This is an optimization exercise on Yosys and OpenROAD, whose aim is small area, not a production implementation.
Only simulation tests tie the RTL to the original design; equivalence was not proved.
Not every run is shown, and edits may drop behaviour that the tests do not exercise.

--- flow/config.mk ---
export PLATFORM = sky130hd
export DESIGN_NAME = Uart8_Matrix10
export DESIGN_NICKNAME = Uart8_Matrix10
export VERILOG_FILES = /design/flow/design.v
export SDC_FILE = /design/flow/constraint.sdc
export NUM_CORES = 4
export LEC_CHECK = 0
export CAP_MARGIN = 20
export CORE_MARGIN = 2
export CORE_UTILIZATION = 45
export PLACE_DENSITY = 0.6
export SLEW_MARGIN = 20
--- flow/constraint.sdc ---
create_clock -name core_clock -period 12.0 [get_ports {clk}]
set_input_delay 2.4000 -clock core_clock [delete_from_list [all_inputs] [get_ports {clk}]]
set_output_delay 2.4000 -clock core_clock [all_outputs]
set_load 0.01 [all_outputs]
--- flow/design.v ---
`timescale 1ns / 1ps
`timescale 1ns / 1ps
module Uart8Receiver (
    input  wire       clk,
    input  wire       rst,
    input  wire       tick,
    input  wire       in,
    output reg  [7:0] data,
    output reg        done,
    output reg        busy,
    output reg        err
);
    localparam [1:0] IDLE = 2'd0;
    localparam [1:0] DATA_BITS = 2'd1;
    localparam [1:0] STOP_BIT = 2'd2;
    reg [1:0] state;
    reg [2:0] inputSw;
    reg [6:0] cnt;    
    wire sampledBit = (inputSw[2] & inputSw[1]) |
                      (inputSw[1] & inputSw[0]) |
                      (inputSw[2] & inputSw[0]);
    always @(posedge clk) begin
        if (rst) begin
            state <= IDLE;
            inputSw <= 3'b111;
            done <= 1'b0;
            busy <= 1'b0;
            err <= 1'b0;
        end else if (tick) begin
            inputSw <= {inputSw[1:0], in};
            done <= 1'b0;
            case (state)
                IDLE: begin
                    if (!sampledBit) begin
                        if (cnt[2:0] == 3'd7) begin
                            state <= DATA_BITS;
                            busy <= 1'b1;
                            cnt <= 7'd0;
                        end else begin
                            cnt <= cnt + 7'd1;
                        end
                    end else begin
                        cnt <= 7'd0;
                    end
                end
                DATA_BITS: begin
                    if (cnt[3:0] == 4'hF)
                        data <= {sampledBit, data[7:1]};
                    if (cnt == 7'h7F)
                        state <= STOP_BIT;
                    cnt <= cnt + 7'd1;
                end
                default: begin  
                    if (cnt[3:0] == 4'hF) begin
                        state <= IDLE;
                        if (sampledBit) begin
                            done <= 1'b1;
                            busy <= 1'b0;
                        end else begin
                            err <= 1'b1;
                        end
                    end
                    cnt <= cnt + 7'd1;
                end
            endcase
        end
    end
endmodule
`timescale 1ns / 1ps
`timescale 1ns / 1ps
module Uart8_Matrix10 (
    input wire clk,
    input wire rst,
    input wire rx,
    input wire rxEn,
    output wire [7:0] out,
    output wire rxDone,
    output wire rxBusy,
    output wire rxErr,
    output wire tx,
    input wire txEn,
    output wire txDone,
    output wire txBusy,
    output reg [7:0] led
);
    localparam [2:0] RX_A = 3'd0, RX_B = 3'd1, WAIT = 3'd2, SUM = 3'd3, TX = 3'd4;
    reg [6:0] bc;
    always @(posedge clk) begin
        if (rst) bc <= 7'd0;
        else bc <= bc + 7'd1;
    end
    wire rxTick = (bc[2:0] == 3'd3);
    wire bitEnd = (bc == 7'd127);
    wire [7:0] rxData;
    Uart8Receiver rxInst (
        .clk(clk),
        .rst(rst),
        .tick(rxTick),
        .in(rx),
        .data(rxData),
        .done(rxDone),
        .busy(rxBusy),
        .err(rxErr)
    );
    wire rxRise = rxDone & (bc[2:0] == 3'd4);
    assign out = rxRise ? rxData : led;
    always @(posedge clk) begin
        if (rst) led <= 8'd0;
        else if (rxRise) led <= rxData;
    end
    reg [3:0] m, k;
    reg [2:0] ph;
    wire revEnd = (m == 4'd9) & (k == 4'd9);
    always @(posedge clk) begin
        if (rst) begin
            m <= 4'd0;
            k <= 4'd0;
            ph <= 3'd0;
        end else begin
        if (k == 4'd9) begin
            k <= 4'd0;
            m <= (m == 4'd9) ? 4'd0 : m + 4'd1;
        end else begin
            k <= k + 4'd1;
        end
        if (revEnd) ph <= ph + 3'd1;
        end
    end
    reg [2:0] st;
    reg pend;             
    reg [3:0] hi, lo;     
    reg [3:0] tbit;       
    reg [7:0] acc;
    wire wrA = (st == RX_A) & pend & (m == hi) & (k == lo);
    wire wrB = (st == RX_B) & pend & (m == lo) & (k == hi) & (ph == 3'd7);
    reg [799:0] ringA;
    reg [799:0] ringB;
    always @(posedge clk) begin
        ringA <= {wrA ? led : ringA[7:0], ringA[799:8]};
        ringB <= {wrB ? led : {ringB[6:0], ringB[7]}, ringB[799:8]};
    end
    wire [3:0] dd = lo - hi;
    wire wrap = lo < hi;
    wire [3:0] d = wrap ? dd + 4'd10 : dd;
    reg bbit;
    always @(*) begin
        case (d)
            4'd0: bbit = ringB[7];
            4'd1: bbit = ringB[87];
            4'd2: bbit = ringB[167];
            4'd3: bbit = ringB[247];
            4'd4: bbit = ringB[327];
            4'd5: bbit = ringB[407];
            4'd6: bbit = ringB[487];
            4'd7: bbit = ringB[567];
            4'd8: bbit = ringB[647];
            default: bbit = ringB[727];
        endcase
    end
    wire [2:0] pp = ph + {2'd0, wrap};    
    wire [7:0] term = ringA[7:0] & {8{bbit}};
    wire [7:0] base = (k != 4'd0) ? acc : (pp == 3'd0) ? 8'd0 : {acc[6:0], 1'b0};
    wire lastElem = (hi == 4'd9) & (lo == 4'd9);
    always @(posedge clk) begin
        if (rst) begin
            st <= RX_A;
            pend <= 1'b0;
            hi <= 4'd0;
            lo <= 4'd0;
        end else begin
            if (rxRise) pend <= 1'b1;
            case (st)
                RX_A, RX_B: begin
                    if (wrA | wrB) begin
                        pend <= 1'b0;
                        if (lo == 4'd9) begin
                            lo <= 4'd0;
                            hi <= (hi == 4'd9) ? 4'd0 : hi + 4'd1;
                        end else begin
                            lo <= lo + 4'd1;
                        end
                        if (lastElem) st <= st + 3'd1;
                    end
                end
                WAIT: begin
                    if (revEnd & (pp == 3'd7)) st <= SUM;
                end
                SUM: begin
                    if (m == hi) acc <= base + term;
                    if (revEnd & (pp == 3'd7)) begin
                        st <= TX;
                        tbit <= 4'd15;
                    end
                end
                default: begin  
                    if (bitEnd) begin
                        tbit <= tbit + 4'd1;
                        if (tbit != 4'd0 && tbit != 4'd15) acc <= {1'b0, acc[7:1]};
                        if (tbit == 4'd9) begin
                            if (lo == 4'd9) begin
                                lo <= 4'd0;
                                hi <= (hi == 4'd9) ? 4'd0 : hi + 4'd1;
                            end else begin
                                lo <= lo + 4'd1;
                            end
                            st <= lastElem ? RX_A : WAIT;
                        end
                    end
                end
            endcase
        end
    end
    assign txBusy = (st == TX) & (tbit != 4'd9);
    assign txDone = (st == TX) & (tbit == 4'd9);
    assign tx = (st != TX) | (tbit == 4'd9) | (tbit == 4'd15) | ((tbit != 4'd0) & acc[0]);
endmodule
--- flow/run.sh ---
#!/bin/bash
# synth_recipe.tcl (not shown) runs the flow's synth.tcl, then flattens the netlist and writes it again
# the make line also repeats each setting of config.mk as NAME=value (left out here)
make -C /OpenROAD-flow-scripts/flow DESIGN_CONFIG=/design/flow/config.mk WORK_HOME=/design/flow/orfs CLKGATE_MAP_FILE= SYNTH_SCRIPT=/design/flow/synth_recipe.tcl finish
**Run 1: clock wiring as the flow saved it**

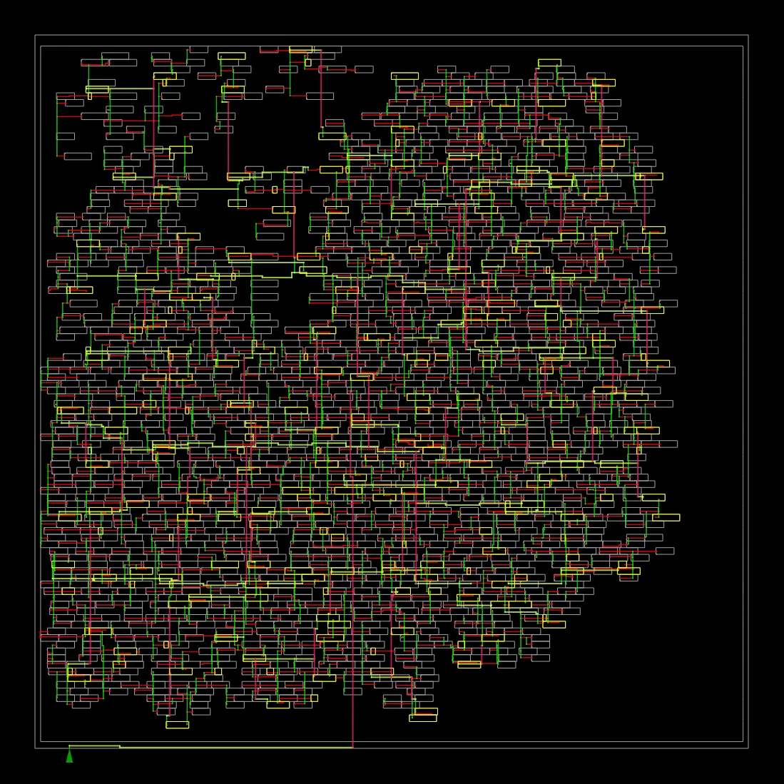
number of buffers created by CTS: 147
clock latency on the worst-skew pair: 0.71 ns
number of clock buffers in the layout: 207
sinks on the clock net: 1673

**Run 1: placement by cell class**

Fill, decap, tap and diode cells in grey.
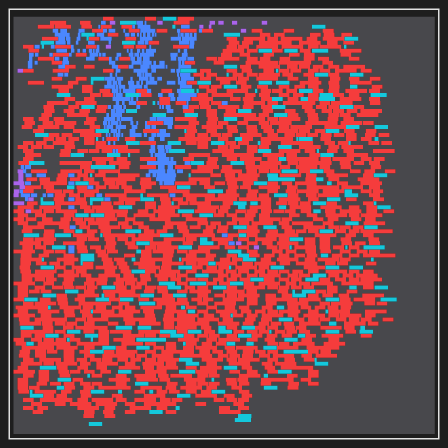
cyan -> clock drivers and dummy loads  # cells 263, share of their area 12%
red -> registers  # cells 1673, share of their area 80%
blue -> remaining logic cells  # cells 411, share of their area 7.0%
purple -> remaining buffers and delay cells  # cells 25, share of their area 0.58%
core outline area: 0.08081 mm²
final cell utilization of the core: 53.66%

**Run 1: nets reached from selected ports**

Scale bar: 100 µm.
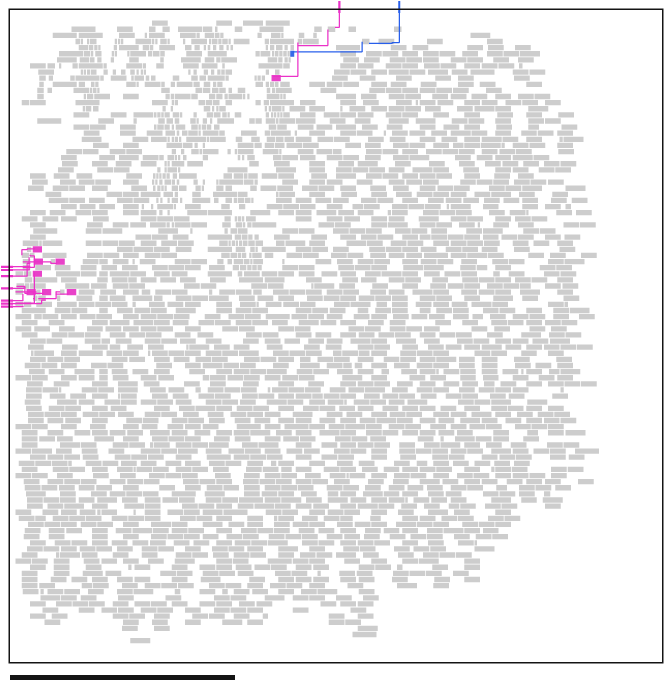
blue -> `txDone`  # direction output, edge north, end cells 1, buffers 1, wire 63.2 µm
magenta -> `out`  # direction output, edge 7 west, 1 north, end cells 8, buffers 8, wire 229 µm

==> summary.txt, run 1 <==
Outcome
  – Run status: timing/DRC/antenna clean

STA
  – Hold violation count in the final report: 0
  – Maximum achievable frequency: between 0.15 and 0.2 GHz
  – Tcrit/Tclk final: a little under half
  – Max_slew headroom: a little over two fifths
  – Final period demand of the worst path: 5.411 ns

Synthesis
  – Most instantiated library cell after synthesis: sky130_fd_sc_hd__dfxtp_1
  – Commonest cells in the synthesized netlist: 1646 x sky130_fd_sc_hd__dfxtp_1, 54 x sky130_fd_sc_hd__nor2_1, 32 x sky130_fd_sc_hd__ha_1, 31 x sky130_fd_sc_hd__a21oi_1, 31 x sky130_fd_sc_hd__mux2_2
  – Net count of the mapped netlist: 2144
  – Mapped Cells: approximately 2100
  – Post-synth top flop: sky130_fd_sc_hd__dfxtp_1
  – EDFF count, synth: 27
  – Compound-Gate Fraction of Synth Area: under 10%
  – Synth warnings: 2
  – Biggest area contributors in the synthesized netlist: sky130_fd_sc_hd__dfxtp_1 89%, sky130_fd_sc_hd__edfxtp_1 2.2%, sky130_fd_sc_hd__ha_1 1.1%, sky130_fd_sc_hd__mux2_2 0.95%, sky130_fd_sc_hd__xor2_1 0.62%

Worst hold path
  – Worst hold path stage count: 0

Critical path
  – Type of element capturing the critical path: flop
  – Cell depth of the worst flop-to-flop path: 19
  – Library cell appearing most often on the critical path: sky130_fd_sc_hd__ha_1
  – CP Launch Type: flop
  – Ordered cell list for the critical path: inv_1 -> ha_1 -> fa_1 -> inv_2 -> ha_1 -> a21oi_1 -> a221o_1 -> nor4_1 -> nor4_2 -> mux2i_4 -> nor2b_1 -> ha_1 -> a21o_1 -> a21oi_1 -> o21ai_0 -> o41ai_1 -> xor2_1 -> nand2b_1 -> mux2i_1

GRT
  – Global-route congestion overflow total: 0
  – Maximum number of pins on one net before global-route repair: 53
  – Number of global-route vias before repair: 14699

Drt
  – Count of routing violations after the opening detailed-route iteration: 611
  – Remaining antenna violation count after routing: 0
  – Post-detailed-route DRC marker count: 0
  – Number of vias in the routed layout: between 10000 and 15000
  – Average via count per standard cell: just over 4

Place
  – Port buffer count: 24

Clock tree
  – Post-CTS clock slew at the launch and capture registers of the worst setup and hold paths: roughly 0.060 ns
  – TritonCTS clock tree: done
  – Post-CTS repair timing setup buffer count: 0
  – Number of hold-repair buffers added at the cts stage: 0
  – Clock Path Buffers: 3

Layout
  – Share of post-route cells with drive strength above 1: 12.02%
  – Relative area change from synthesis to final layout: 17.73%

Job
  – Count of maximum capacitance violations: 0

Floorplanning
  – Horiz. Die Dim: about 290 µm
  – Chip Height: roughly 290 µm
## run 1: cells by family (layout without fill, tap and decap cells)
logic type,after synthesis,after routing
AND/OR/NAND/NOR,187,187
multiplexers,38,38
adder cells (fa/ha/maj),35,35
XOR/XNOR,42,42
other,0,1
flip-flops,1673,1673
buffers and inverters,50,317
AO/OA/AOI/OAI,80,80
## run 1: path summary, 6_finish.rpt
kind	from	to	slack, ns
setup reg to reg	lo[0]	acc[7]	6.59
hold reg to reg	ringA[740]	ringA[732]	0.30
hold / removal	ringA[740]	ringA[732]	0.30
setup / recovery	lo[0]	acc[7]	6.59
## run 1: cell type report
cell class	instances	area [µm²]
clock inverter	56	837.1
clock buffer	207	4228
multi-input combinational	382	2854
timing repair buffer	25	242.7
antenna	1	2.502
tap	1060	1326
sequential	1673	33760
fill	6197	37450
inverter	29	108.9
## run 1: registers in the layout, summed over array words and instances, names as in the netlist, 4 cells and up
| signal | count |
|---|---|
| lo | 4 |
| led | 8 |
| ringA | 800 |
| rxInst.data | 8 |
| rxInst.cnt | 7 |
| ringB | 800 |
| acc | 8 |
| k | 4 |
| tbit | 4 |
| m | 4 |
| hi | 4 |
| bc | 7 |
## run 1: stage by stage
| stage | instance area [µm²] | utilization (%) | setup WS, ns | cells |
|---|---|---|---|---|
| floorplan | 36830 | - | 7.274 | 2105 |
| global placement | 38290 | 47.38 | 6.933 | 3169 |
| detailed placement | 38290 | 47.39 | 6.724 | 3169 |
| CTS | 43360 | 53.66 | 6.687 | 3432 |
| global route | 43360 | 53.66 | 6.334 | 3432 |
| finish | 43360 | 53.66 | 6.589 | 3433 |
## run 1: worst max-delay path: cells and delay by family (launching register included)
kind,cells,cell delay [ns]
adder cells (fa/ha/maj),4,1.54
AO/OA/AOI/OAI,6,1.45
XOR/XNOR,1,0.24
AND/OR/NAND/NOR,4,0.80
flip-flops,1,0.51
multiplexers,2,0.38
buffers and inverters,2,0.26
## run 1: layer usage
layer	GRT usage (%)	routed length (µm)	vias up
met5	0	0	-
met2	15.00	17410	249
met1	15.25	22740	6635
met4	5.856	1630	0
met3	3.255	2118	132
li1	-	-	7023
## run 1: cells in the final DEF, fill, tap and decap left out, types with 26 or more instances in the layout
cell type	instances
sky130_fd_sc_hd__a21oi_1	31
sky130_fd_sc_hd__clkbuf_1	31
sky130_fd_sc_hd__clkbuf_16	150
sky130_fd_sc_hd__clkbuf_8	26
sky130_fd_sc_hd__dfxtp_1	1646
sky130_fd_sc_hd__edfxtp_1	27
sky130_fd_sc_hd__ha_1	32
sky130_fd_sc_hd__inv_1	28
sky130_fd_sc_hd__mux2_2	31
sky130_fd_sc_hd__nand2_1	29
sky130_fd_sc_hd__nor2_1	54
sky130_fd_sc_hd__xor2_1	26
==> run 2: changes to the inputs <==
==> flow/flow/run.sh (new file) <==
#!/bin/bash
# Standard layout, with a clock tree of clkbuf_8 buffers driving clusters of
# up to 16 registers and no dummy loads (the default tree uses clkbuf_16 on
# clusters of about five registers and pads it with dummy loads).
set -euo pipefail
export CTS_ARGS="-sink_clustering_enable -repair_clock_nets -dont_use_dummy_load -buf_list sky130_fd_sc_hd__clkbuf_8 -sink_clustering_size 16 -sink_clustering_max_diameter 80 -sink_buffer_max_cap_derate 1.0"
bash standard.sh > standard.log 2>&1
==> flow/standard.sh (new file) <==
#!/bin/bash
# synth_recipe.tcl (not shown) runs the flow's synth.tcl, then flattens the netlist and writes it again
# the make line also repeats each setting of config.mk as NAME=value (left out here)
make -C /OpenROAD-flow-scripts/flow DESIGN_CONFIG=/design/flow/config.mk WORK_HOME=/design/flow/orfs CLKGATE_MAP_FILE= SYNTH_SCRIPT=/design/flow/synth_recipe.tcl "${@:-finish}"
removed: flow/run.sh
**Run 2: worst path highlighted**

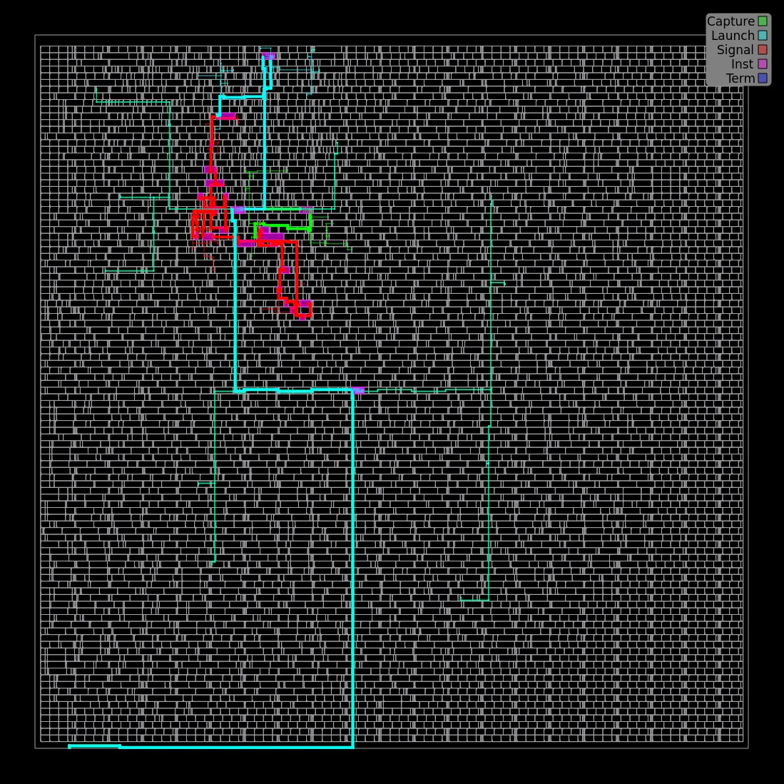
Total Negative Setup Slacks: 0 ns
final cell utilization of the core: 49.34%
final period demand of the worst path: 5.400 ns
fin cells: 3285

**Run 2: nets reached from selected ports**

Scale bar: 100 µm.
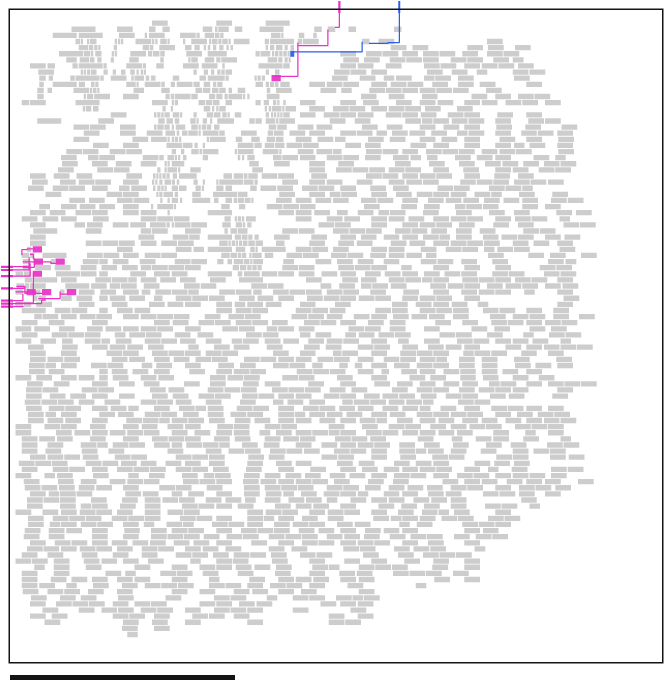
magenta -> `out`  # direction output, edge 7 west, 1 north, end cells 8, buffers 8, wire 228 µm
blue -> `txDone`  # direction output, edge north, end cells 1, buffers 1, wire 63.2 µm

==> summary.txt, run 2 <==
Outcome
  – Run status: timing/DRC/antenna clean

Worst hold path
  – Hold path endpoint: ringA[779]
  – Start point of the worst min-delay path: ringA[787]

Layout
  – Relative area change from synthesis to final layout: 8.241%
  – Most common cell after layout, fill and taps aside: sky130_fd_sc_hd__dfxtp_1
  – Fin area: 0.03987 mm² (-8.1%)
  – Most frequent cells in the layout: 1646 x sky130_fd_sc_hd__dfxtp_1, 114 x sky130_fd_sc_hd__clkbuf_8, 54 x sky130_fd_sc_hd__nor2_1
  – Regs by FF count: ringA: 800 flops, ringB: 800 flops

Synthesis
  – Biggest area contributors in the synthesized netlist: sky130_fd_sc_hd__dfxtp_1 89%, sky130_fd_sc_hd__edfxtp_1 2.2%, sky130_fd_sc_hd__ha_1 1.1%, sky130_fd_sc_hd__mux2_2 0.95%, sky130_fd_sc_hd__xor2_1 0.62%
  – Commonest cells in the synthesized netlist: 1646 x sky130_fd_sc_hd__dfxtp_1, 54 x sky130_fd_sc_hd__nor2_1, 32 x sky130_fd_sc_hd__ha_1, 31 x sky130_fd_sc_hd__a21oi_1, 31 x sky130_fd_sc_hd__mux2_2
  – Net count of the mapped netlist: 2144 (unchanged)
  – EDFF count, synth: 27 (unchanged)
  – Post-synth top flop: sky130_fd_sc_hd__dfxtp_1
  – Synth warnings: 2 (unchanged)

Floorplanning
  – Chip Height: 290.1 µm (unchanged)
  – Core outline area: 0.08081 mm² (unchanged)
  – Horiz. Die Dim: 290.1 µm (unchanged)

Drt
  – Average via count per standard cell: 4.132 (+1.0%)
  – Number of vias in the routed layout: 13573 (-3.3%)
  – Remaining antenna violation count after routing: 0 (unchanged)
  – Post-detailed-route DRC marker count: 0 (unchanged)
  – Count of routing violations after the opening detailed-route iteration: 551 (-9.8%)

Clock tree
  – Number of buffers created by CTS: 114 (-22%)
  – Post-CTS repair timing setup buffer count: 0 (unchanged)
  – Sinks on the clock net: 1673 (unchanged)
  – TritonCTS clock tree: done
  – Post-CTS clock slew at the launch and capture registers of the worst setup and hold paths: 0.10 ns (+0.04 ns)
  – Clock latency on the worst-skew pair: 0.72 ns (about the same)
  – Number of hold-repair buffers added at the cts stage: 0 (unchanged)
  – Clock Path Buffers: 3 (unchanged)

STA
  – Worst clock skew on the final layout: ~0.064 ns
  – Tcrit/Tclk final: 45.00% (-0.095 points)
  – Maximum achievable frequency: 0.1852 GHz (+0.21%)
  – Hold violation count in the final report: 0 (unchanged)
  – Max_slew headroom: 43.77% (+0.21 points)

Critical path
  – Ordered cell list for the critical path: inv_1 -> ha_1 -> fa_1 -> inv_2 -> ha_1 -> a21oi_1 -> a221o_1 -> nor4_1 -> nor4_2 -> mux2i_4 -> nor2b_1 -> ha_1 -> a21o_1 -> a21oi_1 -> o21ai_0 -> o41ai_1 -> xor2_1 -> nand2b_1 -> mux2i_1
  – Cell depth of the worst flop-to-flop path: 19 (unchanged)
  – CP Launch Type: flop
  – Reg-to-reg slack, setup: 6.60 ns (about the same)
  – Total buffers and inverters traversed by the critical path: 2 (unchanged)
  – Crit-path leading delay family: adder cells
  – Critical R2R Capture: acc[7]
  – Worst reg2reg path startpoint: lo[0]
  – Library cell appearing most often on the critical path: sky130_fd_sc_hd__ha_1

Place
  – Placement-stage cell area: 0.03829 mm² (unchanged)
  – Port buffer count: 24 (unchanged)
  – Estimated wirelength of the detail-placed design: around 22 mm

GRT
  – Wire length of the first global-routing pass: between 70 and 80 mm
  – Global-route congestion overflow total: 0 (unchanged)
  – Number of global-route vias before repair: 13976 (-4.9%)

Job
  – Count of maximum capacitance violations: 0 (unchanged)
**Run 2: metal layers overlaid**

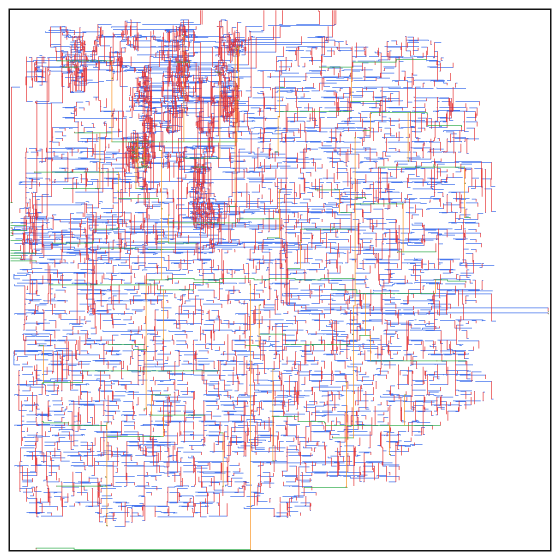
orange -> M4  # wire length 1370 µm
green -> M3  # wire length 1760 µm
blue -> M1  # wire length 22.2 mm
red -> M2  # wire length 16100 µm
average wire per cell in the routed design: 12.63 µm
total routing resource utilization after global routing: 10.09%

**Run 2: placement by cell class**

Fill, decap, tap and diode cells in grey.
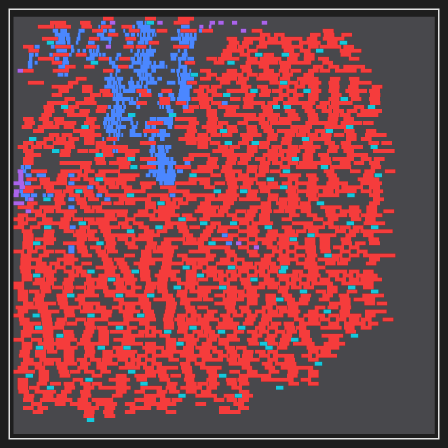
red -> registers  # cells 1673, share of their area 88%
purple -> remaining buffers and delay cells  # cells 25, share of their area 0.63%
blue -> remaining logic cells  # cells 411, share of their area 7.7%
cyan -> clock-net drivers  # cells 114, share of their area 4.1%
number of placement rows: 104
sequential share of cell area: 84.69%

==> run 2: per-stage QoR <==
stage | hold slack, ns | setup WS (ns)
floorplan | 0.3096 | 7.274
global placement | 0.3102 | 6.933
detailed placement | 0.3121 | 6.724
finish | 0.2854 | 6.600
CTS | 0.2807 | 6.669
global route | 0.2871 | 6.328
==> run 2: worst max path at each step <==
stage	from	end	slack, ns	depth (start not counted)
6_report	lo[0]	acc[7]	6.60	19
3_3_place_gp	lo[0]	acc[7]	6.93	19
5_1_grt	lo[0]	acc[7]	6.33	19
3_5_place_dp	lo[0]	acc[7]	6.72	19
4_1_cts	lo[0]	acc[7]	6.67	19
2_1_floorplan	lo[1]	acc[6]	7.27	22
==> run 2: cells by family (layout without fill, tap and decap cells) <==
logic type | count (synthesis) | in the layout | synth area share [%]
other | 0 | 2 | 0
and+or+nand+nor | 187 | 187 | 2.819
AOI/OAI and AO/OA | 80 | 80 | 1.485
adders and majority gates | 35 | 35 | 1.223
buffers and inverters | 50 | 168 | 0.6012
DFF | 1673 | 1673 | 91.66
xor gates and xnor gates | 42 | 42 | 1.036
muxes | 38 | 38 | 1.172
==> run 2: area by class of cell <==
type                            count  area [µm²]
Clock buffer                      114        1569
Timing Repair Buffer               25       242.7
Antenna cell                        2       5.005
Tap cell                         1060        1326
Multi-Input combinational cell    382        2854
Inverter                           29       108.9
Sequential cell                  1673       33760
Fill cell                        6566       40940
==> run 2: metal layers <==
layer	vias to the layer above	wire, µm	GRT usage [%]
met1	6457	22210	14.81
li1	6831	-	-
met3	98	1759	2.397
met5	-	0	0
met4	0	1370	4.929
met2	187	16140	13.94
==> run 3: changes to the inputs <==
--- a/flow/config.mk
+++ b/flow/config.mk
@@ -9,4 +9,4 @@
 export CORE_MARGIN = 2
-export CORE_UTILIZATION = 45
-export PLACE_DENSITY = 0.6
+export CORE_UTILIZATION = 65
+export PLACE_DENSITY = 0.75
 export SLEW_MARGIN = 20
**Run 3: placement by cell class**

Fill, decap, tap and diode cells in grey.
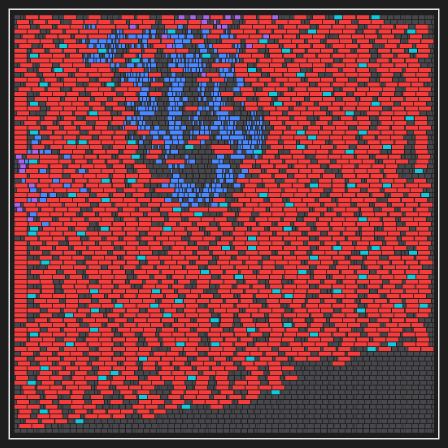
purple -> remaining buffers and delay cells  # cells 26, share of their area 0.65%
blue -> remaining logic cells  # cells 411, share of their area 7.7%
cyan -> clock-net drivers  # cells 115, share of their area 4.1%
red -> registers  # cells 1673, share of their area 88%

**Run 3: worst path highlighted**

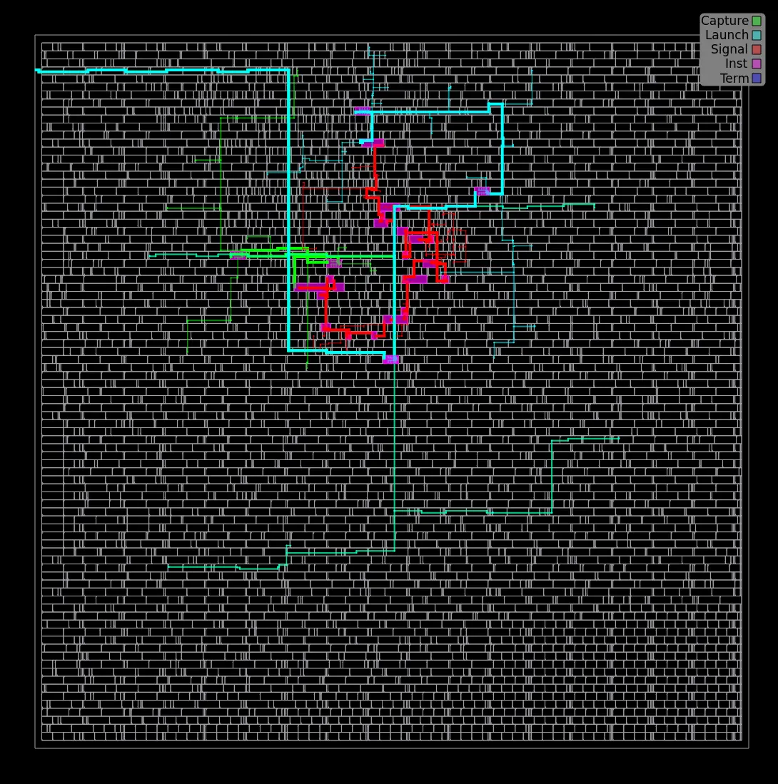
final period demand of the worst path: 5.355 ns
final cell utilization of the core: 70.33%
fin cells: 2982

==> summary.txt, run 3 <==
Drt
  – Average via count per standard cell: 4.513 (+9.2%)
  – Remaining antenna violation count after routing: 0 (unchanged)
  – Count of routing violations after the opening detailed-route iteration: 646 (+17%)
  – Post-detailed-route DRC marker count: 0 (unchanged)
  – Average wire per cell in the routed design: 14.08 µm (+12%)

Synthesis
  – Commonest cells in the synthesized netlist: 1646 x sky130_fd_sc_hd__dfxtp_1, 54 x sky130_fd_sc_hd__nor2_1, 32 x sky130_fd_sc_hd__ha_1, 31 x sky130_fd_sc_hd__a21oi_1, 31 x sky130_fd_sc_hd__mux2_2
  – Post-synth top flop: sky130_fd_sc_hd__dfxtp_1
  – Post-synthesis xor/xnor area fraction: 1.036% (unchanged)

Floorplanning
  – Number of placement rows: 87 (-16%)
  – Core outline area: 0.05617 mm² (-30%)
  – Chip Height: 242.0 µm (-17%)

Clock tree
  – Post-CTS clock slew at the launch and capture registers of the worst setup and hold paths: 0.09 ns (about the same)
  – TritonCTS clock tree: done
  – Sinks on the clock net: 1673 (unchanged)
  – Number of buffers created by CTS: 115 (+0.88%)

Layout
  – Fill cell count: 3465 (-47%)
  – Most common cell after layout, fill and taps aside: sky130_fd_sc_hd__dfxtp_1
  – Fin area: 0.03950 mm² (-0.92%)
  – Regs by FF count: ringA: 800 flops, ringB: 800 flops

STA
  – Total Negative Setup Slacks: 0 ns (unchanged)
  – Tcrit/Tclk final: 44.63% (-0.37 points)
  – Worst clock skew on the final layout: 0.06618 ns (+0.001783 ns)
  – Hold violation count in the final report: 0 (unchanged)
  – Maximum achievable frequency: 0.1867 GHz (+0.83%)

GRT
  – Wire length of the first global-routing pass: 70.64 mm (+0.86%)
  – Number of global-route vias before repair: 13973 (-0.021%)
  – Total routing resource utilization after global routing: 14.90% (+4.8 points)

Place
  – Port buffer count: 24 (unchanged)
  – Placement-stage cell area: 0.03792 mm² (-0.99%)

Critical path
  – Worst reg2reg path startpoint: lo[0]
  – Ordered cell list for the critical path: inv_1 -> ha_1 -> fa_1 -> inv_2 -> ha_1 -> a21oi_1 -> a221o_1 -> nor4_1 -> nor4_2 -> mux2i_4 -> nor2b_1 -> ha_1 -> a21o_1 -> a21oi_1 -> o21ai_0 -> o41ai_1 -> xor2_1 -> nand2b_1 -> mux2i_1
  – Timing startpoint of the critical path: lo[0]

Outcome
  – Run status: timing/DRC/antenna clean
**Run 3: nets reached from selected ports**

Scale bar: 50 µm.
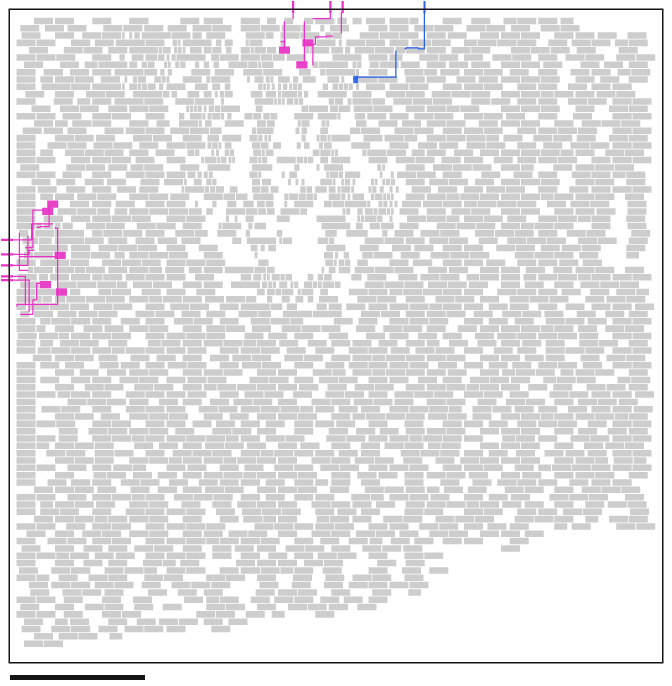
blue -> `txDone`  # direction output, edge north, end cells 1, buffers 1, wire 48.7 µm
magenta -> `out`  # direction output, edge 5 west, 3 north, end cells 8, buffers 8, wire 285 µm

**Run 3: supply network**

Pins as bars on the die edge.
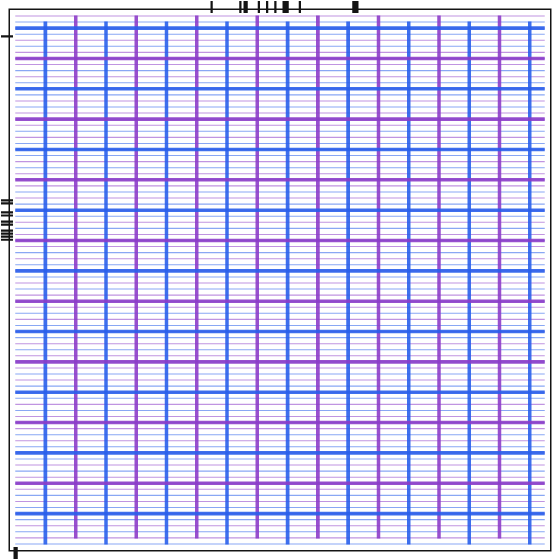
blue -> VSS
purple -> VDD
signal pins = 27
met5 straps = 17
rows = 87

## run 3: cell counts after synthesis
No cell type changed its count.
## run 3: per-stage QoR
step | worst slack (ns) | hold WS, ns
4_1_cts | 6.698 | 0.2754
3_5_place_dp | 6.788 | 0.3121
2_1_floorplan | 7.274 | 0.3096
5_1_grt | 6.246 | 0.2683
3_3_place_gp | 6.921 | 0.3095
6_report | 6.645 | 0.2729
## run 3: per-layer routing
| layer | vias to the layer above | global-route usage, % | wire [µm] |
|---|---|---|---|
| met3 | 102 | 3.800 | 1676 |
| met1 | 6337 | 21.99 | 21610 |
| met2 | 185 | 21.21 | 17480 |
| met4 | 0 | 6.100 | 1222 |
| li1 | 6833 | - | - |
| met5 | - | 0 | 0 |
## run 3: worst paths after layout
path / end / slack [ns] / depth (start not counted)
max: acc[7] / 6.64 / 19
min: ringB[516] / 0.27 / 0
max reg2reg: acc[7] / 6.64 / 19
min reg2reg: ringB[516] / 0.27 / 0
## run 3: cell type report
class	instances	area (µm²)	area share (%)
timing repair buffer	26	250.2	0.6335
multi-input combinational	382	2849	7.212
inverter	29	108.9	0.2756
tap	756	945.9	2.395
antenna	1	2.502	0.006335
clock buffer	115	1583	4.007
sequential	1673	33760	85.47
## run 3: worst register-to-register path, delay by kind of cell (launching register included)
kind,cells,cell delay [ns]
compound gates,6,1.41
xor+xnor,1,0.21
fa+ha+maj,4,1.53
buf+inv,2,0.25
flops,1,0.58
mux,2,0.37
simple gates,4,0.70
## run 3: kinds of logic (layout without fill, tap and decap cells)
logic type / after synthesis / after routing
buffers and inverters: 50 / 170
AND/OR/NAND/NOR: 187 / 187
multiplexers: 38 / 38
other: 0 / 1
adder cells (fa/ha/maj): 35 / 35
XOR/XNOR: 42 / 42
AO/OA/AOI/OAI: 80 / 80
flip-flops: 1673 / 1673
==> run 4: changes to the inputs <==
==> flow/flow/run.sh (replaced) <==
#!/bin/bash
# Standard layout with a leaner clock tree: fewer, larger sink clusters
# and no dummy loads.
set -euo pipefail
export CTS_ARGS="-sink_clustering_enable -repair_clock_nets -dont_use_dummy_load -buf_list sky130_fd_sc_hd__clkbuf_8 -sink_clustering_size 22 -sink_clustering_max_diameter 60 -sink_buffer_max_cap_derate 1.0"
bash standard.sh > standard.log 2>&1
--- a/flow/config.mk
+++ b/flow/config.mk
@@ -7,2 +7,3 @@
 export LEC_CHECK = 0
+export ABC_AREA = 1
 export CAP_MARGIN = 20
**Run 4: placement by cell class**

Fill, decap, tap and diode cells in grey.
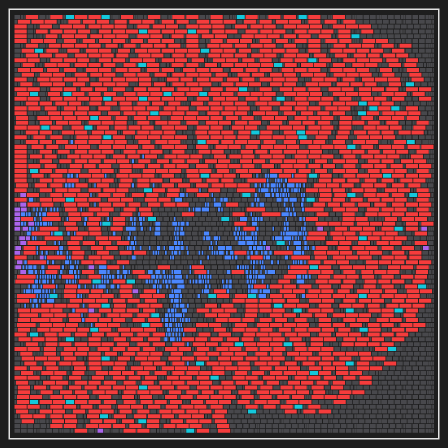
blue -> remaining logic cells  # cells 569, share of their area 7.8%
purple -> remaining buffers and delay cells  # cells 27, share of their area 0.69%
cyan -> clock-net drivers  # cells 88, share of their area 3.2%
red -> registers  # cells 1673, share of their area 88%
sequential share of cell area: 86.22%
fin area: 0.03916 mm²
final cell utilization of the core: 69.71%

**Run 4: metal layers overlaid**

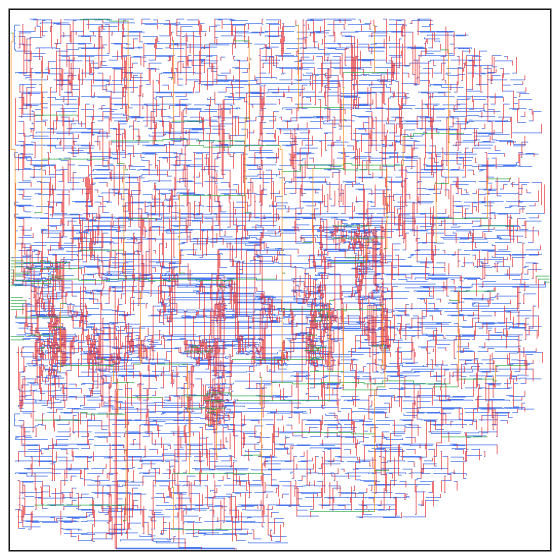
blue -> M1  # wire length 22.8 mm
orange -> M4  # wire length 1320 µm
red -> M2  # wire length 18000 µm
green -> M3  # wire length 1670 µm
average wire per cell in the routed design: 14.06 µm
number of vias in the routed layout: 14003
Post-Route WL: 43.79 mm

==> summary.txt, run 4 <==
Synthesis
  – Mapped cell area: about 0.037 mm²
  – Commonest cells in the synthesized netlist: 1646 x sky130_fd_sc_hd__dfxtp_1, 124 x sky130_fd_sc_hd__nand2_1, 103 x sky130_fd_sc_hd__inv_1, 76 x sky130_fd_sc_hd__nor2_1, 44 x sky130_fd_sc_hd__a21oi_1
  – Synthesized-area fraction occupied by and/or/nand/nor cells: 3.438%
  – EDFF count, synth: 27
  – Async SR Flop Fraction: 0%
  – Share of the synthesized area in the top cell type: around 90%
  – Post-synthesis xor/xnor area fraction: 0.5236% (-0.51 points)
  – Synth warnings: 2
  – Mux contribution to synthesized area: 0%
  – Number of storage elements in the synthesis netlist: roughly 1700
  – Post-synth top flop: sky130_fd_sc_hd__dfxtp_1
  – Biggest area contributors in the synthesized netlist: sky130_fd_sc_hd__dfxtp_1 90%, sky130_fd_sc_hd__edfxtp_1 2.2%, sky130_fd_sc_hd__nand2_1 1.3%, sky130_fd_sc_hd__ha_1 1.1%, sky130_fd_sc_hd__inv_1 1.1%

Critical path
  – CP Data Arrival Time: 2.97 ns
  – Ordered cell list for the critical path: inv_1 -> ha_1 -> nand3_1 -> inv_1 -> a21oi_1 -> clkdlybuf4s50_1
  – Standard cell with the maximum stage delay on the critical path: sky130_fd_sc_hd__clkdlybuf4s50_1
  – Delay of the slowest cell on the worst path: approximately 0.58 ns
  – Reg-to-reg slack, setup: 7.59 ns (+0.95 ns)

Clock tree
  – TritonCTS clock tree: done
  – Sinks on the clock net: 1673 (unchanged)
  – Number of buffers created by CTS: 88 (-23%)
  – Post-CTS clock slew at the launch and capture registers of the worst setup and hold paths: 0.12 ns (+0.03 ns)
  – H-tree depth: 3

STA
  – Worst clock skew on the final layout: 0.08389 ns (+0.01771 ns)
  – Tcrit/Tclk final: 44.76% (+0.13 points)
  – Maximum achievable frequency: 0.1862 GHz (-0.28%)
  – Hold violation count in the final report: 0 (unchanged)
  – Final period demand of the worst path: 5.371 ns (+0.01525 ns)
  – Total Negative Setup Slacks: 0 ns (unchanged)

GRT
  – Total routing resource utilization after global routing: 15.55% (+0.65 points)
  – Wire length of the first global-routing pass: 72.91 mm (+3.2%)
  – Number of global-route vias before repair: 14227 (+1.8%)

Drt
  – Count of routing violations after the opening detailed-route iteration: 740 (+15%)
  – Remaining antenna violation count after routing: 0 (unchanged)
  – Average via count per standard cell: 4.495 (-0.39%)
  – Post-detailed-route DRC marker count: 0 (unchanged)

Layout
  – Relative area change from synthesis to final layout: 6.413%
  – Regs by FF count: ringA: 800 flops, ringB: 800 flops
  – Flip-flop and latch area: 0.03376 mm² (unchanged)
  – Most frequent cells in the layout: 1646 x sky130_fd_sc_hd__dfxtp_1, 124 x sky130_fd_sc_hd__nand2_1, 103 x sky130_fd_sc_hd__inv_1
  – Area used by multi-input combinational logic: 0.002546 mm² (-11%)
  – Most common cell after layout, fill and taps aside: sky130_fd_sc_hd__dfxtp_1
  – Fill cell count: 3634 (+4.9%)

Floorplanning
  – Horiz. Die Dim: 241.9 µm
  – Number of placement rows: 87 (unchanged)
  – Chip Height: 241.9 µm (about the same)
  – Core outline area: 0.05617 mm² (unchanged)

Worst hold path
  – Worst min-delay path category: reg2reg

Outcome
  – Run status: timing/DRC/antenna clean

Place
  – Port buffer count: 24 (unchanged)
**Run 4: nets reached from selected ports**

Scale bar: 50 µm.
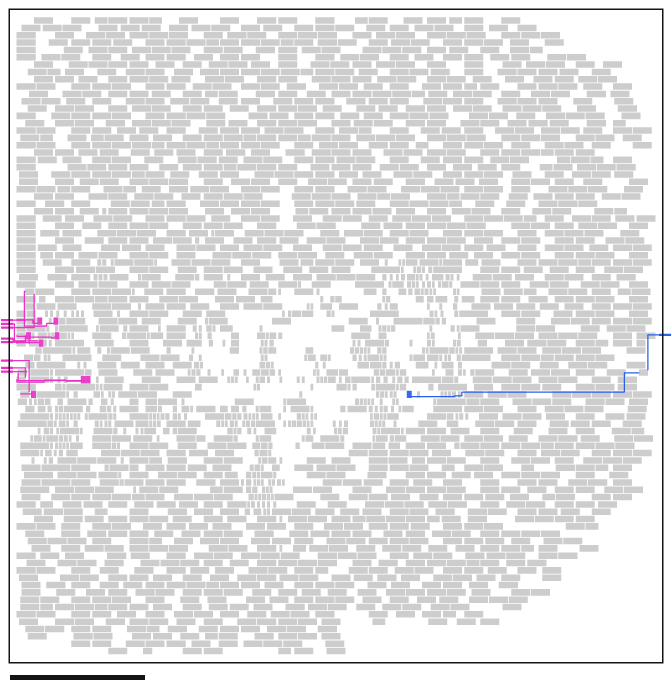
blue -> `txDone`  # direction output, edge east, end cells 1, buffers 1, wire 112 µm
magenta -> `out`  # direction output, edge west, end cells 8, buffers 8, wire 210 µm

**Run 4: worst path highlighted**

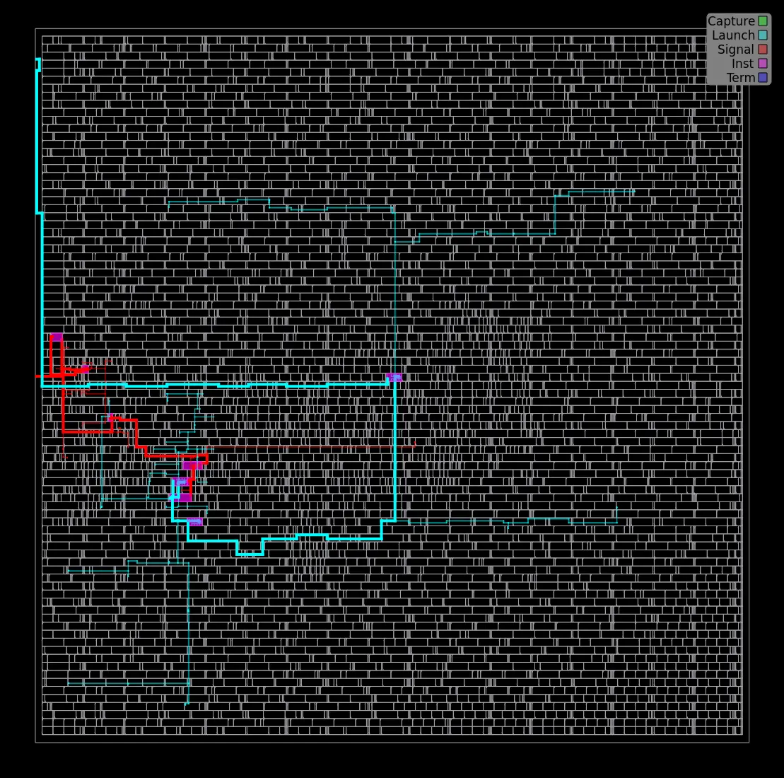
post-route worst setup slack: 6.629 ns
fin cells: 3115

[run 4: worst paths after layout]
check,from,end,cells past startpoint
worst min register to register,ringA[752],ringA[744],0
worst min-delay path,ringA[752],ringA[744],0
worst max-delay path,bc[0],out[4],6
worst max register to register,lo[0],acc[6],25
[run 4: routing by layer]
layer	global-route usage, %	part of all wire [%]	routed length [µm]
met5	0	0	0
met1	23.55	52	22810
met2	22.35	41	17990
met4	5.574	3.0	1317
met3	3.323	3.8	1672
[run 4: stage by stage]
stage	setup WS, ns	area, µm²	hold WS (ns)
final	6.629	39160	0.2799
after global routing	6.441	39160	0.2846
after CTS	6.534	39150	0.2773
after detailed placement	7.354	37940	0.3121
after global placement	7.436	37940	0.3098
after floorplan	8.100	36800	0.3096
[run 4: cell type report]
cell class	count	share of cell area (%)
diodes	2	0.01278
clock buffers	88	3.093
inverters	113	1.083
multi-input cells	456	6.502
flip-flops and latches	1673	86.22
well taps	756	2.416
repair buffers	27	0.6710
[run 4: cells by family (layout without fill, tap and decap cells)]
group | Yosys count | in the layout
flops | 1673 | 1673
xor+xnor | 22 | 22
compound gates | 116 | 116
simple gates | 284 | 284
buf+inv | 128 | 228
fa+ha+maj | 34 | 34
other cells | 0 | 2
[run 4: worst max-delay path, delay by kind of cell, from the launching register on]
family,cells,cell delay [ns]
buffers and inverters,3,1.04
DFF,1,0.38
adders and majority gates,1,0.19
AOI/OAI and AO/OA,1,0.28
and+or+nand+nor,1,0.40
==> run 5: changes to the inputs <==
--- a/flow/design.v
+++ b/flow/design.v
@@ -7,3 +7,4 @@
     input  wire       in,
-    output reg  [7:0] data,
+    output wire       shift,  
+    output wire       sbit,   
     output reg        done,
@@ -21,2 +22,4 @@
                       (inputSw[2] & inputSw[0]);
+    assign shift = tick & (state == DATA_BITS) & (cnt[3:0] == 4'hF);
+    assign sbit = sampledBit;
     always @(posedge clk) begin
@@ -46,4 +49,2 @@
                 DATA_BITS: begin
-                    if (cnt[3:0] == 4'hF)
-                        data <= {sampledBit, data[7:1]};
                     if (cnt == 7'h7F)
@@ -93,3 +94,3 @@
     wire bitEnd = (bc == 7'd127);
-    wire [7:0] rxData;
+    wire rxShift, rxBit;
     Uart8Receiver rxInst (
@@ -99,3 +100,4 @@
         .in(rx),
-        .data(rxData),
+        .shift(rxShift),
+        .sbit(rxBit),
         .done(rxDone),
@@ -104,7 +106,8 @@
     );
+    reg [7:0] acc;        
     wire rxRise = rxDone & (bc[2:0] == 3'd4);
-    assign out = rxRise ? rxData : led;
+    assign out = rxRise ? acc : led;
     always @(posedge clk) begin
         if (rst) led <= 8'd0;
-        else if (rxRise) led <= rxData;
+        else if (rxRise) led <= acc;
     end
@@ -132,3 +135,2 @@
     reg [3:0] tbit;       
-    reg [7:0] acc;
     wire wrA = (st == RX_A) & pend & (m == hi) & (k == lo);
@@ -171,2 +173,3 @@
             if (rxRise) pend <= 1'b1;
+            if (rxShift) acc <= {rxBit, acc[7:1]};
             case (st)
==> flow/flow/run.sh (replaced) <==
#!/bin/bash
# Standard layout, with a clock tree of clkbuf_8 buffers driving clusters of
# up to 16 registers and no dummy loads (the default tree uses clkbuf_16 on
# clusters of about five registers and pads it with dummy loads).
set -euo pipefail
export CTS_ARGS="-sink_clustering_enable -repair_clock_nets -dont_use_dummy_load -buf_list sky130_fd_sc_hd__clkbuf_8 -sink_clustering_size 16 -sink_clustering_max_diameter 80 -sink_buffer_max_cap_derate 1.0"
bash standard.sh > standard.log 2>&1
--- a/flow/config.mk
+++ b/flow/config.mk
@@ -10,4 +10,4 @@
 export CORE_MARGIN = 2
-export CORE_UTILIZATION = 65
-export PLACE_DENSITY = 0.75
+export CORE_UTILIZATION = 45
+export PLACE_DENSITY = 0.6
 export SLEW_MARGIN = 20
**Run 5: placement by cell class**

Fill, decap, tap and diode cells in grey.
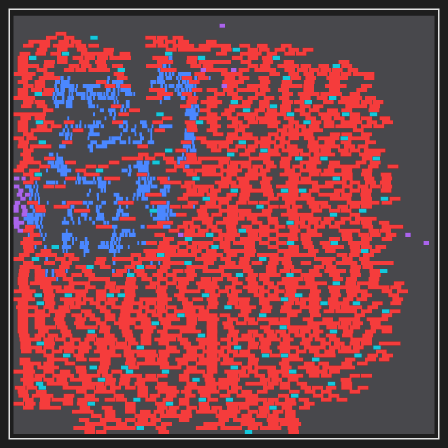
blue -> remaining logic cells  # cells 562, share of their area 8.0%
red -> registers  # cells 1665, share of their area 87%
purple -> remaining buffers and delay cells  # cells 25, share of their area 0.65%
cyan -> clock-net drivers  # cells 114, share of their area 4.1%
fin area: 0.03974 mm²
sequential share of cell area: 84.36%

**Run 5: clock wiring as the flow saved it**

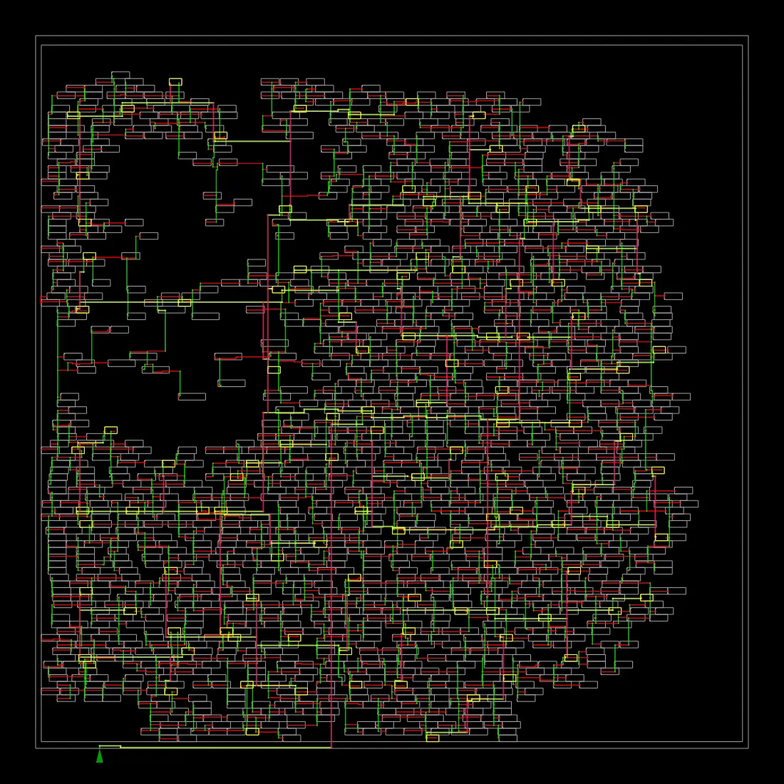
number of clock buffers in the layout: 114
worst clock skew on the final layout: 0.06551 ns
sinks on the clock net: 1665
number of buffers created by CTS: 114

==> summary.txt, run 5 <==
Drt
  – Average via count per standard cell: 4.128 (-8.2%)
  – Post-Route WL: 43.21 mm (-1.3%)
  – Count of routing violations after the opening detailed-route iteration: 669 (-9.6%)
  – Remaining antenna violation count after routing: 0 (unchanged)
  – Average wire per cell in the routed design: 12.61 µm (-10%)
  – Post-detailed-route DRC marker count: 0 (unchanged)
  – Number of vias in the routed layout: 14146 (+1.0%)

Clock tree
  – Post-CTS clock slew at the launch and capture registers of the worst setup and hold paths: 0.09 ns (-0.03 ns)
  – H-tree depth: 3 (unchanged)
  – TritonCTS clock tree: done
  – Clock latency on the worst-skew pair: a little over 0.7 ns

GRT
  – Wire length of the first global-routing pass: 72.83 mm (-0.11%)
  – Number of global-route vias before repair: 14347 (+0.84%)
  – Total routing resource utilization after global routing: 10.78% (-4.8 points)
  – Number of antenna violations at the first check in global routing: 2

Worst hold path
  – Start point of the worst min-delay path: ringB[645]
  – Hold path endpoint: ringB[637]
  – Worst hold path stage count: 0 (unchanged)
  – Worst min-delay path category: reg2reg

Synthesis
  – Commonest cells in the synthesized netlist: 1646 x sky130_fd_sc_hd__dfxtp_1, 102 x sky130_fd_sc_hd__inv_1, 97 x sky130_fd_sc_hd__nand2_1, 69 x sky130_fd_sc_hd__nor2_1, 55 x sky130_fd_sc_hd__o21ai_0
  – Biggest area contributors in the synthesized netlist: sky130_fd_sc_hd__dfxtp_1 90%, sky130_fd_sc_hd__edfxtp_1 1.6%, sky130_fd_sc_hd__ha_1 1.1%, sky130_fd_sc_hd__inv_1 1.0%, sky130_fd_sc_hd__nand2_1 0.99%
  – Post-synth top flop: sky130_fd_sc_hd__dfxtp_1
  – Synth warnings: 2 (unchanged)
  – Mapped cell area: 0.03666 mm² (-0.38%)
  – Number of storage elements in the synthesis netlist: 1665 (-0.48%)
  – Async SR Flop Fraction: 0% (unchanged)
  – EDFF count, synth: 19 (-30%)
  – Share of the synthesized area in the top cell type: 89.89% (+0.34 points)
  – Synth unique cells: slightly below 50

Floorplanning
  – Horiz. Die Dim: 289.4 µm (+20%)
  – Chip Height: 289.4 µm (+20%)
  – Core outline area: 0.08055 mm² (+43%)
  – Area of the die: about 0.084 mm²
  – Number of placement rows: 104 (+20%)

Outcome
  – Run status: timing/DRC/antenna clean

Layout
  – Relative area change from synthesis to final layout: 8.393%
  – Most frequent cells in the layout: 1646 x sky130_fd_sc_hd__dfxtp_1, 114 x sky130_fd_sc_hd__clkbuf_8, 101 x sky130_fd_sc_hd__inv_1
  – Most common cell after layout, fill and taps aside: sky130_fd_sc_hd__dfxtp_1
  – Regs by FF count: ringA: 800 flops, ringB: 800 flops
  – Final-stage net count: 2407

Critical path
  – CP Data Arrival Time: 3.15 ns (+0.18 ns)
  – Classification of the worst setup path: reg2out
  – Reg-to-reg slack, setup: 7.32 ns (-0.27 ns)
  – Worst reg2reg path startpoint: lo[0]
  – Cell depth of the worst flop-to-flop path: 23 (-8.0%)
  – Critical R2R Capture: acc[7]

STA
  – Hold violation count in the final report: 0 (unchanged)
  – Total setup violations reported at the end of the flow: 0
  – Total Negative Setup Slacks: 0 ns (unchanged)
  – Tcrit/Tclk final: 46.21% (+1.5 points)
  – Maximum achievable frequency: 0.1803 GHz (-3.2%)

Place
  – Port buffer count: 24 (unchanged)
**Run 5: worst path highlighted**

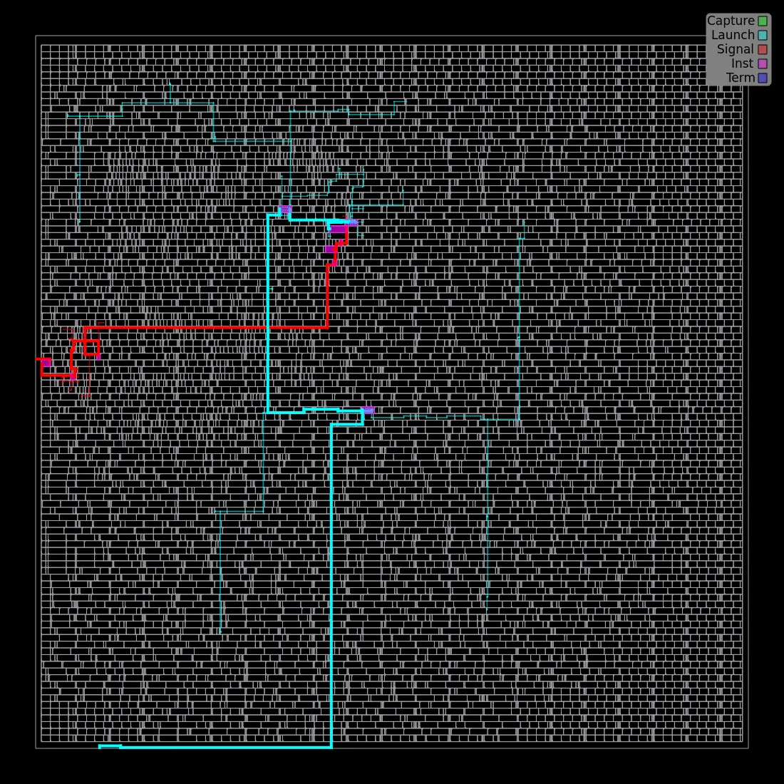
final period demand of the worst path: 5.546 ns
fin cells: 3427
post-route worst setup slack: 6.454 ns
final cell utilization of the core: 49.33%

**Run 5: nets reached from selected ports**

Scale bar: 100 µm.
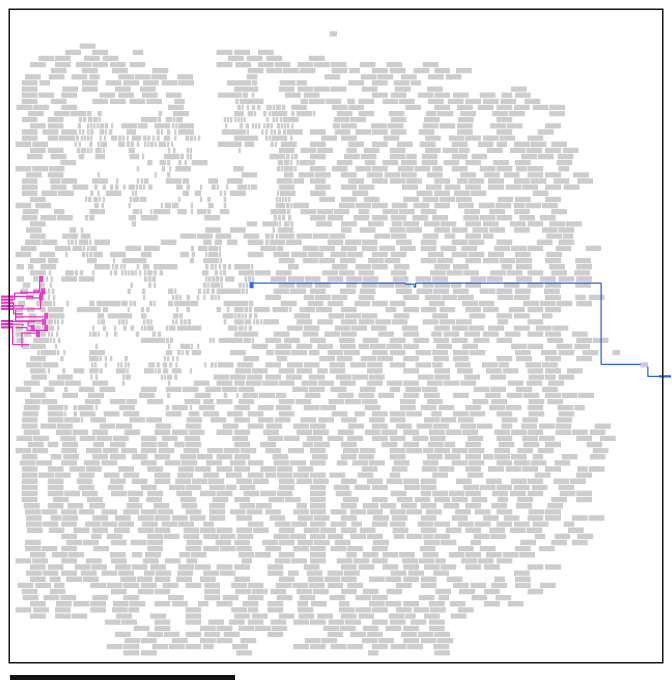
magenta -> `out`  # direction output, edge west, end cells 8, buffers 8, wire 176 µm
blue -> `txDone`  # direction output, edge east, end cells 1, buffers 1, wire 222 µm

run 5: cell types whose count changed after synthesis, moves of 2 or more:
cell,before,now
sky130_fd_sc_hd__o21ai_0,42,55
sky130_fd_sc_hd__nand2_1,124,97
sky130_fd_sc_hd__o211ai_1,1,6
sky130_fd_sc_hd__o31ai_1,2,5
sky130_fd_sc_hd__nor4_1,4,1
sky130_fd_sc_hd__edfxtp_1,27,19
sky130_fd_sc_hd__nor2_1,76,69
sky130_fd_sc_hd__nand4_1,17,7
sky130_fd_sc_hd__o21ai_1,4,1
sky130_fd_sc_hd__o21bai_1,1,3
sky130_fd_sc_hd__o221ai_1,1,3
sky130_fd_sc_hd__nand3_1,34,44
run 5: how the worst max path moves through the flow:
stage | from | endpoint | slack [ns] | cells past startpoint
after floorplan | lo[0] | acc[6] | 8.12 | 25
after global placement | rst | tbit[2] | 7.23 | 5
after detailed placement | rst | tbit[2] | 7.16 | 5
after CTS | bc[0] | out[3] | 6.39 | 6
after global routing | bc[0] | out[6] | 6.19 | 6
final | bc[0] | out[3] | 6.45 | 6
run 5: per-stage QoR:
step / worst slack [ns] / cell area, µm² / hold WS [ns]
after floorplan: 8.117 / 36660 / 0.3096
after global placement: 7.231 / 38160 / 0.3098
after detailed placement: 7.163 / 38160 / 0.3121
after CTS: 6.387 / 39730 / 0.2796
after global routing: 6.195 / 39740 / 0.2777
final: 6.454 / 39740 / 0.2789
run 5: layer usage:
| metal | part of all wire, % | wire length [µm] | GRT usage [%] |
|---|---|---|---|
| met5 | 0 | 0 | 0 |
| met4 | 2.9 | 1232 | 4.871 |
| met2 | 38 | 16550 | 14.52 |
| met1 | 54 | 23350 | 16.37 |
| met3 | 4.8 | 2073 | 2.457 |
run 5: worst max-delay path: stages (launching register included):
cell,delay [ns]
sky130_fd_sc_hd__dfxtp_1,0.37
sky130_fd_sc_hd__inv_1,0.07
sky130_fd_sc_hd__ha_1,0.19
sky130_fd_sc_hd__nand3_1,0.42
sky130_fd_sc_hd__clkinv_1,0.53
sky130_fd_sc_hd__a21oi_1,0.31
sky130_fd_sc_hd__clkdlybuf4s50_1,0.57
run 5: cells by family after synthesis:
family                     share of synthesized area (%)
xor gates and xnor gates                          0.5495
AOI/OAI and AO/OA                                  2.280
buffers and inverters                              1.335
and+or+nand+nor                                    3.191
DFF                                                91.44
adders and majority gates                          1.201
run 5: cell type report:
cell class              instances  area [µm²]
flip-flops and latches       1665       33520
diodes                          1       2.502
fillers                      6585       40810
multi-input cells             450        2648
inverters                     112       420.4
clock buffers                 114        1569
well taps                    1060        1326
repair buffers                 25       247.7
==> run 6: changes to the inputs <==
--- a/flow/design.v
+++ b/flow/design.v
@@ -7,2 +7,4 @@
     input  wire       in,
+    input  wire       txRun,   
+    input  wire       txStep,  
     output wire       shift,  
@@ -11,3 +13,4 @@
     output reg        busy,
-    output reg        err
+    output reg        err,
+    output wire [3:0] txBit   
 );
@@ -24,2 +27,3 @@
     assign sbit = sampledBit;
+    assign txBit = cnt[3:0];
     always @(posedge clk) begin
@@ -44,2 +48,4 @@
                         end
+                    end else if (txRun) begin
+                        if (txStep) cnt <= cnt + 7'd1;
                     end else begin
@@ -93,4 +99,6 @@
     wire rxTick = (bc[2:0] == 3'd3);
-    wire bitEnd = (bc == 7'd127);
+    wire bitEnd = (bc == 7'd123);    
     wire rxShift, rxBit;
+    wire [3:0] tbit;      
+    reg [2:0] st;
     Uart8Receiver rxInst (
@@ -100,2 +108,5 @@
         .in(rx),
+        .txRun(st == TX),
+        .txStep(bc[6:3] == 4'hF),
+        .txBit(tbit),
         .shift(rxShift),
@@ -131,6 +142,4 @@
     end
-    reg [2:0] st;
     reg pend;             
     reg [3:0] hi, lo;     
-    reg [3:0] tbit;       
     wire wrA = (st == RX_A) & pend & (m == hi) & (k == lo);
@@ -163,3 +172,3 @@
     wire [7:0] term = ringA[7:0] & {8{bbit}};
-    wire [7:0] base = (k != 4'd0) ? acc : (pp == 3'd0) ? 8'd0 : {acc[6:0], 1'b0};
+    wire [7:0] base = (k != 4'd0) ? acc : {acc[6:0], 1'b0};
     wire lastElem = (hi == 4'd9) & (lo == 4'd9);
@@ -192,6 +201,3 @@
                     if (m == hi) acc <= base + term;
-                    if (revEnd & (pp == 3'd7)) begin
-                        st <= TX;
-                        tbit <= 4'd15;
-                    end
+                    if (revEnd & (pp == 3'd7)) st <= TX;
                 end
@@ -199,5 +205,4 @@
                     if (bitEnd) begin
-                        tbit <= tbit + 4'd1;
-                        if (tbit != 4'd0 && tbit != 4'd15) acc <= {1'b0, acc[7:1]};
-                        if (tbit == 4'd9) begin
+                        if (tbit >= 4'd2 && tbit <= 4'd9) acc <= {1'b0, acc[7:1]};
+                        if (tbit == 4'd10) begin
                             if (lo == 4'd9) begin
@@ -215,5 +220,5 @@
     end
-    assign txBusy = (st == TX) & (tbit != 4'd9);
-    assign txDone = (st == TX) & (tbit == 4'd9);
-    assign tx = (st != TX) | (tbit == 4'd9) | (tbit == 4'd15) | ((tbit != 4'd0) & acc[0]);
+    assign txBusy = (st == TX) & (tbit != 4'd10);
+    assign txDone = (st == TX) & (tbit == 4'd10);
+    assign tx = (st != TX) | (tbit == 4'd10) | (tbit == 4'd0) | ((tbit != 4'd1) & acc[0]);
 endmodule
==> flow/flow/run.sh (replaced) <==
#!/bin/bash
# Standard layout with a leaner clock tree: clkbuf_8 buffers on clusters of
# up to 16 registers and no dummy loads (the default tree uses clkbuf_16 on
# clusters of about five registers and pads it with dummy loads). Every port
# still gets its own buffer, a buf_1 instead of a clkdlybuf4s50_1.
set -euo pipefail
export CTS_ARGS="-sink_clustering_enable -repair_clock_nets -dont_use_dummy_load -buf_list sky130_fd_sc_hd__clkbuf_8 -sink_clustering_size 16 -sink_clustering_max_diameter 80 -sink_buffer_max_cap_derate 1.0"
export BUFFER_PORTS_ARGS="-buffer_cell sky130_fd_sc_hd__buf_1"
bash standard.sh > standard.log 2>&1
**Run 6: worst path highlighted**

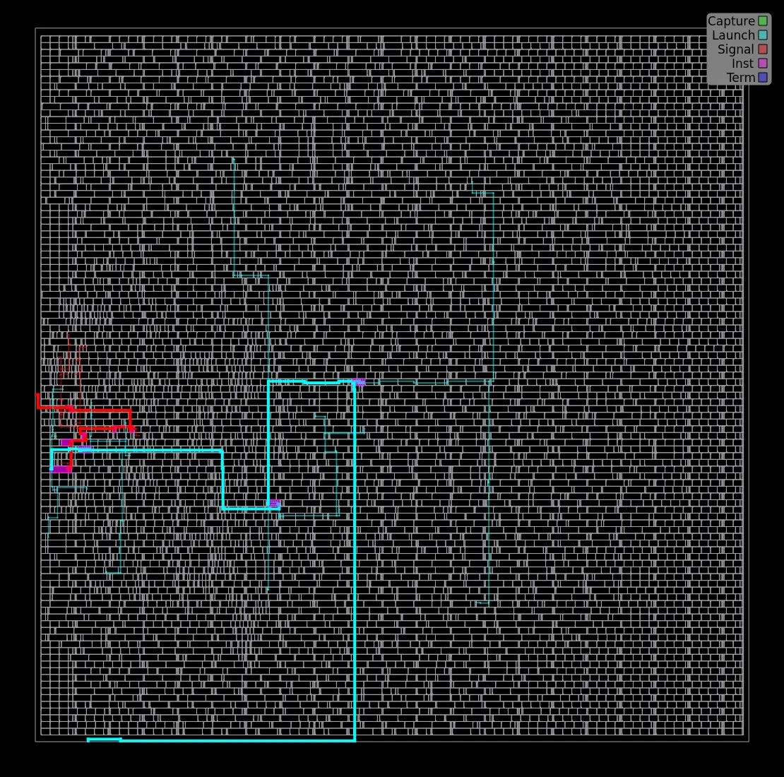
final cell utilization of the core: 49.02%
post-route worst setup slack: 7.101 ns
final period demand of the worst path: 4.899 ns

**Run 6: supply network**

Pins as bars on the die edge.
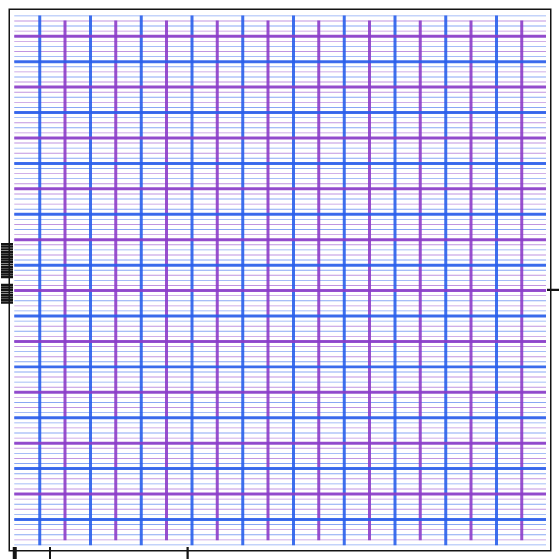
purple -> VDD
blue -> VSS
signal pins = 27
rows = 104
met1 rails = 105
met4 straps = 20
met5 straps = 20
Horiz. Die Dim: 288.8 µm

==> summary.txt, run 6 <==
STA
  – Total Negative Setup Slacks: 0 ns (unchanged)
  – Tcrit/Tclk final: 40.83% (-5.4 points)
  – Worst clock skew on the final layout: 0.07932 ns (+0.01381 ns)
  – Tightest hold margin: 0.2556 ns (-0.02333 ns)
  – Total setup violations reported at the end of the flow: 0 (unchanged)

Clock tree
  – Post-CTS clock slew at the launch and capture registers of the worst setup and hold paths: 0.09 ns (about the same)
  – Number of buffers created by CTS: 113 (-0.88%)
  – TritonCTS clock tree: done

Worst hold path
  – Worst hold path stage count: 0 (unchanged)
  – Hold path endpoint: ringB[730]
  – Worst min-delay path category: reg2reg
  – Start point of the worst min-delay path: ringB[738]

Drt
  – Post-detailed-route DRC marker count: 0 (unchanged)
  – Count of routing violations after the opening detailed-route iteration: 597 (-11%)
  – Average wire per cell in the routed design: 12.31 µm (-2.4%)
  – Number of vias in the routed layout: 14141 (-0.035%)

Synthesis
  – Post-synth top flop: sky130_fd_sc_hd__dfxtp_1
  – Async SR Flop Fraction: 0% (unchanged)
  – Compound-Gate Fraction of Synth Area: 2.051% (-0.23 points)
  – Post-synthesis adder-cell area fraction: 1.241% (+0.040 points)
  – Largest family of logic cells by synthesized area: simple AND/OR/NAND/NOR gates
  – Synth warnings: 2 (unchanged)
  – Biggest area contributors in the synthesized netlist: sky130_fd_sc_hd__dfxtp_1 90%, sky130_fd_sc_hd__nand2_1 1.3%, sky130_fd_sc_hd__edfxtp_1 1.2%, sky130_fd_sc_hd__ha_1 1.1%, sky130_fd_sc_hd__inv_1 1.1%
  – EDFF count, synth: 15 (-4)
  – Post-synthesis xor/xnor area fraction: 0.2880% (-0.26 points)
  – Synthesized-area fraction occupied by and/or/nand/nor cells: 3.587% (+0.40 points)
  – Synth unique cells: 48 (-2.0%)

Critical path
  – Classification of the worst setup path: reg2out
  – Critical R2R Capture: acc[6]
  – Reg-to-reg slack, setup: 7.34 ns (+0.02 ns)
  – Crit-path leading delay family: buffers and inverters
  – Ordered cell list for the critical path: inv_1 -> ha_1 -> nand3_1 -> clkinv_1 -> a21oi_1 -> buf_1
  – Timing startpoint of the critical path: bc[0]
  – Standard cell with the maximum stage delay on the critical path: sky130_fd_sc_hd__clkinv_1
  – Delay of the slowest cell on the worst path: 0.46 ns (-0.11 ns)

Floorplanning
  – Core outline area: 0.08042 mm² (-0.16%)
  – Number of placement rows: 104 (unchanged)

Outcome
  – Run status: timing/DRC/antenna clean

Layout
  – Fill cell count: 6760 (+2.7%)
  – Most frequent cells in the layout: 1646 x sky130_fd_sc_hd__dfxtp_1, 127 x sky130_fd_sc_hd__nand2_1, 113 x sky130_fd_sc_hd__clkbuf_8
  – Regs by FF count: ringA: 800 flops, ringB: 800 flops

GRT
  – Number of antenna violations at the first check in global routing: 1 (-1)
  – Number of global-route vias before repair: 14513 (+1.2%)
  – Wire length of the first global-routing pass: 72.47 mm (-0.49%)
  – Total routing resource utilization after global routing: 10.63% (-0.16 points)

Place
  – Port buffer count: 24 (unchanged)
**Run 6: placement by cell class**

Fill, decap, tap and diode cells in grey.
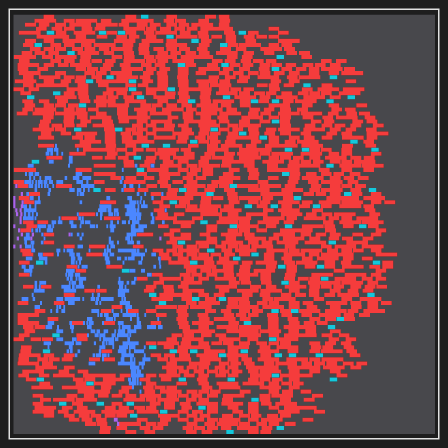
cyan -> clock-net drivers  # cells 113, share of their area 4.1%
blue -> remaining logic cells  # cells 576, share of their area 8.0%
red -> registers  # cells 1661, share of their area 88%
purple -> remaining buffers and delay cells  # cells 25, share of their area 0.26%
sequential share of cell area: 84.74%
fin area: 0.03942 mm²

**Run 6: metal layers overlaid**

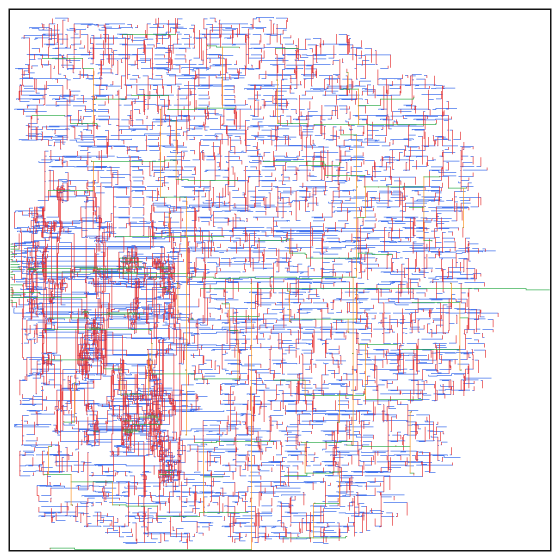
red -> M2  # wire length 16200 µm
blue -> M1  # wire length 22.7 mm
orange -> M4  # wire length 1170 µm
green -> M3  # wire length 2260 µm

==> run 6: layout make-up <==
| cell class | instances | area (µm²) | share of cell area [%] |
|---|---|---|---|
| Sequential cell | 1661 | 33400 | 84.74 |
| Multi-Input combinational cell | 464 | 2615 | 6.634 |
| Clock buffer | 113 | 1555 | 3.945 |
| Tap cell | 1060 | 1326 | 3.365 |
| Inverter | 112 | 420.4 | 1.066 |
| Timing Repair Buffer | 25 | 97.59 | 0.2476 |
| Antenna cell | 1 | 2.502 | 0.006348 |
==> run 6: routing by layer <==
metal  vias up  GRT usage, %  wire (µm)
li1       7192             -          -
met4         0         4.781       1166
met2       245         14.48      16200
met3        97         2.583       2259
met5         -             0          0
met1      6607         15.91      22680
==> run 6: through the flow <==
step / worst slack (ns) / util, % / cell area, µm² / cells
after floorplan: 8.073 / - / 36490 / 2247
after global placement: 7.457 / 47.08 / 37860 / 3322
after detailed placement: 7.371 / 47.08 / 37860 / 3322
after CTS: 6.966 / 49.02 / 39420 / 3435
after global routing: 6.801 / 49.02 / 39420 / 3436
final: 7.101 / 49.02 / 39420 / 3436
==> run 6: worst max path at each step <==
stage	to	slack, ns	depth (start not counted)
4_1_cts	out[1]	6.97	6
3_3_place_gp	acc[6]	7.46	23
5_1_grt	out[1]	6.80	6
6_report	out[1]	7.10	6
2_1_floorplan	acc[6]	8.07	23
3_5_place_dp	acc[6]	7.37	23
==> run 6: kinds of logic after synthesis <==
kind of cell               after synthesis
AOI/OAI and AO/OA                      130
xor gates and xnor gates                12
adders and majority gates               35
buffers and inverters                  122
DFF                                   1661
and+or+nand+nor                        287
==> run 6: worst reg2reg max path: cells and delay by family (launching register included) <==
family	cells	cell delay, ns
xor+xnor	1	0.12
fa+ha+maj	5	1.68
buf+inv	4	0.52
compound gates	6	1.05
flops	1	0.40
simple gates	7	0.65
==> run 7: changes to the inputs <==
--- a/flow/config.mk
+++ b/flow/config.mk
@@ -8,3 +8,3 @@
 export ABC_AREA = 1
-export CAP_MARGIN = 20
+export CAP_MARGIN = 0
 export CORE_MARGIN = 2
@@ -12,2 +12,2 @@
 export PLACE_DENSITY = 0.6
-export SLEW_MARGIN = 20
+export SLEW_MARGIN = 0
**Run 7: clock wiring as the flow saved it**

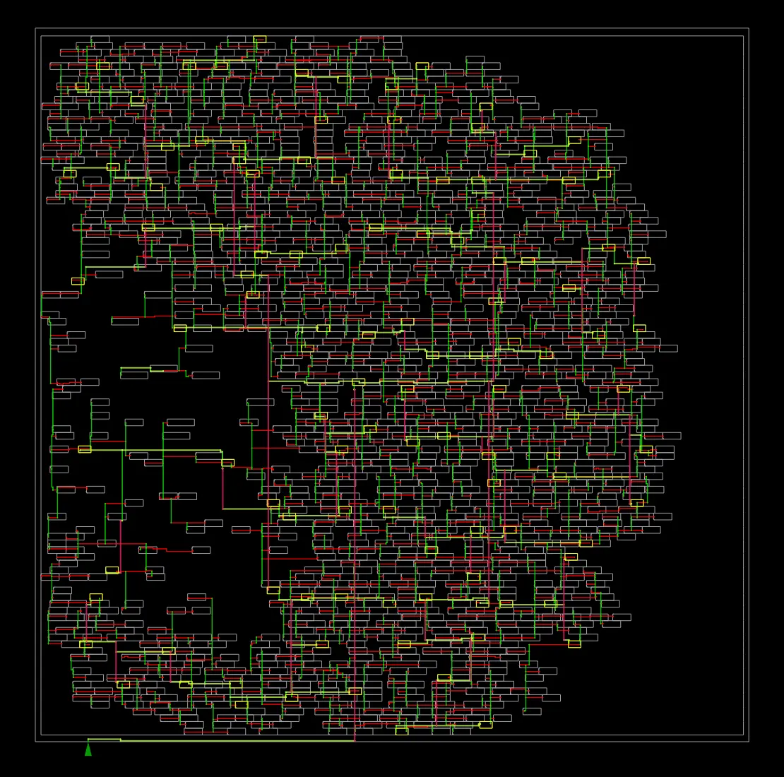
sinks on the clock net: 1661
number of buffers created by CTS: 113

**Run 7: metal layers overlaid**

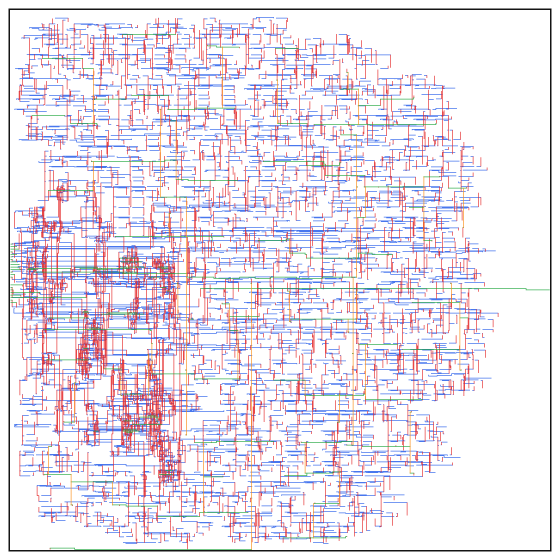
blue -> M1  # wire length 22.7 mm
orange -> M4  # wire length 1170 µm
red -> M2  # wire length 16200 µm
green -> M3  # wire length 2260 µm

==> summary.txt, run 7 <==
Outcome
  – Run status: timing/DRC/antenna clean

Clock tree
  – Number of hold-repair buffers added at the cts stage: 0
  – Post-CTS clock slew at the launch and capture registers of the worst setup and hold paths: 0.09 ns (about the same)

Synthesis
  – Synth unique cells: 48 (unchanged)
  – Synth warnings: 2 (unchanged)
  – Post-synthesis adder-cell area fraction: 1.241% (unchanged)
  – Post-synth top flop: sky130_fd_sc_hd__dfxtp_1
  – EDFF count, synth: 15 (unchanged)
  – Largest family of logic cells by synthesized area: simple AND/OR/NAND/NOR gates
  – Compound-Gate Fraction of Synth Area: 2.051% (unchanged)
  – Biggest area contributors in the synthesized netlist: sky130_fd_sc_hd__dfxtp_1 90%, sky130_fd_sc_hd__nand2_1 1.3%, sky130_fd_sc_hd__edfxtp_1 1.2%, sky130_fd_sc_hd__ha_1 1.1%, sky130_fd_sc_hd__inv_1 1.1%
  – Post-synthesis xor/xnor area fraction: 0.2880% (unchanged)

Layout
  – Flip-flop and latch area: 0.03340 mm² (unchanged)
  – Regs by FF count: ringA: 800 flops, ringB: 800 flops
  – Fill cell count: 6760 (unchanged)
  – Most frequent cells in the layout: 1646 x sky130_fd_sc_hd__dfxtp_1, 127 x sky130_fd_sc_hd__nand2_1, 113 x sky130_fd_sc_hd__clkbuf_8
  – Area used by multi-input combinational logic: 0.002615 mm² (unchanged)

GRT
  – Wire length of the first global-routing pass: 72.47 mm (unchanged)
  – Number of global-route vias before repair: 14513 (unchanged)
  – Most used routing layer: met1
  – Number of antenna violations at the first check in global routing: 1 (unchanged)
  – Met3 track demand over resource: 2.583% (unchanged)
  – Total routing resource utilization after global routing: 10.63% (unchanged)
  – Global-route met2 utilization: 14.48% (unchanged)

STA
  – Total Negative Setup Slacks: 0 ns (unchanged)
  – Final period demand of the worst path: 4.899 ns (-0.0003300 ns)
  – Tcrit/Tclk final: 40.83% (about the same)
  – Tightest hold margin: 0.2558 ns (+0.0002120 ns)
  – Total setup violations reported at the end of the flow: 0 (unchanged)

Place
  – Port buffer count: 24 (unchanged)

Floorplanning
  – IO Count: 27
  – Number of placement rows: 104 (unchanged)
  – Core outline area: 0.08042 mm² (unchanged)

Worst hold path
  – Worst min-delay path category: reg2reg

Critical path
  – Classification of the worst setup path: reg2out
  – CP Data Arrival Time: roughly 2.5 ns

Drt
  – Count of routing violations after the opening detailed-route iteration: 597 (unchanged)
  – Average wire per cell in the routed design: 12.31 µm (about the same)
  – Post-detailed-route DRC marker count: 0 (unchanged)
  – Number of vias in the routed layout: 14142 (+0.0071%)
**Run 7: nets reached from selected ports**

Scale bar: 100 µm.
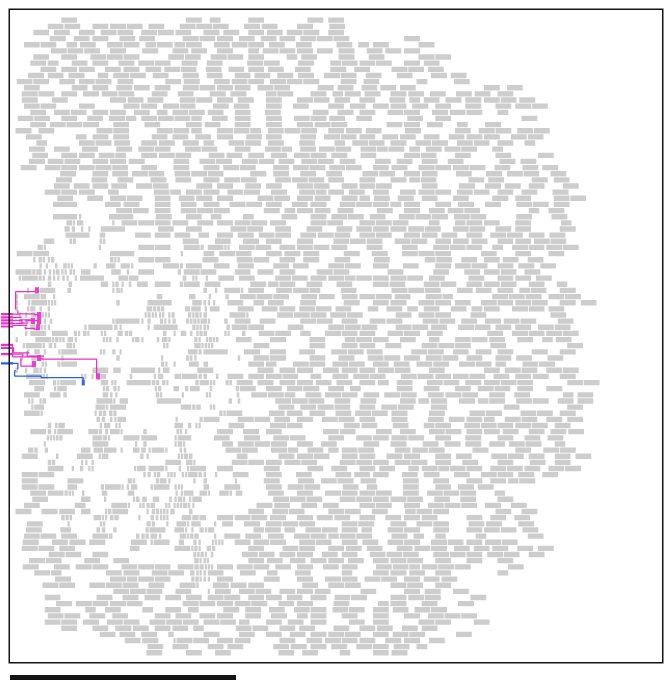
magenta -> `out`  # direction output, edge west, end cells 8, buffers 8, wire 159 µm
blue -> `txDone`  # direction output, edge west, end cells 1, buffers 1, wire 41.5 µm

==> run 7: cell families (layout without fill, tap and decap cells) <==
group                    count (synthesis)  count (layout)
AO/OA/AOI/OAI                          130             130
XOR/XNOR                                12              12
adder cells (fa/ha/maj)                 35              35
buffers and inverters                  122             250
flip-flops                            1661            1661
other                                    0               1
AND/OR/NAND/NOR                        287             287
==> run 7: final timing paths <==
kind | slack [ns] | endpoint | depth (start not counted) | start
hold reg to reg | 0.26 | ringB[730] | 0 | ringB[738]
setup reg to reg | 7.34 | acc[6] | 23 | lo[0]
hold / removal | 0.26 | ringB[730] | 0 | ringB[738]
setup / recovery | 7.10 | out[1] | 6 | bc[0]
==> run 7: routing by layer <==
metal | up-vias | routed length (µm)
li1 | 7192 | -
met1 | 6606 | 22680
met2 | 247 | 16190
met3 | 97 | 2261
met4 | 0 | 1166
met5 | - | 0
==> run 7: per-stage QoR <==
stage	setup slack (ns)	instances	utilization, %	cell area (µm²)
2_1_floorplan	8.073	2247	-	36490
3_3_place_gp	7.457	3322	47.08	37860
3_5_place_dp	7.371	3322	47.08	37860
4_1_cts	6.966	3435	49.02	39420
5_1_grt	6.801	3436	49.02	39420
6_report	7.101	3436	49.02	39420
==> run 7: worst max-delay path: stages (launching register included) <==
cell	delay, ns
sky130_fd_sc_hd__dfxtp_1	0.36
sky130_fd_sc_hd__inv_1	0.06
sky130_fd_sc_hd__ha_1	0.19
sky130_fd_sc_hd__nand3_1	0.26
sky130_fd_sc_hd__clkinv_1	0.46
sky130_fd_sc_hd__a21oi_1	0.32
sky130_fd_sc_hd__buf_1	0.19
==> run 7: area by class of cell <==
class	count	area share [%]
Antenna cell	1	0.006348
Timing Repair Buffer	25	0.2476
Clock buffer	113	3.945
Tap cell	1060	3.365
Multi-Input combinational cell	464	6.634
Inverter	112	1.066
Sequential cell	1661	84.74
==> run 8: changes to the inputs <==
==> flow/flow/run.sh (replaced) <==
#!/bin/bash
# Standard layout, with a clock tree of clkbuf_8 buffers driving clusters of
# up to 16 registers and no dummy loads (the default tree uses clkbuf_16 on
# clusters of about five registers and pads it with dummy loads).
set -euo pipefail
export CTS_ARGS="-sink_clustering_enable -repair_clock_nets -dont_use_dummy_load -buf_list sky130_fd_sc_hd__clkbuf_8 -sink_clustering_size 16 -sink_clustering_max_diameter 80 -sink_buffer_max_cap_derate 1.0"
bash standard.sh > standard.log 2>&1
--- a/flow/config.mk
+++ b/flow/config.mk
@@ -8,3 +8,3 @@
 export ABC_AREA = 1
-export CAP_MARGIN = 0
+export CAP_MARGIN = 20
 export CORE_MARGIN = 2
@@ -12,2 +12,2 @@
 export PLACE_DENSITY = 0.6
-export SLEW_MARGIN = 0
+export SLEW_MARGIN = 20
**Run 8: clock wiring as the flow saved it**

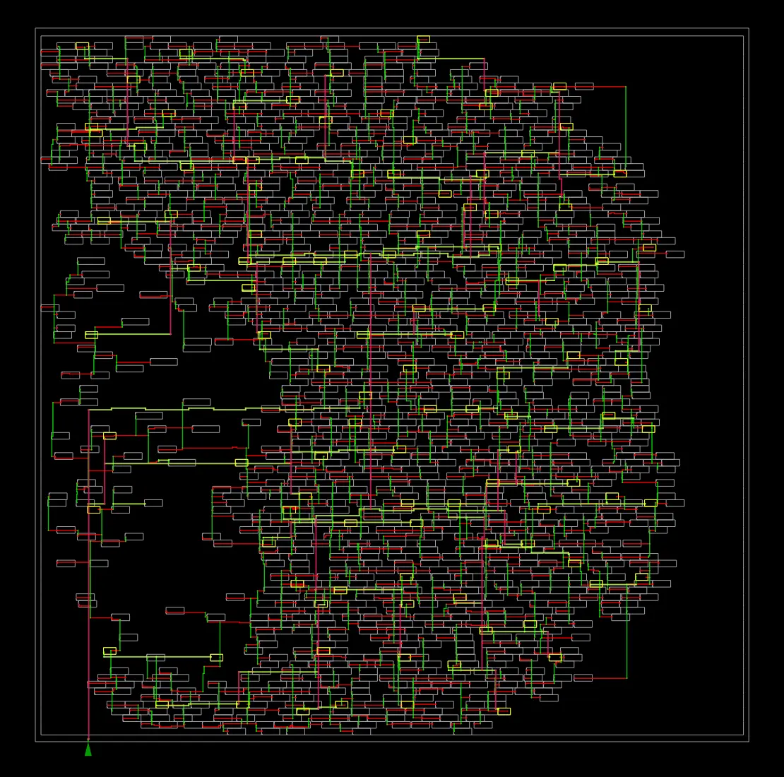
number of flip-flops and latches: 1661
worst clock skew on the final layout: 0.05656 ns
number of buffers created by CTS: 114

**Run 8: placement by cell class**

Fill, decap, tap and diode cells in grey.
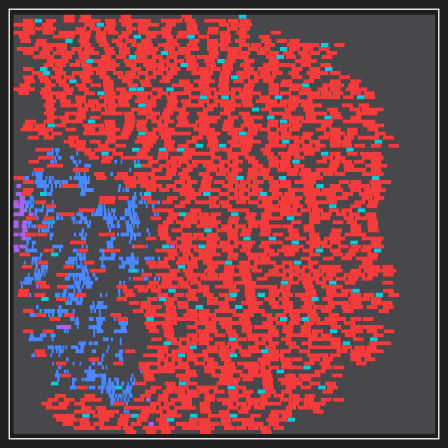
red -> registers  # cells 1661, share of their area 87%
purple -> remaining buffers and delay cells  # cells 26, share of their area 0.72%
blue -> remaining logic cells  # cells 576, share of their area 7.9%
cyan -> clock-net drivers  # cells 114, share of their area 4.1%

==> summary.txt, run 8 <==
Drt
  – Count of routing violations after the opening detailed-route iteration: 720 (+21%)
  – Number of vias in the routed layout: 14106 (-0.25%)

Worst hold path
  – Start point of the worst min-delay path: ringB[606]
  – Worst min-delay path category: reg2reg

Critical path
  – CP Data Arrival Time: 2.97 ns (+0.47 ns)
  – Classification of the worst setup path: reg2out
  – Timing startpoint of the critical path: bc[0]
  – Worst reg2reg path startpoint: lo[0]

Layout
  – Regs by FF count: ringA: 800 flops, ringB: 800 flops
  – Most frequent cells in the layout: 1646 x sky130_fd_sc_hd__dfxtp_1, 127 x sky130_fd_sc_hd__nand2_1, 114 x sky130_fd_sc_hd__clkbuf_8

Clock tree
  – Sinks on the clock net: 1661 (unchanged)
  – Number of hold-repair buffers added at the cts stage: 0 (unchanged)
  – Post-CTS clock slew at the launch and capture registers of the worst setup and hold paths: 0.09 ns (about the same)

Synthesis
  – Biggest area contributors in the synthesized netlist: sky130_fd_sc_hd__dfxtp_1 90%, sky130_fd_sc_hd__nand2_1 1.3%, sky130_fd_sc_hd__edfxtp_1 1.2%, sky130_fd_sc_hd__ha_1 1.1%, sky130_fd_sc_hd__inv_1 1.1%
  – EDFF count, synth: 15 (unchanged)
  – Async SR Flop Fraction: 0%
  – Post-synth top flop: sky130_fd_sc_hd__dfxtp_1
  – Synth warnings: 2 (unchanged)

Outcome
  – Run status: timing/DRC/antenna clean

Place
  – Post-Place Setup Slack: 7.290 ns (-0.08114 ns)
  – Port buffer count: 24 (unchanged)

Floorplanning
  – Core outline area: 0.08042 mm² (unchanged)

GRT
  – Number of global-route vias before repair: 14655 (+0.98%)
  – Number of antenna violations at the first check in global routing: 1 (unchanged)
  – Wire length of the first global-routing pass: 72.92 mm (+0.62%)

STA
  – Total Negative Setup Slacks: 0 ns (unchanged)
**Run 8: worst path highlighted**

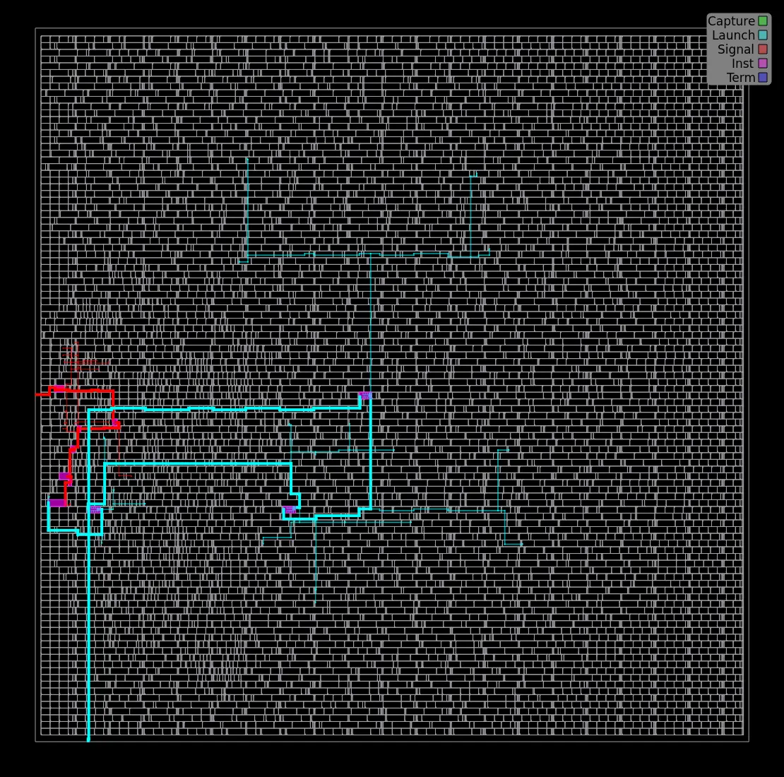
final period demand of the worst path: 5.366 ns
final cell utilization of the core: 49.26%
fin cells: 3438
post-route worst setup slack: 6.634 ns

**Run 8: metal layers overlaid**

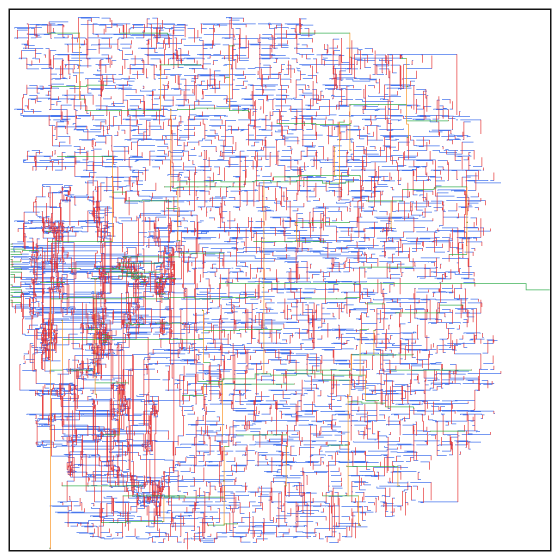
red -> M2  # wire length 16300 µm
orange -> M4  # wire length 1030 µm
blue -> M1  # wire length 22.9 mm
green -> M3  # wire length 2250 µm

## run 8: cell count changes in the layout (fill, tap and decap cells not counted)
cell,previous run,this run
sky130_fd_sc_hd__buf_16,0,1
sky130_fd_sc_hd__clkdlybuf4s50_1,0,24
sky130_fd_sc_hd__clkbuf_8,113,114
sky130_fd_sc_hd__clkinv_1,1,2
sky130_fd_sc_hd__buf_1,24,0
sky130_fd_sc_hd__inv_1,104,103
## run 8: cells by family after synthesis
family	after synthesis	synth area share, %
AO/OA/AOI/OAI	130	2.051
adder cells (fa/ha/maj)	35	1.241
flip-flops	1661	91.54
buffers and inverters	122	1.289
AND/OR/NAND/NOR	287	3.587
XOR/XNOR	12	0.2880
## run 8: cell type report
| cell class | instances | area [µm²] |
|---|---|---|
| fillers | 6749 | 40810 |
| diodes | 1 | 2.502 |
| repair buffers | 26 | 275.3 |
| flip-flops and latches | 1661 | 33400 |
| clock buffers | 114 | 1569 |
| inverters | 112 | 420.4 |
| multi-input cells | 464 | 2615 |
| well taps | 1060 | 1326 |
## run 8: worst max-delay path: stages (launching register included)
cell                              delay [ns]
sky130_fd_sc_hd__dfxtp_1                0.35
sky130_fd_sc_hd__inv_1                  0.06
sky130_fd_sc_hd__ha_1                   0.20
sky130_fd_sc_hd__nand3_1                0.27
sky130_fd_sc_hd__clkinv_1               0.49
sky130_fd_sc_hd__a21oi_1                0.36
sky130_fd_sc_hd__clkdlybuf4s50_1        0.59
## run 8: layer usage
layer	wire, µm	vias to the layer above	share of wire (%)	track usage [%]
li1	-	7203	-	-
met1	22900	6596	54	15.99
met2	16340	221	38	14.61
met3	2253	86	5.3	2.867
met4	1027	0	2.4	4.253
met5	0	-	0	0
## run 8: final timing paths
path	end	slack (ns)	depth (start not counted)
max	out[1]	6.63	6
min	ringB[598]	0.30	0
max reg2reg	acc[6]	7.36	23
min reg2reg	ringB[598]	0.30	0
## run 8: per-stage QoR
step / cell area, µm² / hold WS [ns] / util (%) / cells
detailed placement: 38010 / 0.3121 / 47.27 / 3322
global route: 39610 / 0.2977 / 49.26 / 3438
finish: 39610 / 0.2969 / 49.26 / 3438
CTS: 39580 / 0.2968 / 49.22 / 3436
floorplan: 36490 / 0.3096 / - / 2247
global placement: 38010 / 0.3099 / 47.27 / 3322
==> run 9: changes to the inputs <==
==> flow/flow/run.sh (replaced) <==
#!/bin/bash
# Standard layout with a leaner clock tree: fewer, larger sink clusters
# and no dummy loads.
set -euo pipefail
export CTS_ARGS="-sink_clustering_enable -repair_clock_nets -dont_use_dummy_load -buf_list sky130_fd_sc_hd__clkbuf_8 -sink_clustering_size 18 -sink_clustering_max_diameter 70 -sink_buffer_max_cap_derate 1.0"
bash standard.sh > standard.log 2>&1
**Run 9: placement by cell class**

Fill, decap, tap and diode cells in grey.
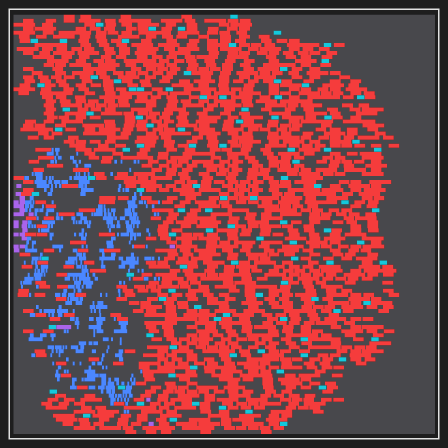
blue -> remaining logic cells  # cells 576, share of their area 8.0%
red -> registers  # cells 1661, share of their area 88%
purple -> remaining buffers and delay cells  # cells 26, share of their area 0.72%
cyan -> clock-net drivers  # cells 104, share of their area 3.8%
fin area: 0.03947 mm²
sequential share of cell area: 84.62%
final cell utilization of the core: 49.09%
core outline area: 0.08042 mm²

**Run 9: nets reached from selected ports**

Scale bar: 100 µm.
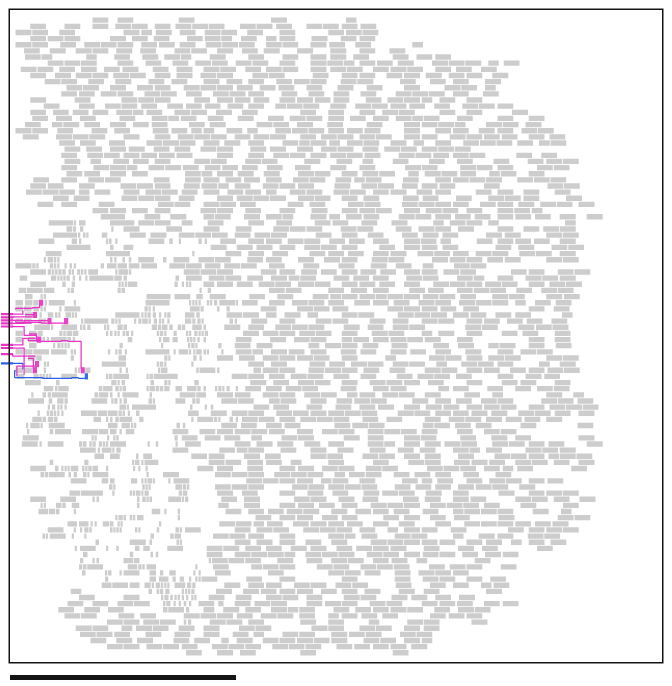
blue -> `txDone`  # direction output, edge west, end cells 1, buffers 1, wire 43.7 µm
magenta -> `out`  # direction output, edge west, end cells 8, buffers 8, wire 204 µm

==> summary.txt, run 9 <==
GRT
  – Wire length of the first global-routing pass: 72.28 mm (-0.87%)
  – Number of antenna violations at the first check in global routing: 1 (unchanged)

Clock tree
  – Number of hold-repair buffers added at the cts stage: 0 (unchanged)
  – Sinks on the clock net: 1661 (unchanged)
  – Number of buffers created by CTS: 104 (-8.8%)
  – Post-CTS clock slew at the launch and capture registers of the worst setup and hold paths: 0.11 ns (+0.02 ns)

Layout
  – Most frequent cells in the layout: 1646 x sky130_fd_sc_hd__dfxtp_1, 127 x sky130_fd_sc_hd__nand2_1, 104 x sky130_fd_sc_hd__clkbuf_8
  – Fill cell count: 6747 (-0.030%)

Synthesis
  – Biggest area contributors in the synthesized netlist: sky130_fd_sc_hd__dfxtp_1 90%, sky130_fd_sc_hd__nand2_1 1.3%, sky130_fd_sc_hd__edfxtp_1 1.2%, sky130_fd_sc_hd__ha_1 1.1%, sky130_fd_sc_hd__inv_1 1.1%
  – Synth unique cells: 48
  – Post-synth top flop: sky130_fd_sc_hd__dfxtp_1
  – EDFF count, synth: 15 (unchanged)
  – Async SR Flop Fraction: 0% (unchanged)

Worst hold path
  – Worst min-delay path category: reg2reg

Critical path
  – Reg-to-reg slack, setup: 7.30 ns (-0.06 ns)
  – Ordered cell list for the critical path: inv_1 -> ha_1 -> nand3_1 -> clkinv_1 -> a21oi_1 -> clkdlybuf4s50_1
  – Total buffers and inverters traversed by the critical path: 3 (unchanged)
  – Crit-path leading delay family: buffers and inverters
  – CP Data Arrival Time: 2.99 ns (+0.02 ns)
  – Classification of the worst setup path: reg2out
  – Standard cell with the maximum stage delay on the critical path: sky130_fd_sc_hd__clkdlybuf4s50_1

STA
  – Total Negative Setup Slacks: 0 ns (unchanged)
  – Tightest hold margin: 0.2586 ns (-0.03828 ns)
  – Maximum achievable frequency: between 0.15 and 0.2 GHz
  – Worst clock skew on the final layout: 0.05642 ns (-0.0001353 ns)

Drt
  – Count of routing violations after the opening detailed-route iteration: 646 (-10%)

Place
  – Port buffer count: 24 (unchanged)

Outcome
  – Run status: timing/DRC/antenna clean
**Run 9: metal layers overlaid**

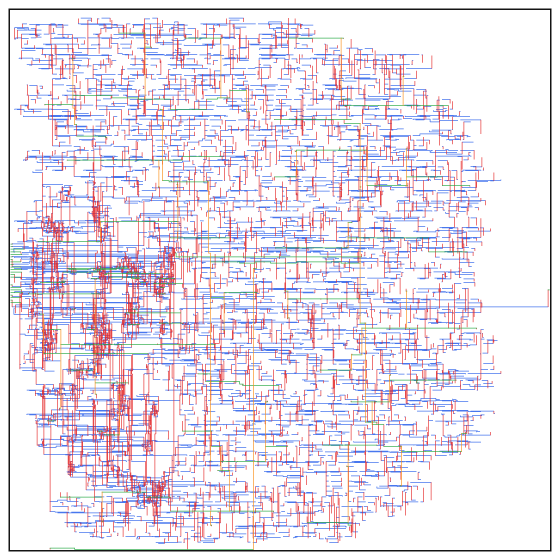
green -> M3  # wire length 2140 µm
blue -> M1  # wire length 23.1 mm
red -> M2  # wire length 16000 µm
orange -> M4  # wire length 1190 µm

**Run 9: worst path highlighted**

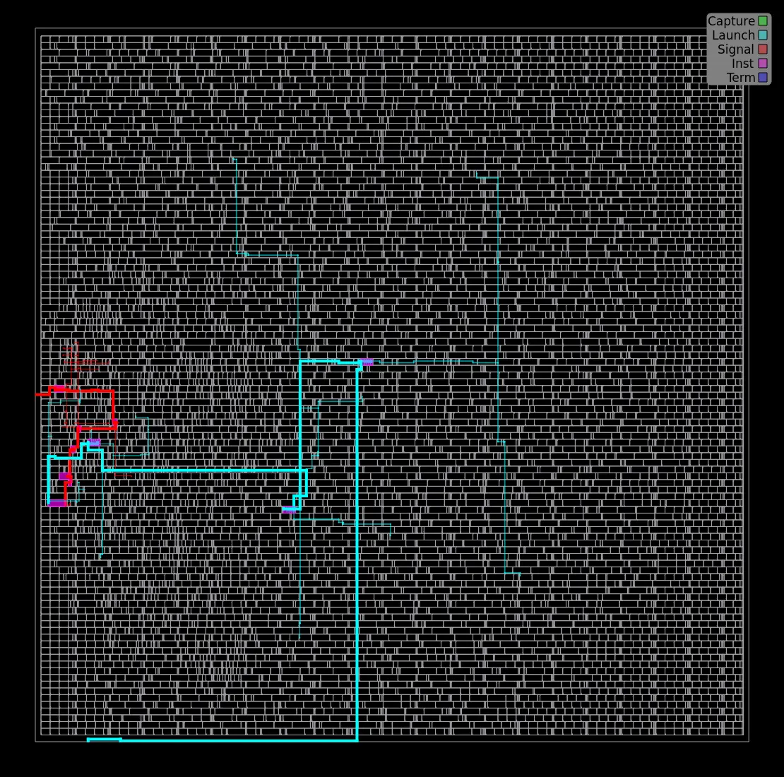
final period demand of the worst path: 5.390 ns
fin cells: 3428

## run 9: cell types whose count changed in the layout (fill, tap and decap cells not counted)
cell | previous run | this run
sky130_fd_sc_hd__clkbuf_8 | 114 | 104
## run 9: layout make-up
cell class / count / area (µm²) / share of cell area, %
diodes: 1 / 2.502 / 0.006340
clock buffers: 104 / 1431 / 3.626
inverters: 112 / 420.4 / 1.065
multi-input cells: 464 / 2615 / 6.625
flip-flops and latches: 1661 / 33400 / 84.62
well taps: 1060 / 1326 / 3.360
repair buffers: 26 / 275.3 / 0.6973
## run 9: cell families (layout without fill, tap and decap cells)
kind of cell	count (synthesis)	after routing	synth area share, %
adders and majority gates	35	35	1.241
and+or+nand+nor	287	287	3.587
other	0	1	0
xor gates and xnor gates	12	12	0.2880
buffers and inverters	122	242	1.289
DFF	1661	1661	91.54
AOI/OAI and AO/OA	130	130	2.051
## run 9: path summary, 6_finish.rpt
check | start | end | depth (start not counted)
worst max register to register | lo[0] | acc[6] | 23
worst max-delay path | bc[0] | out[1] | 6
worst min-delay path | ringA[358] | ringA[350] | 0
worst min register to register | ringA[358] | ringA[350] | 0
## run 9: stage by stage
stage / instance area, µm² / instances / worst slack [ns] / util (%)
floorplan: 36490 / 2247 / 8.073 / -
global placement: 38010 / 3322 / 7.353 / 47.27
detailed placement: 38010 / 3322 / 7.290 / 47.27
CTS: 39440 / 3426 / 6.464 / 49.05
global route: 39470 / 3428 / 6.310 / 49.09
finish: 39470 / 3428 / 6.610 / 49.09
## run 9: routing by layer
metal | vias up | part of all wire (%) | global-route usage, %
met5 | - | 0 | 0
met4 | 0 | 2.8 | 4.820
met3 | 94 | 5.0 | 2.583
met2 | 215 | 38 | 14.37
met1 | 6505 | 54 | 15.96
li1 | 7185 | - | -
==> run 10: changes to the inputs <==
==> flow/flow/run.sh (replaced) <==
#!/bin/bash
# Standard layout with a leaner clock tree: clkbuf_8 buffers on clusters of
# up to 18 registers and no dummy loads (the default tree uses clkbuf_16 on
# clusters of about five registers and pads it with dummy loads). Every port
# still gets its own buffer, a buf_1 instead of a clkdlybuf4s50_1.
set -euo pipefail
export CTS_ARGS="-sink_clustering_enable -repair_clock_nets -dont_use_dummy_load -buf_list sky130_fd_sc_hd__clkbuf_8 -sink_clustering_size 18 -sink_clustering_max_diameter 70 -sink_buffer_max_cap_derate 1.0"
export BUFFER_PORTS_ARGS="-buffer_cell sky130_fd_sc_hd__buf_1"
bash standard.sh > standard.log 2>&1
**Run 10: nets reached from selected ports**

Scale bar: 100 µm.
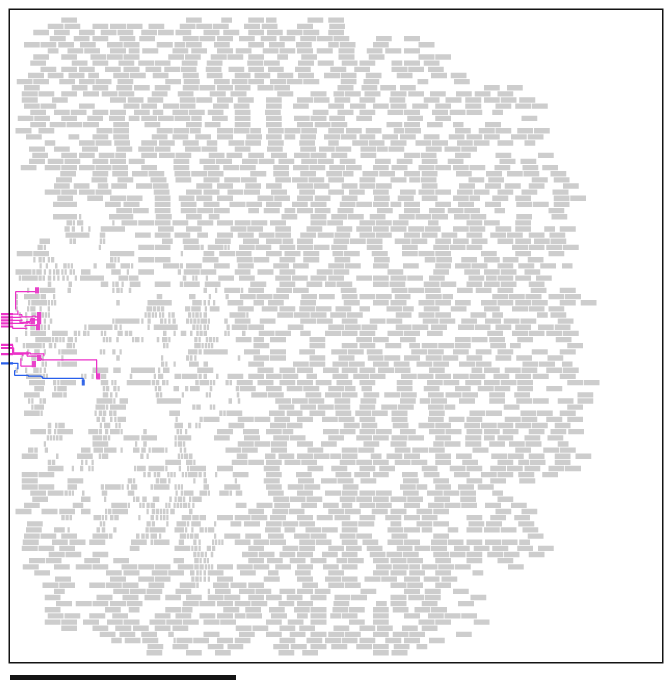
magenta -> `out`  # direction output, edge west, end cells 8, buffers 8, wire 160 µm
blue -> `txDone`  # direction output, edge west, end cells 1, buffers 1, wire 41.5 µm
IO Count: 27
port buffer count: 24

**Run 10: worst path highlighted**

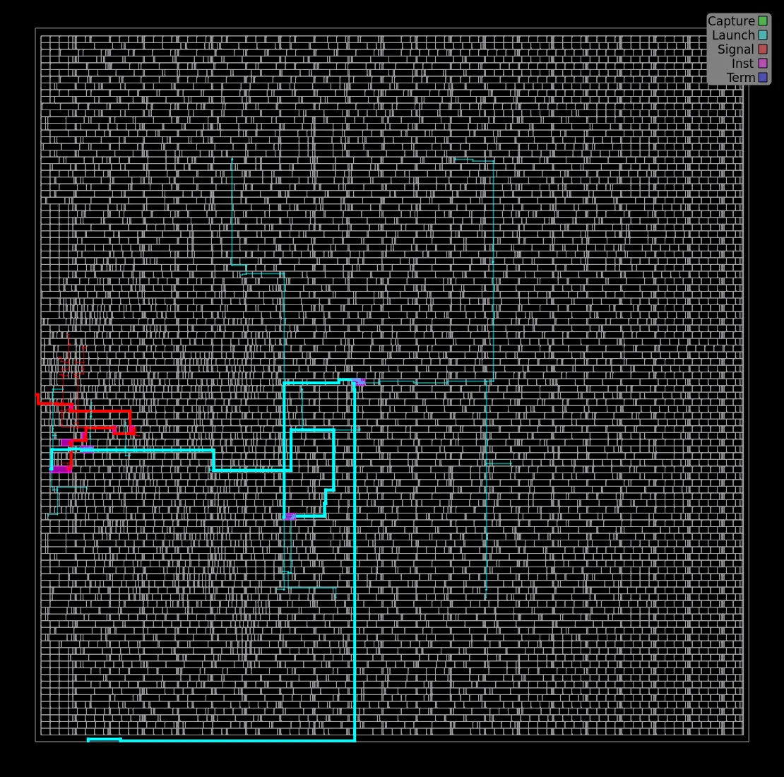
final period demand of the worst path: 4.947 ns
final cell utilization of the core: 48.85%
post-route worst setup slack: 7.053 ns
fin cells: 3426

==> summary.txt, run 10 <==
Outcome
  – Run status: timing/DRC/antenna clean

Synthesis
  – Synthesized-area fraction occupied by and/or/nand/nor cells: 3.587% (unchanged)
  – Async SR Flop Fraction: 0% (unchanged)
  – Post-synthesis xor/xnor area fraction: 0.2880% (unchanged)
  – Mux contribution to synthesized area: 0% (unchanged)
  – Synth unique cells: 48 (unchanged)
  – EDFF count, synth: 15 (unchanged)
  – Post-synth top flop: sky130_fd_sc_hd__dfxtp_1
  – Mapped cell area: 0.03649 mm²
  – Share of the synthesized area in the top cell type: about nine tenths
  – Compound-Gate Fraction of Synth Area: 2.051% (unchanged)

Clock tree
  – Number of buffers created by CTS: 103 (-0.96%)
  – H-tree depth: 3
  – Post-CTS clock slew at the launch and capture registers of the worst setup and hold paths: 0.10 ns (about the same)
  – Number of hold-repair buffers added at the cts stage: 0 (unchanged)
  – Sinks on the clock net: 1661 (unchanged)

Drt
  – Count of routing violations after the opening detailed-route iteration: 647 (+0.15%)
  – Post-Route WL: ~42 mm

Critical path
  – CP Data Arrival Time: 2.55 ns (-0.44 ns)
  – Delay of the slowest cell on the worst path: around 0.47 ns
  – Classification of the worst setup path: reg2out
  – Standard cell with the maximum stage delay on the critical path: sky130_fd_sc_hd__clkinv_1

GRT
  – Number of antenna violations at the first check in global routing: 1 (unchanged)
  – Wire length of the first global-routing pass: 72.02 mm (-0.37%)

STA
  – Total Negative Setup Slacks: 0 ns (unchanged)
  – Maximum achievable frequency: 0.2021 GHz (+9.0%)
  – Worst clock skew on the final layout: 0.07361 ns (+0.01718 ns)

Floorplanning
  – Number of placement rows: 104
  – Core outline area: 0.08042 mm² (unchanged)

Worst hold path
  – Worst min-delay path category: reg2reg

Layout
  – Most frequent cells in the layout: 1646 x sky130_fd_sc_hd__dfxtp_1, 127 x sky130_fd_sc_hd__nand2_1, 103 x sky130_fd_sc_hd__inv_1, 103 x sky130_fd_sc_hd__clkbuf_8, 76 x sky130_fd_sc_hd__nor2_1
**Run 10: placement by cell class**

Fill, decap, tap and diode cells in grey.
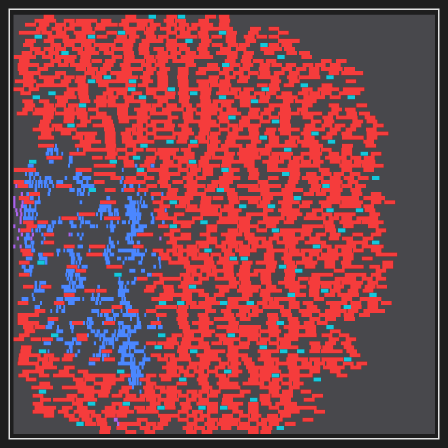
red -> registers  # cells 1661, share of their area 88%
cyan -> clock-net drivers  # cells 103, share of their area 3.7%
blue -> remaining logic cells  # cells 576, share of their area 8.0%
purple -> remaining buffers and delay cells  # cells 25, share of their area 0.26%

**Run 10: metal layers overlaid**

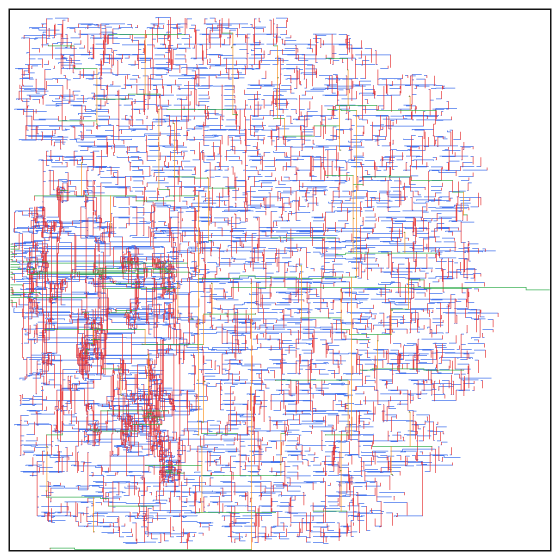
blue -> M1  # wire length 22.7 mm
red -> M2  # wire length 16100 µm
orange -> M4  # wire length 1280 µm
green -> M3  # wire length 2190 µm

==> run 10: cell types whose count changed in the layout (fill, tap and decap cells not counted) <==
| cell | delta |
|---|---|
| sky130_fd_sc_hd__clkbuf_8 | -1 |
| sky130_fd_sc_hd__clkdlybuf4s50_1 | -24 |
| sky130_fd_sc_hd__buf_1 | +24 |
| sky130_fd_sc_hd__clkinv_1 | -1 |
| sky130_fd_sc_hd__inv_2 | +1 |
| sky130_fd_sc_hd__buf_16 | -1 |
==> run 10: layer usage <==
layer / wire length (µm) / track usage, % / up-vias
li1: - / - / 7179
met1: 22680 / 15.91 / 6543
met2: 16090 / 14.35 / 243
met3: 2193 / 2.370 / 103
met4: 1279 / 4.948 / 0
met5: 0 / 0 / -
==> run 10: cells by family after synthesis <==
kind of cell,count (synthesis)
and+or+nand+nor,287
buffers and inverters,122
AOI/OAI and AO/OA,130
xor gates and xnor gates,12
DFF,1661
adders and majority gates,35
==> run 10: worst paths after layout <==
path,to,slack (ns),from,cells past startpoint
min reg2reg,ringA[658],0.28,ringA[666],0
max,out[1],7.05,bc[0],6
min,ringA[658],0.28,ringA[666],0
max reg2reg,acc[6],7.32,lo[0],23
==> run 10: metrics by stage <==
step | instance area [µm²] | cells | util, % | hold WS [ns]
2_1_floorplan | 36490 | 2247 | - | 0.3096
3_3_place_gp | 37860 | 3322 | 47.08 | 0.3096
3_5_place_dp | 37860 | 3322 | 47.08 | 0.3121
4_1_cts | 39280 | 3425 | 48.84 | 0.2755
5_1_grt | 39280 | 3426 | 48.85 | 0.2834
6_report | 39280 | 3426 | 48.85 | 0.2805
==> run 10: cell type report <==
type,count,area (µm²)
Timing Repair Buffer,25,97.59
Inverter,112,420.4
Multi-Input combinational cell,464,2615
Antenna cell,1,2.502
Tap cell,1060,1326
Fill cell,6779,41140
Sequential cell,1661,33400
Clock buffer,103,1418
==> run 10: worst max-delay path, delay by kind of cell, from the launching register on <==
kind            cells  cell delay [ns]
compound gates      1             0.35
fa+ha+maj           1             0.19
buf+inv             3             0.73
flops               1             0.36
simple gates        1             0.26

==> layout pictures side by side <==
Metal layers overlaid.
picture 1
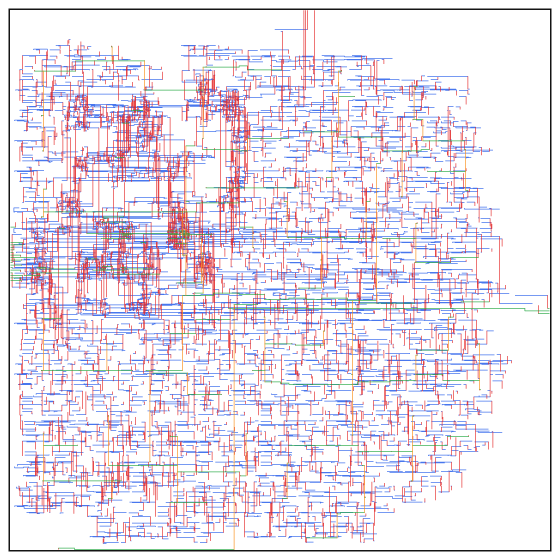
picture 2
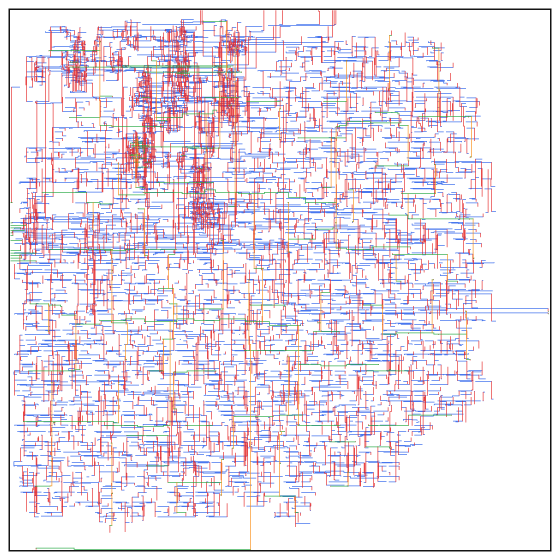
picture 3
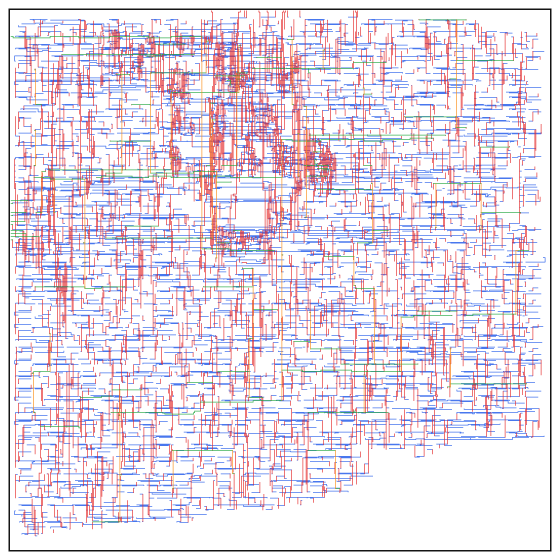
picture 3 -> run 3
picture 1 -> run 5
picture 2 -> run 1

Key to picture 2:
green -> M3  # wire length 2120 µm
orange -> M4  # wire length 1630 µm
blue -> M1  # wire length 22.7 mm
red -> M2  # wire length 17400 µm


==> notes/layouts.md <==
Pictures saved along the way, in no particular order.

Clock wiring as the flow saved it.
(a)
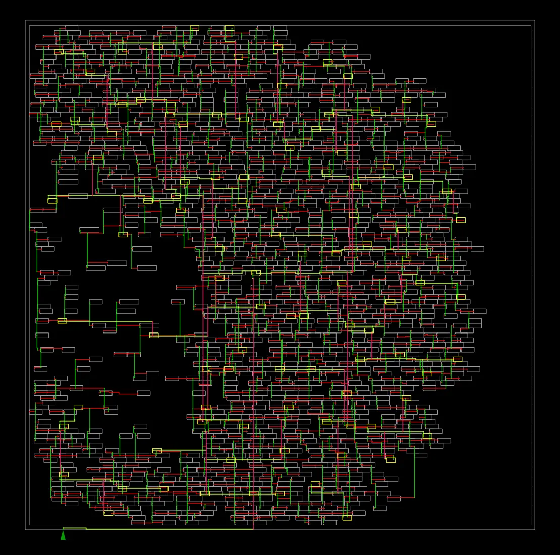
(b)
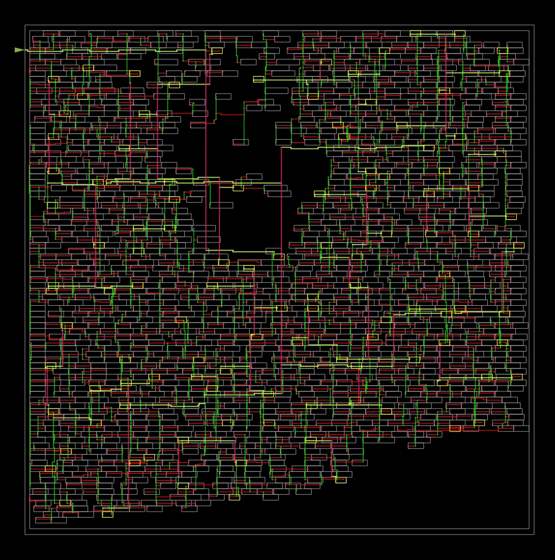
(c)
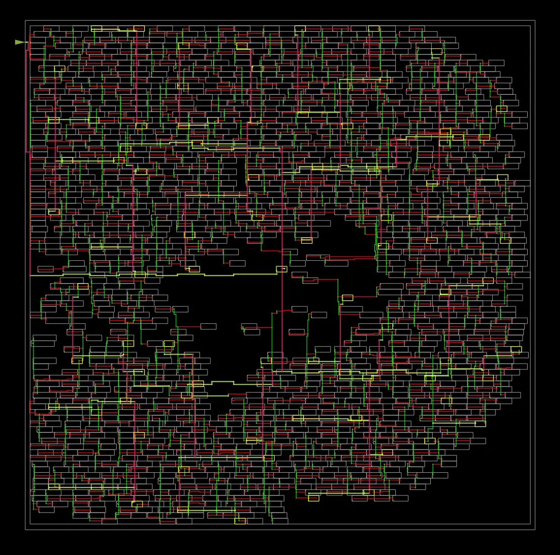
(a): run 10
(b): run 3
(c): run 4

## separate check: timing with driven ports
How much do the figures lean on ideal ports? The routed layouts below were timed once more, with nothing changed but the port constraints.
Step 1 assumes that a clkbuf_16 drives the clock port and a buf_2 every other input.
Step 2 times the ports against the registers' clock, not the clock port: input delays grow and output delays shrink by t, the midpoint of the rising clock arrivals with the driver on.
a / b / c = no drivers / after step 1 / after step 2; a / b = the first two.
run | t (ns) | slack for setup (ns) | worst setup path at the end
run 1 | 0.754 | 6.589 / 6.589 / 6.589 | register to register
run 2 | 0.744 | 6.600 / 6.600 / 6.600 | register to register
run 3 | 0.728 | 6.645 / 6.645 / 6.645 | register to register
run 4 | 0.718 | 6.629 / 6.572 / 7.290 | register to output
run 5 | 0.738 | 6.454 / 6.403 / 7.135 | input to register
run 6 | 0.733 | 7.101 / 7.047 / 7.336 | register to register
run 7 | 0.733 | 7.101 / 7.047 / 7.336 | register to register
run 8 | 0.746 | 6.634 / 6.575 / 7.321 | register to output
run 9 | 0.728 | 6.610 / 6.556 / 7.284 | register to output
run 10 | 0.742 | 7.053 / 6.999 / 7.316 | register to register
After both steps every run listed still meets setup and hold.
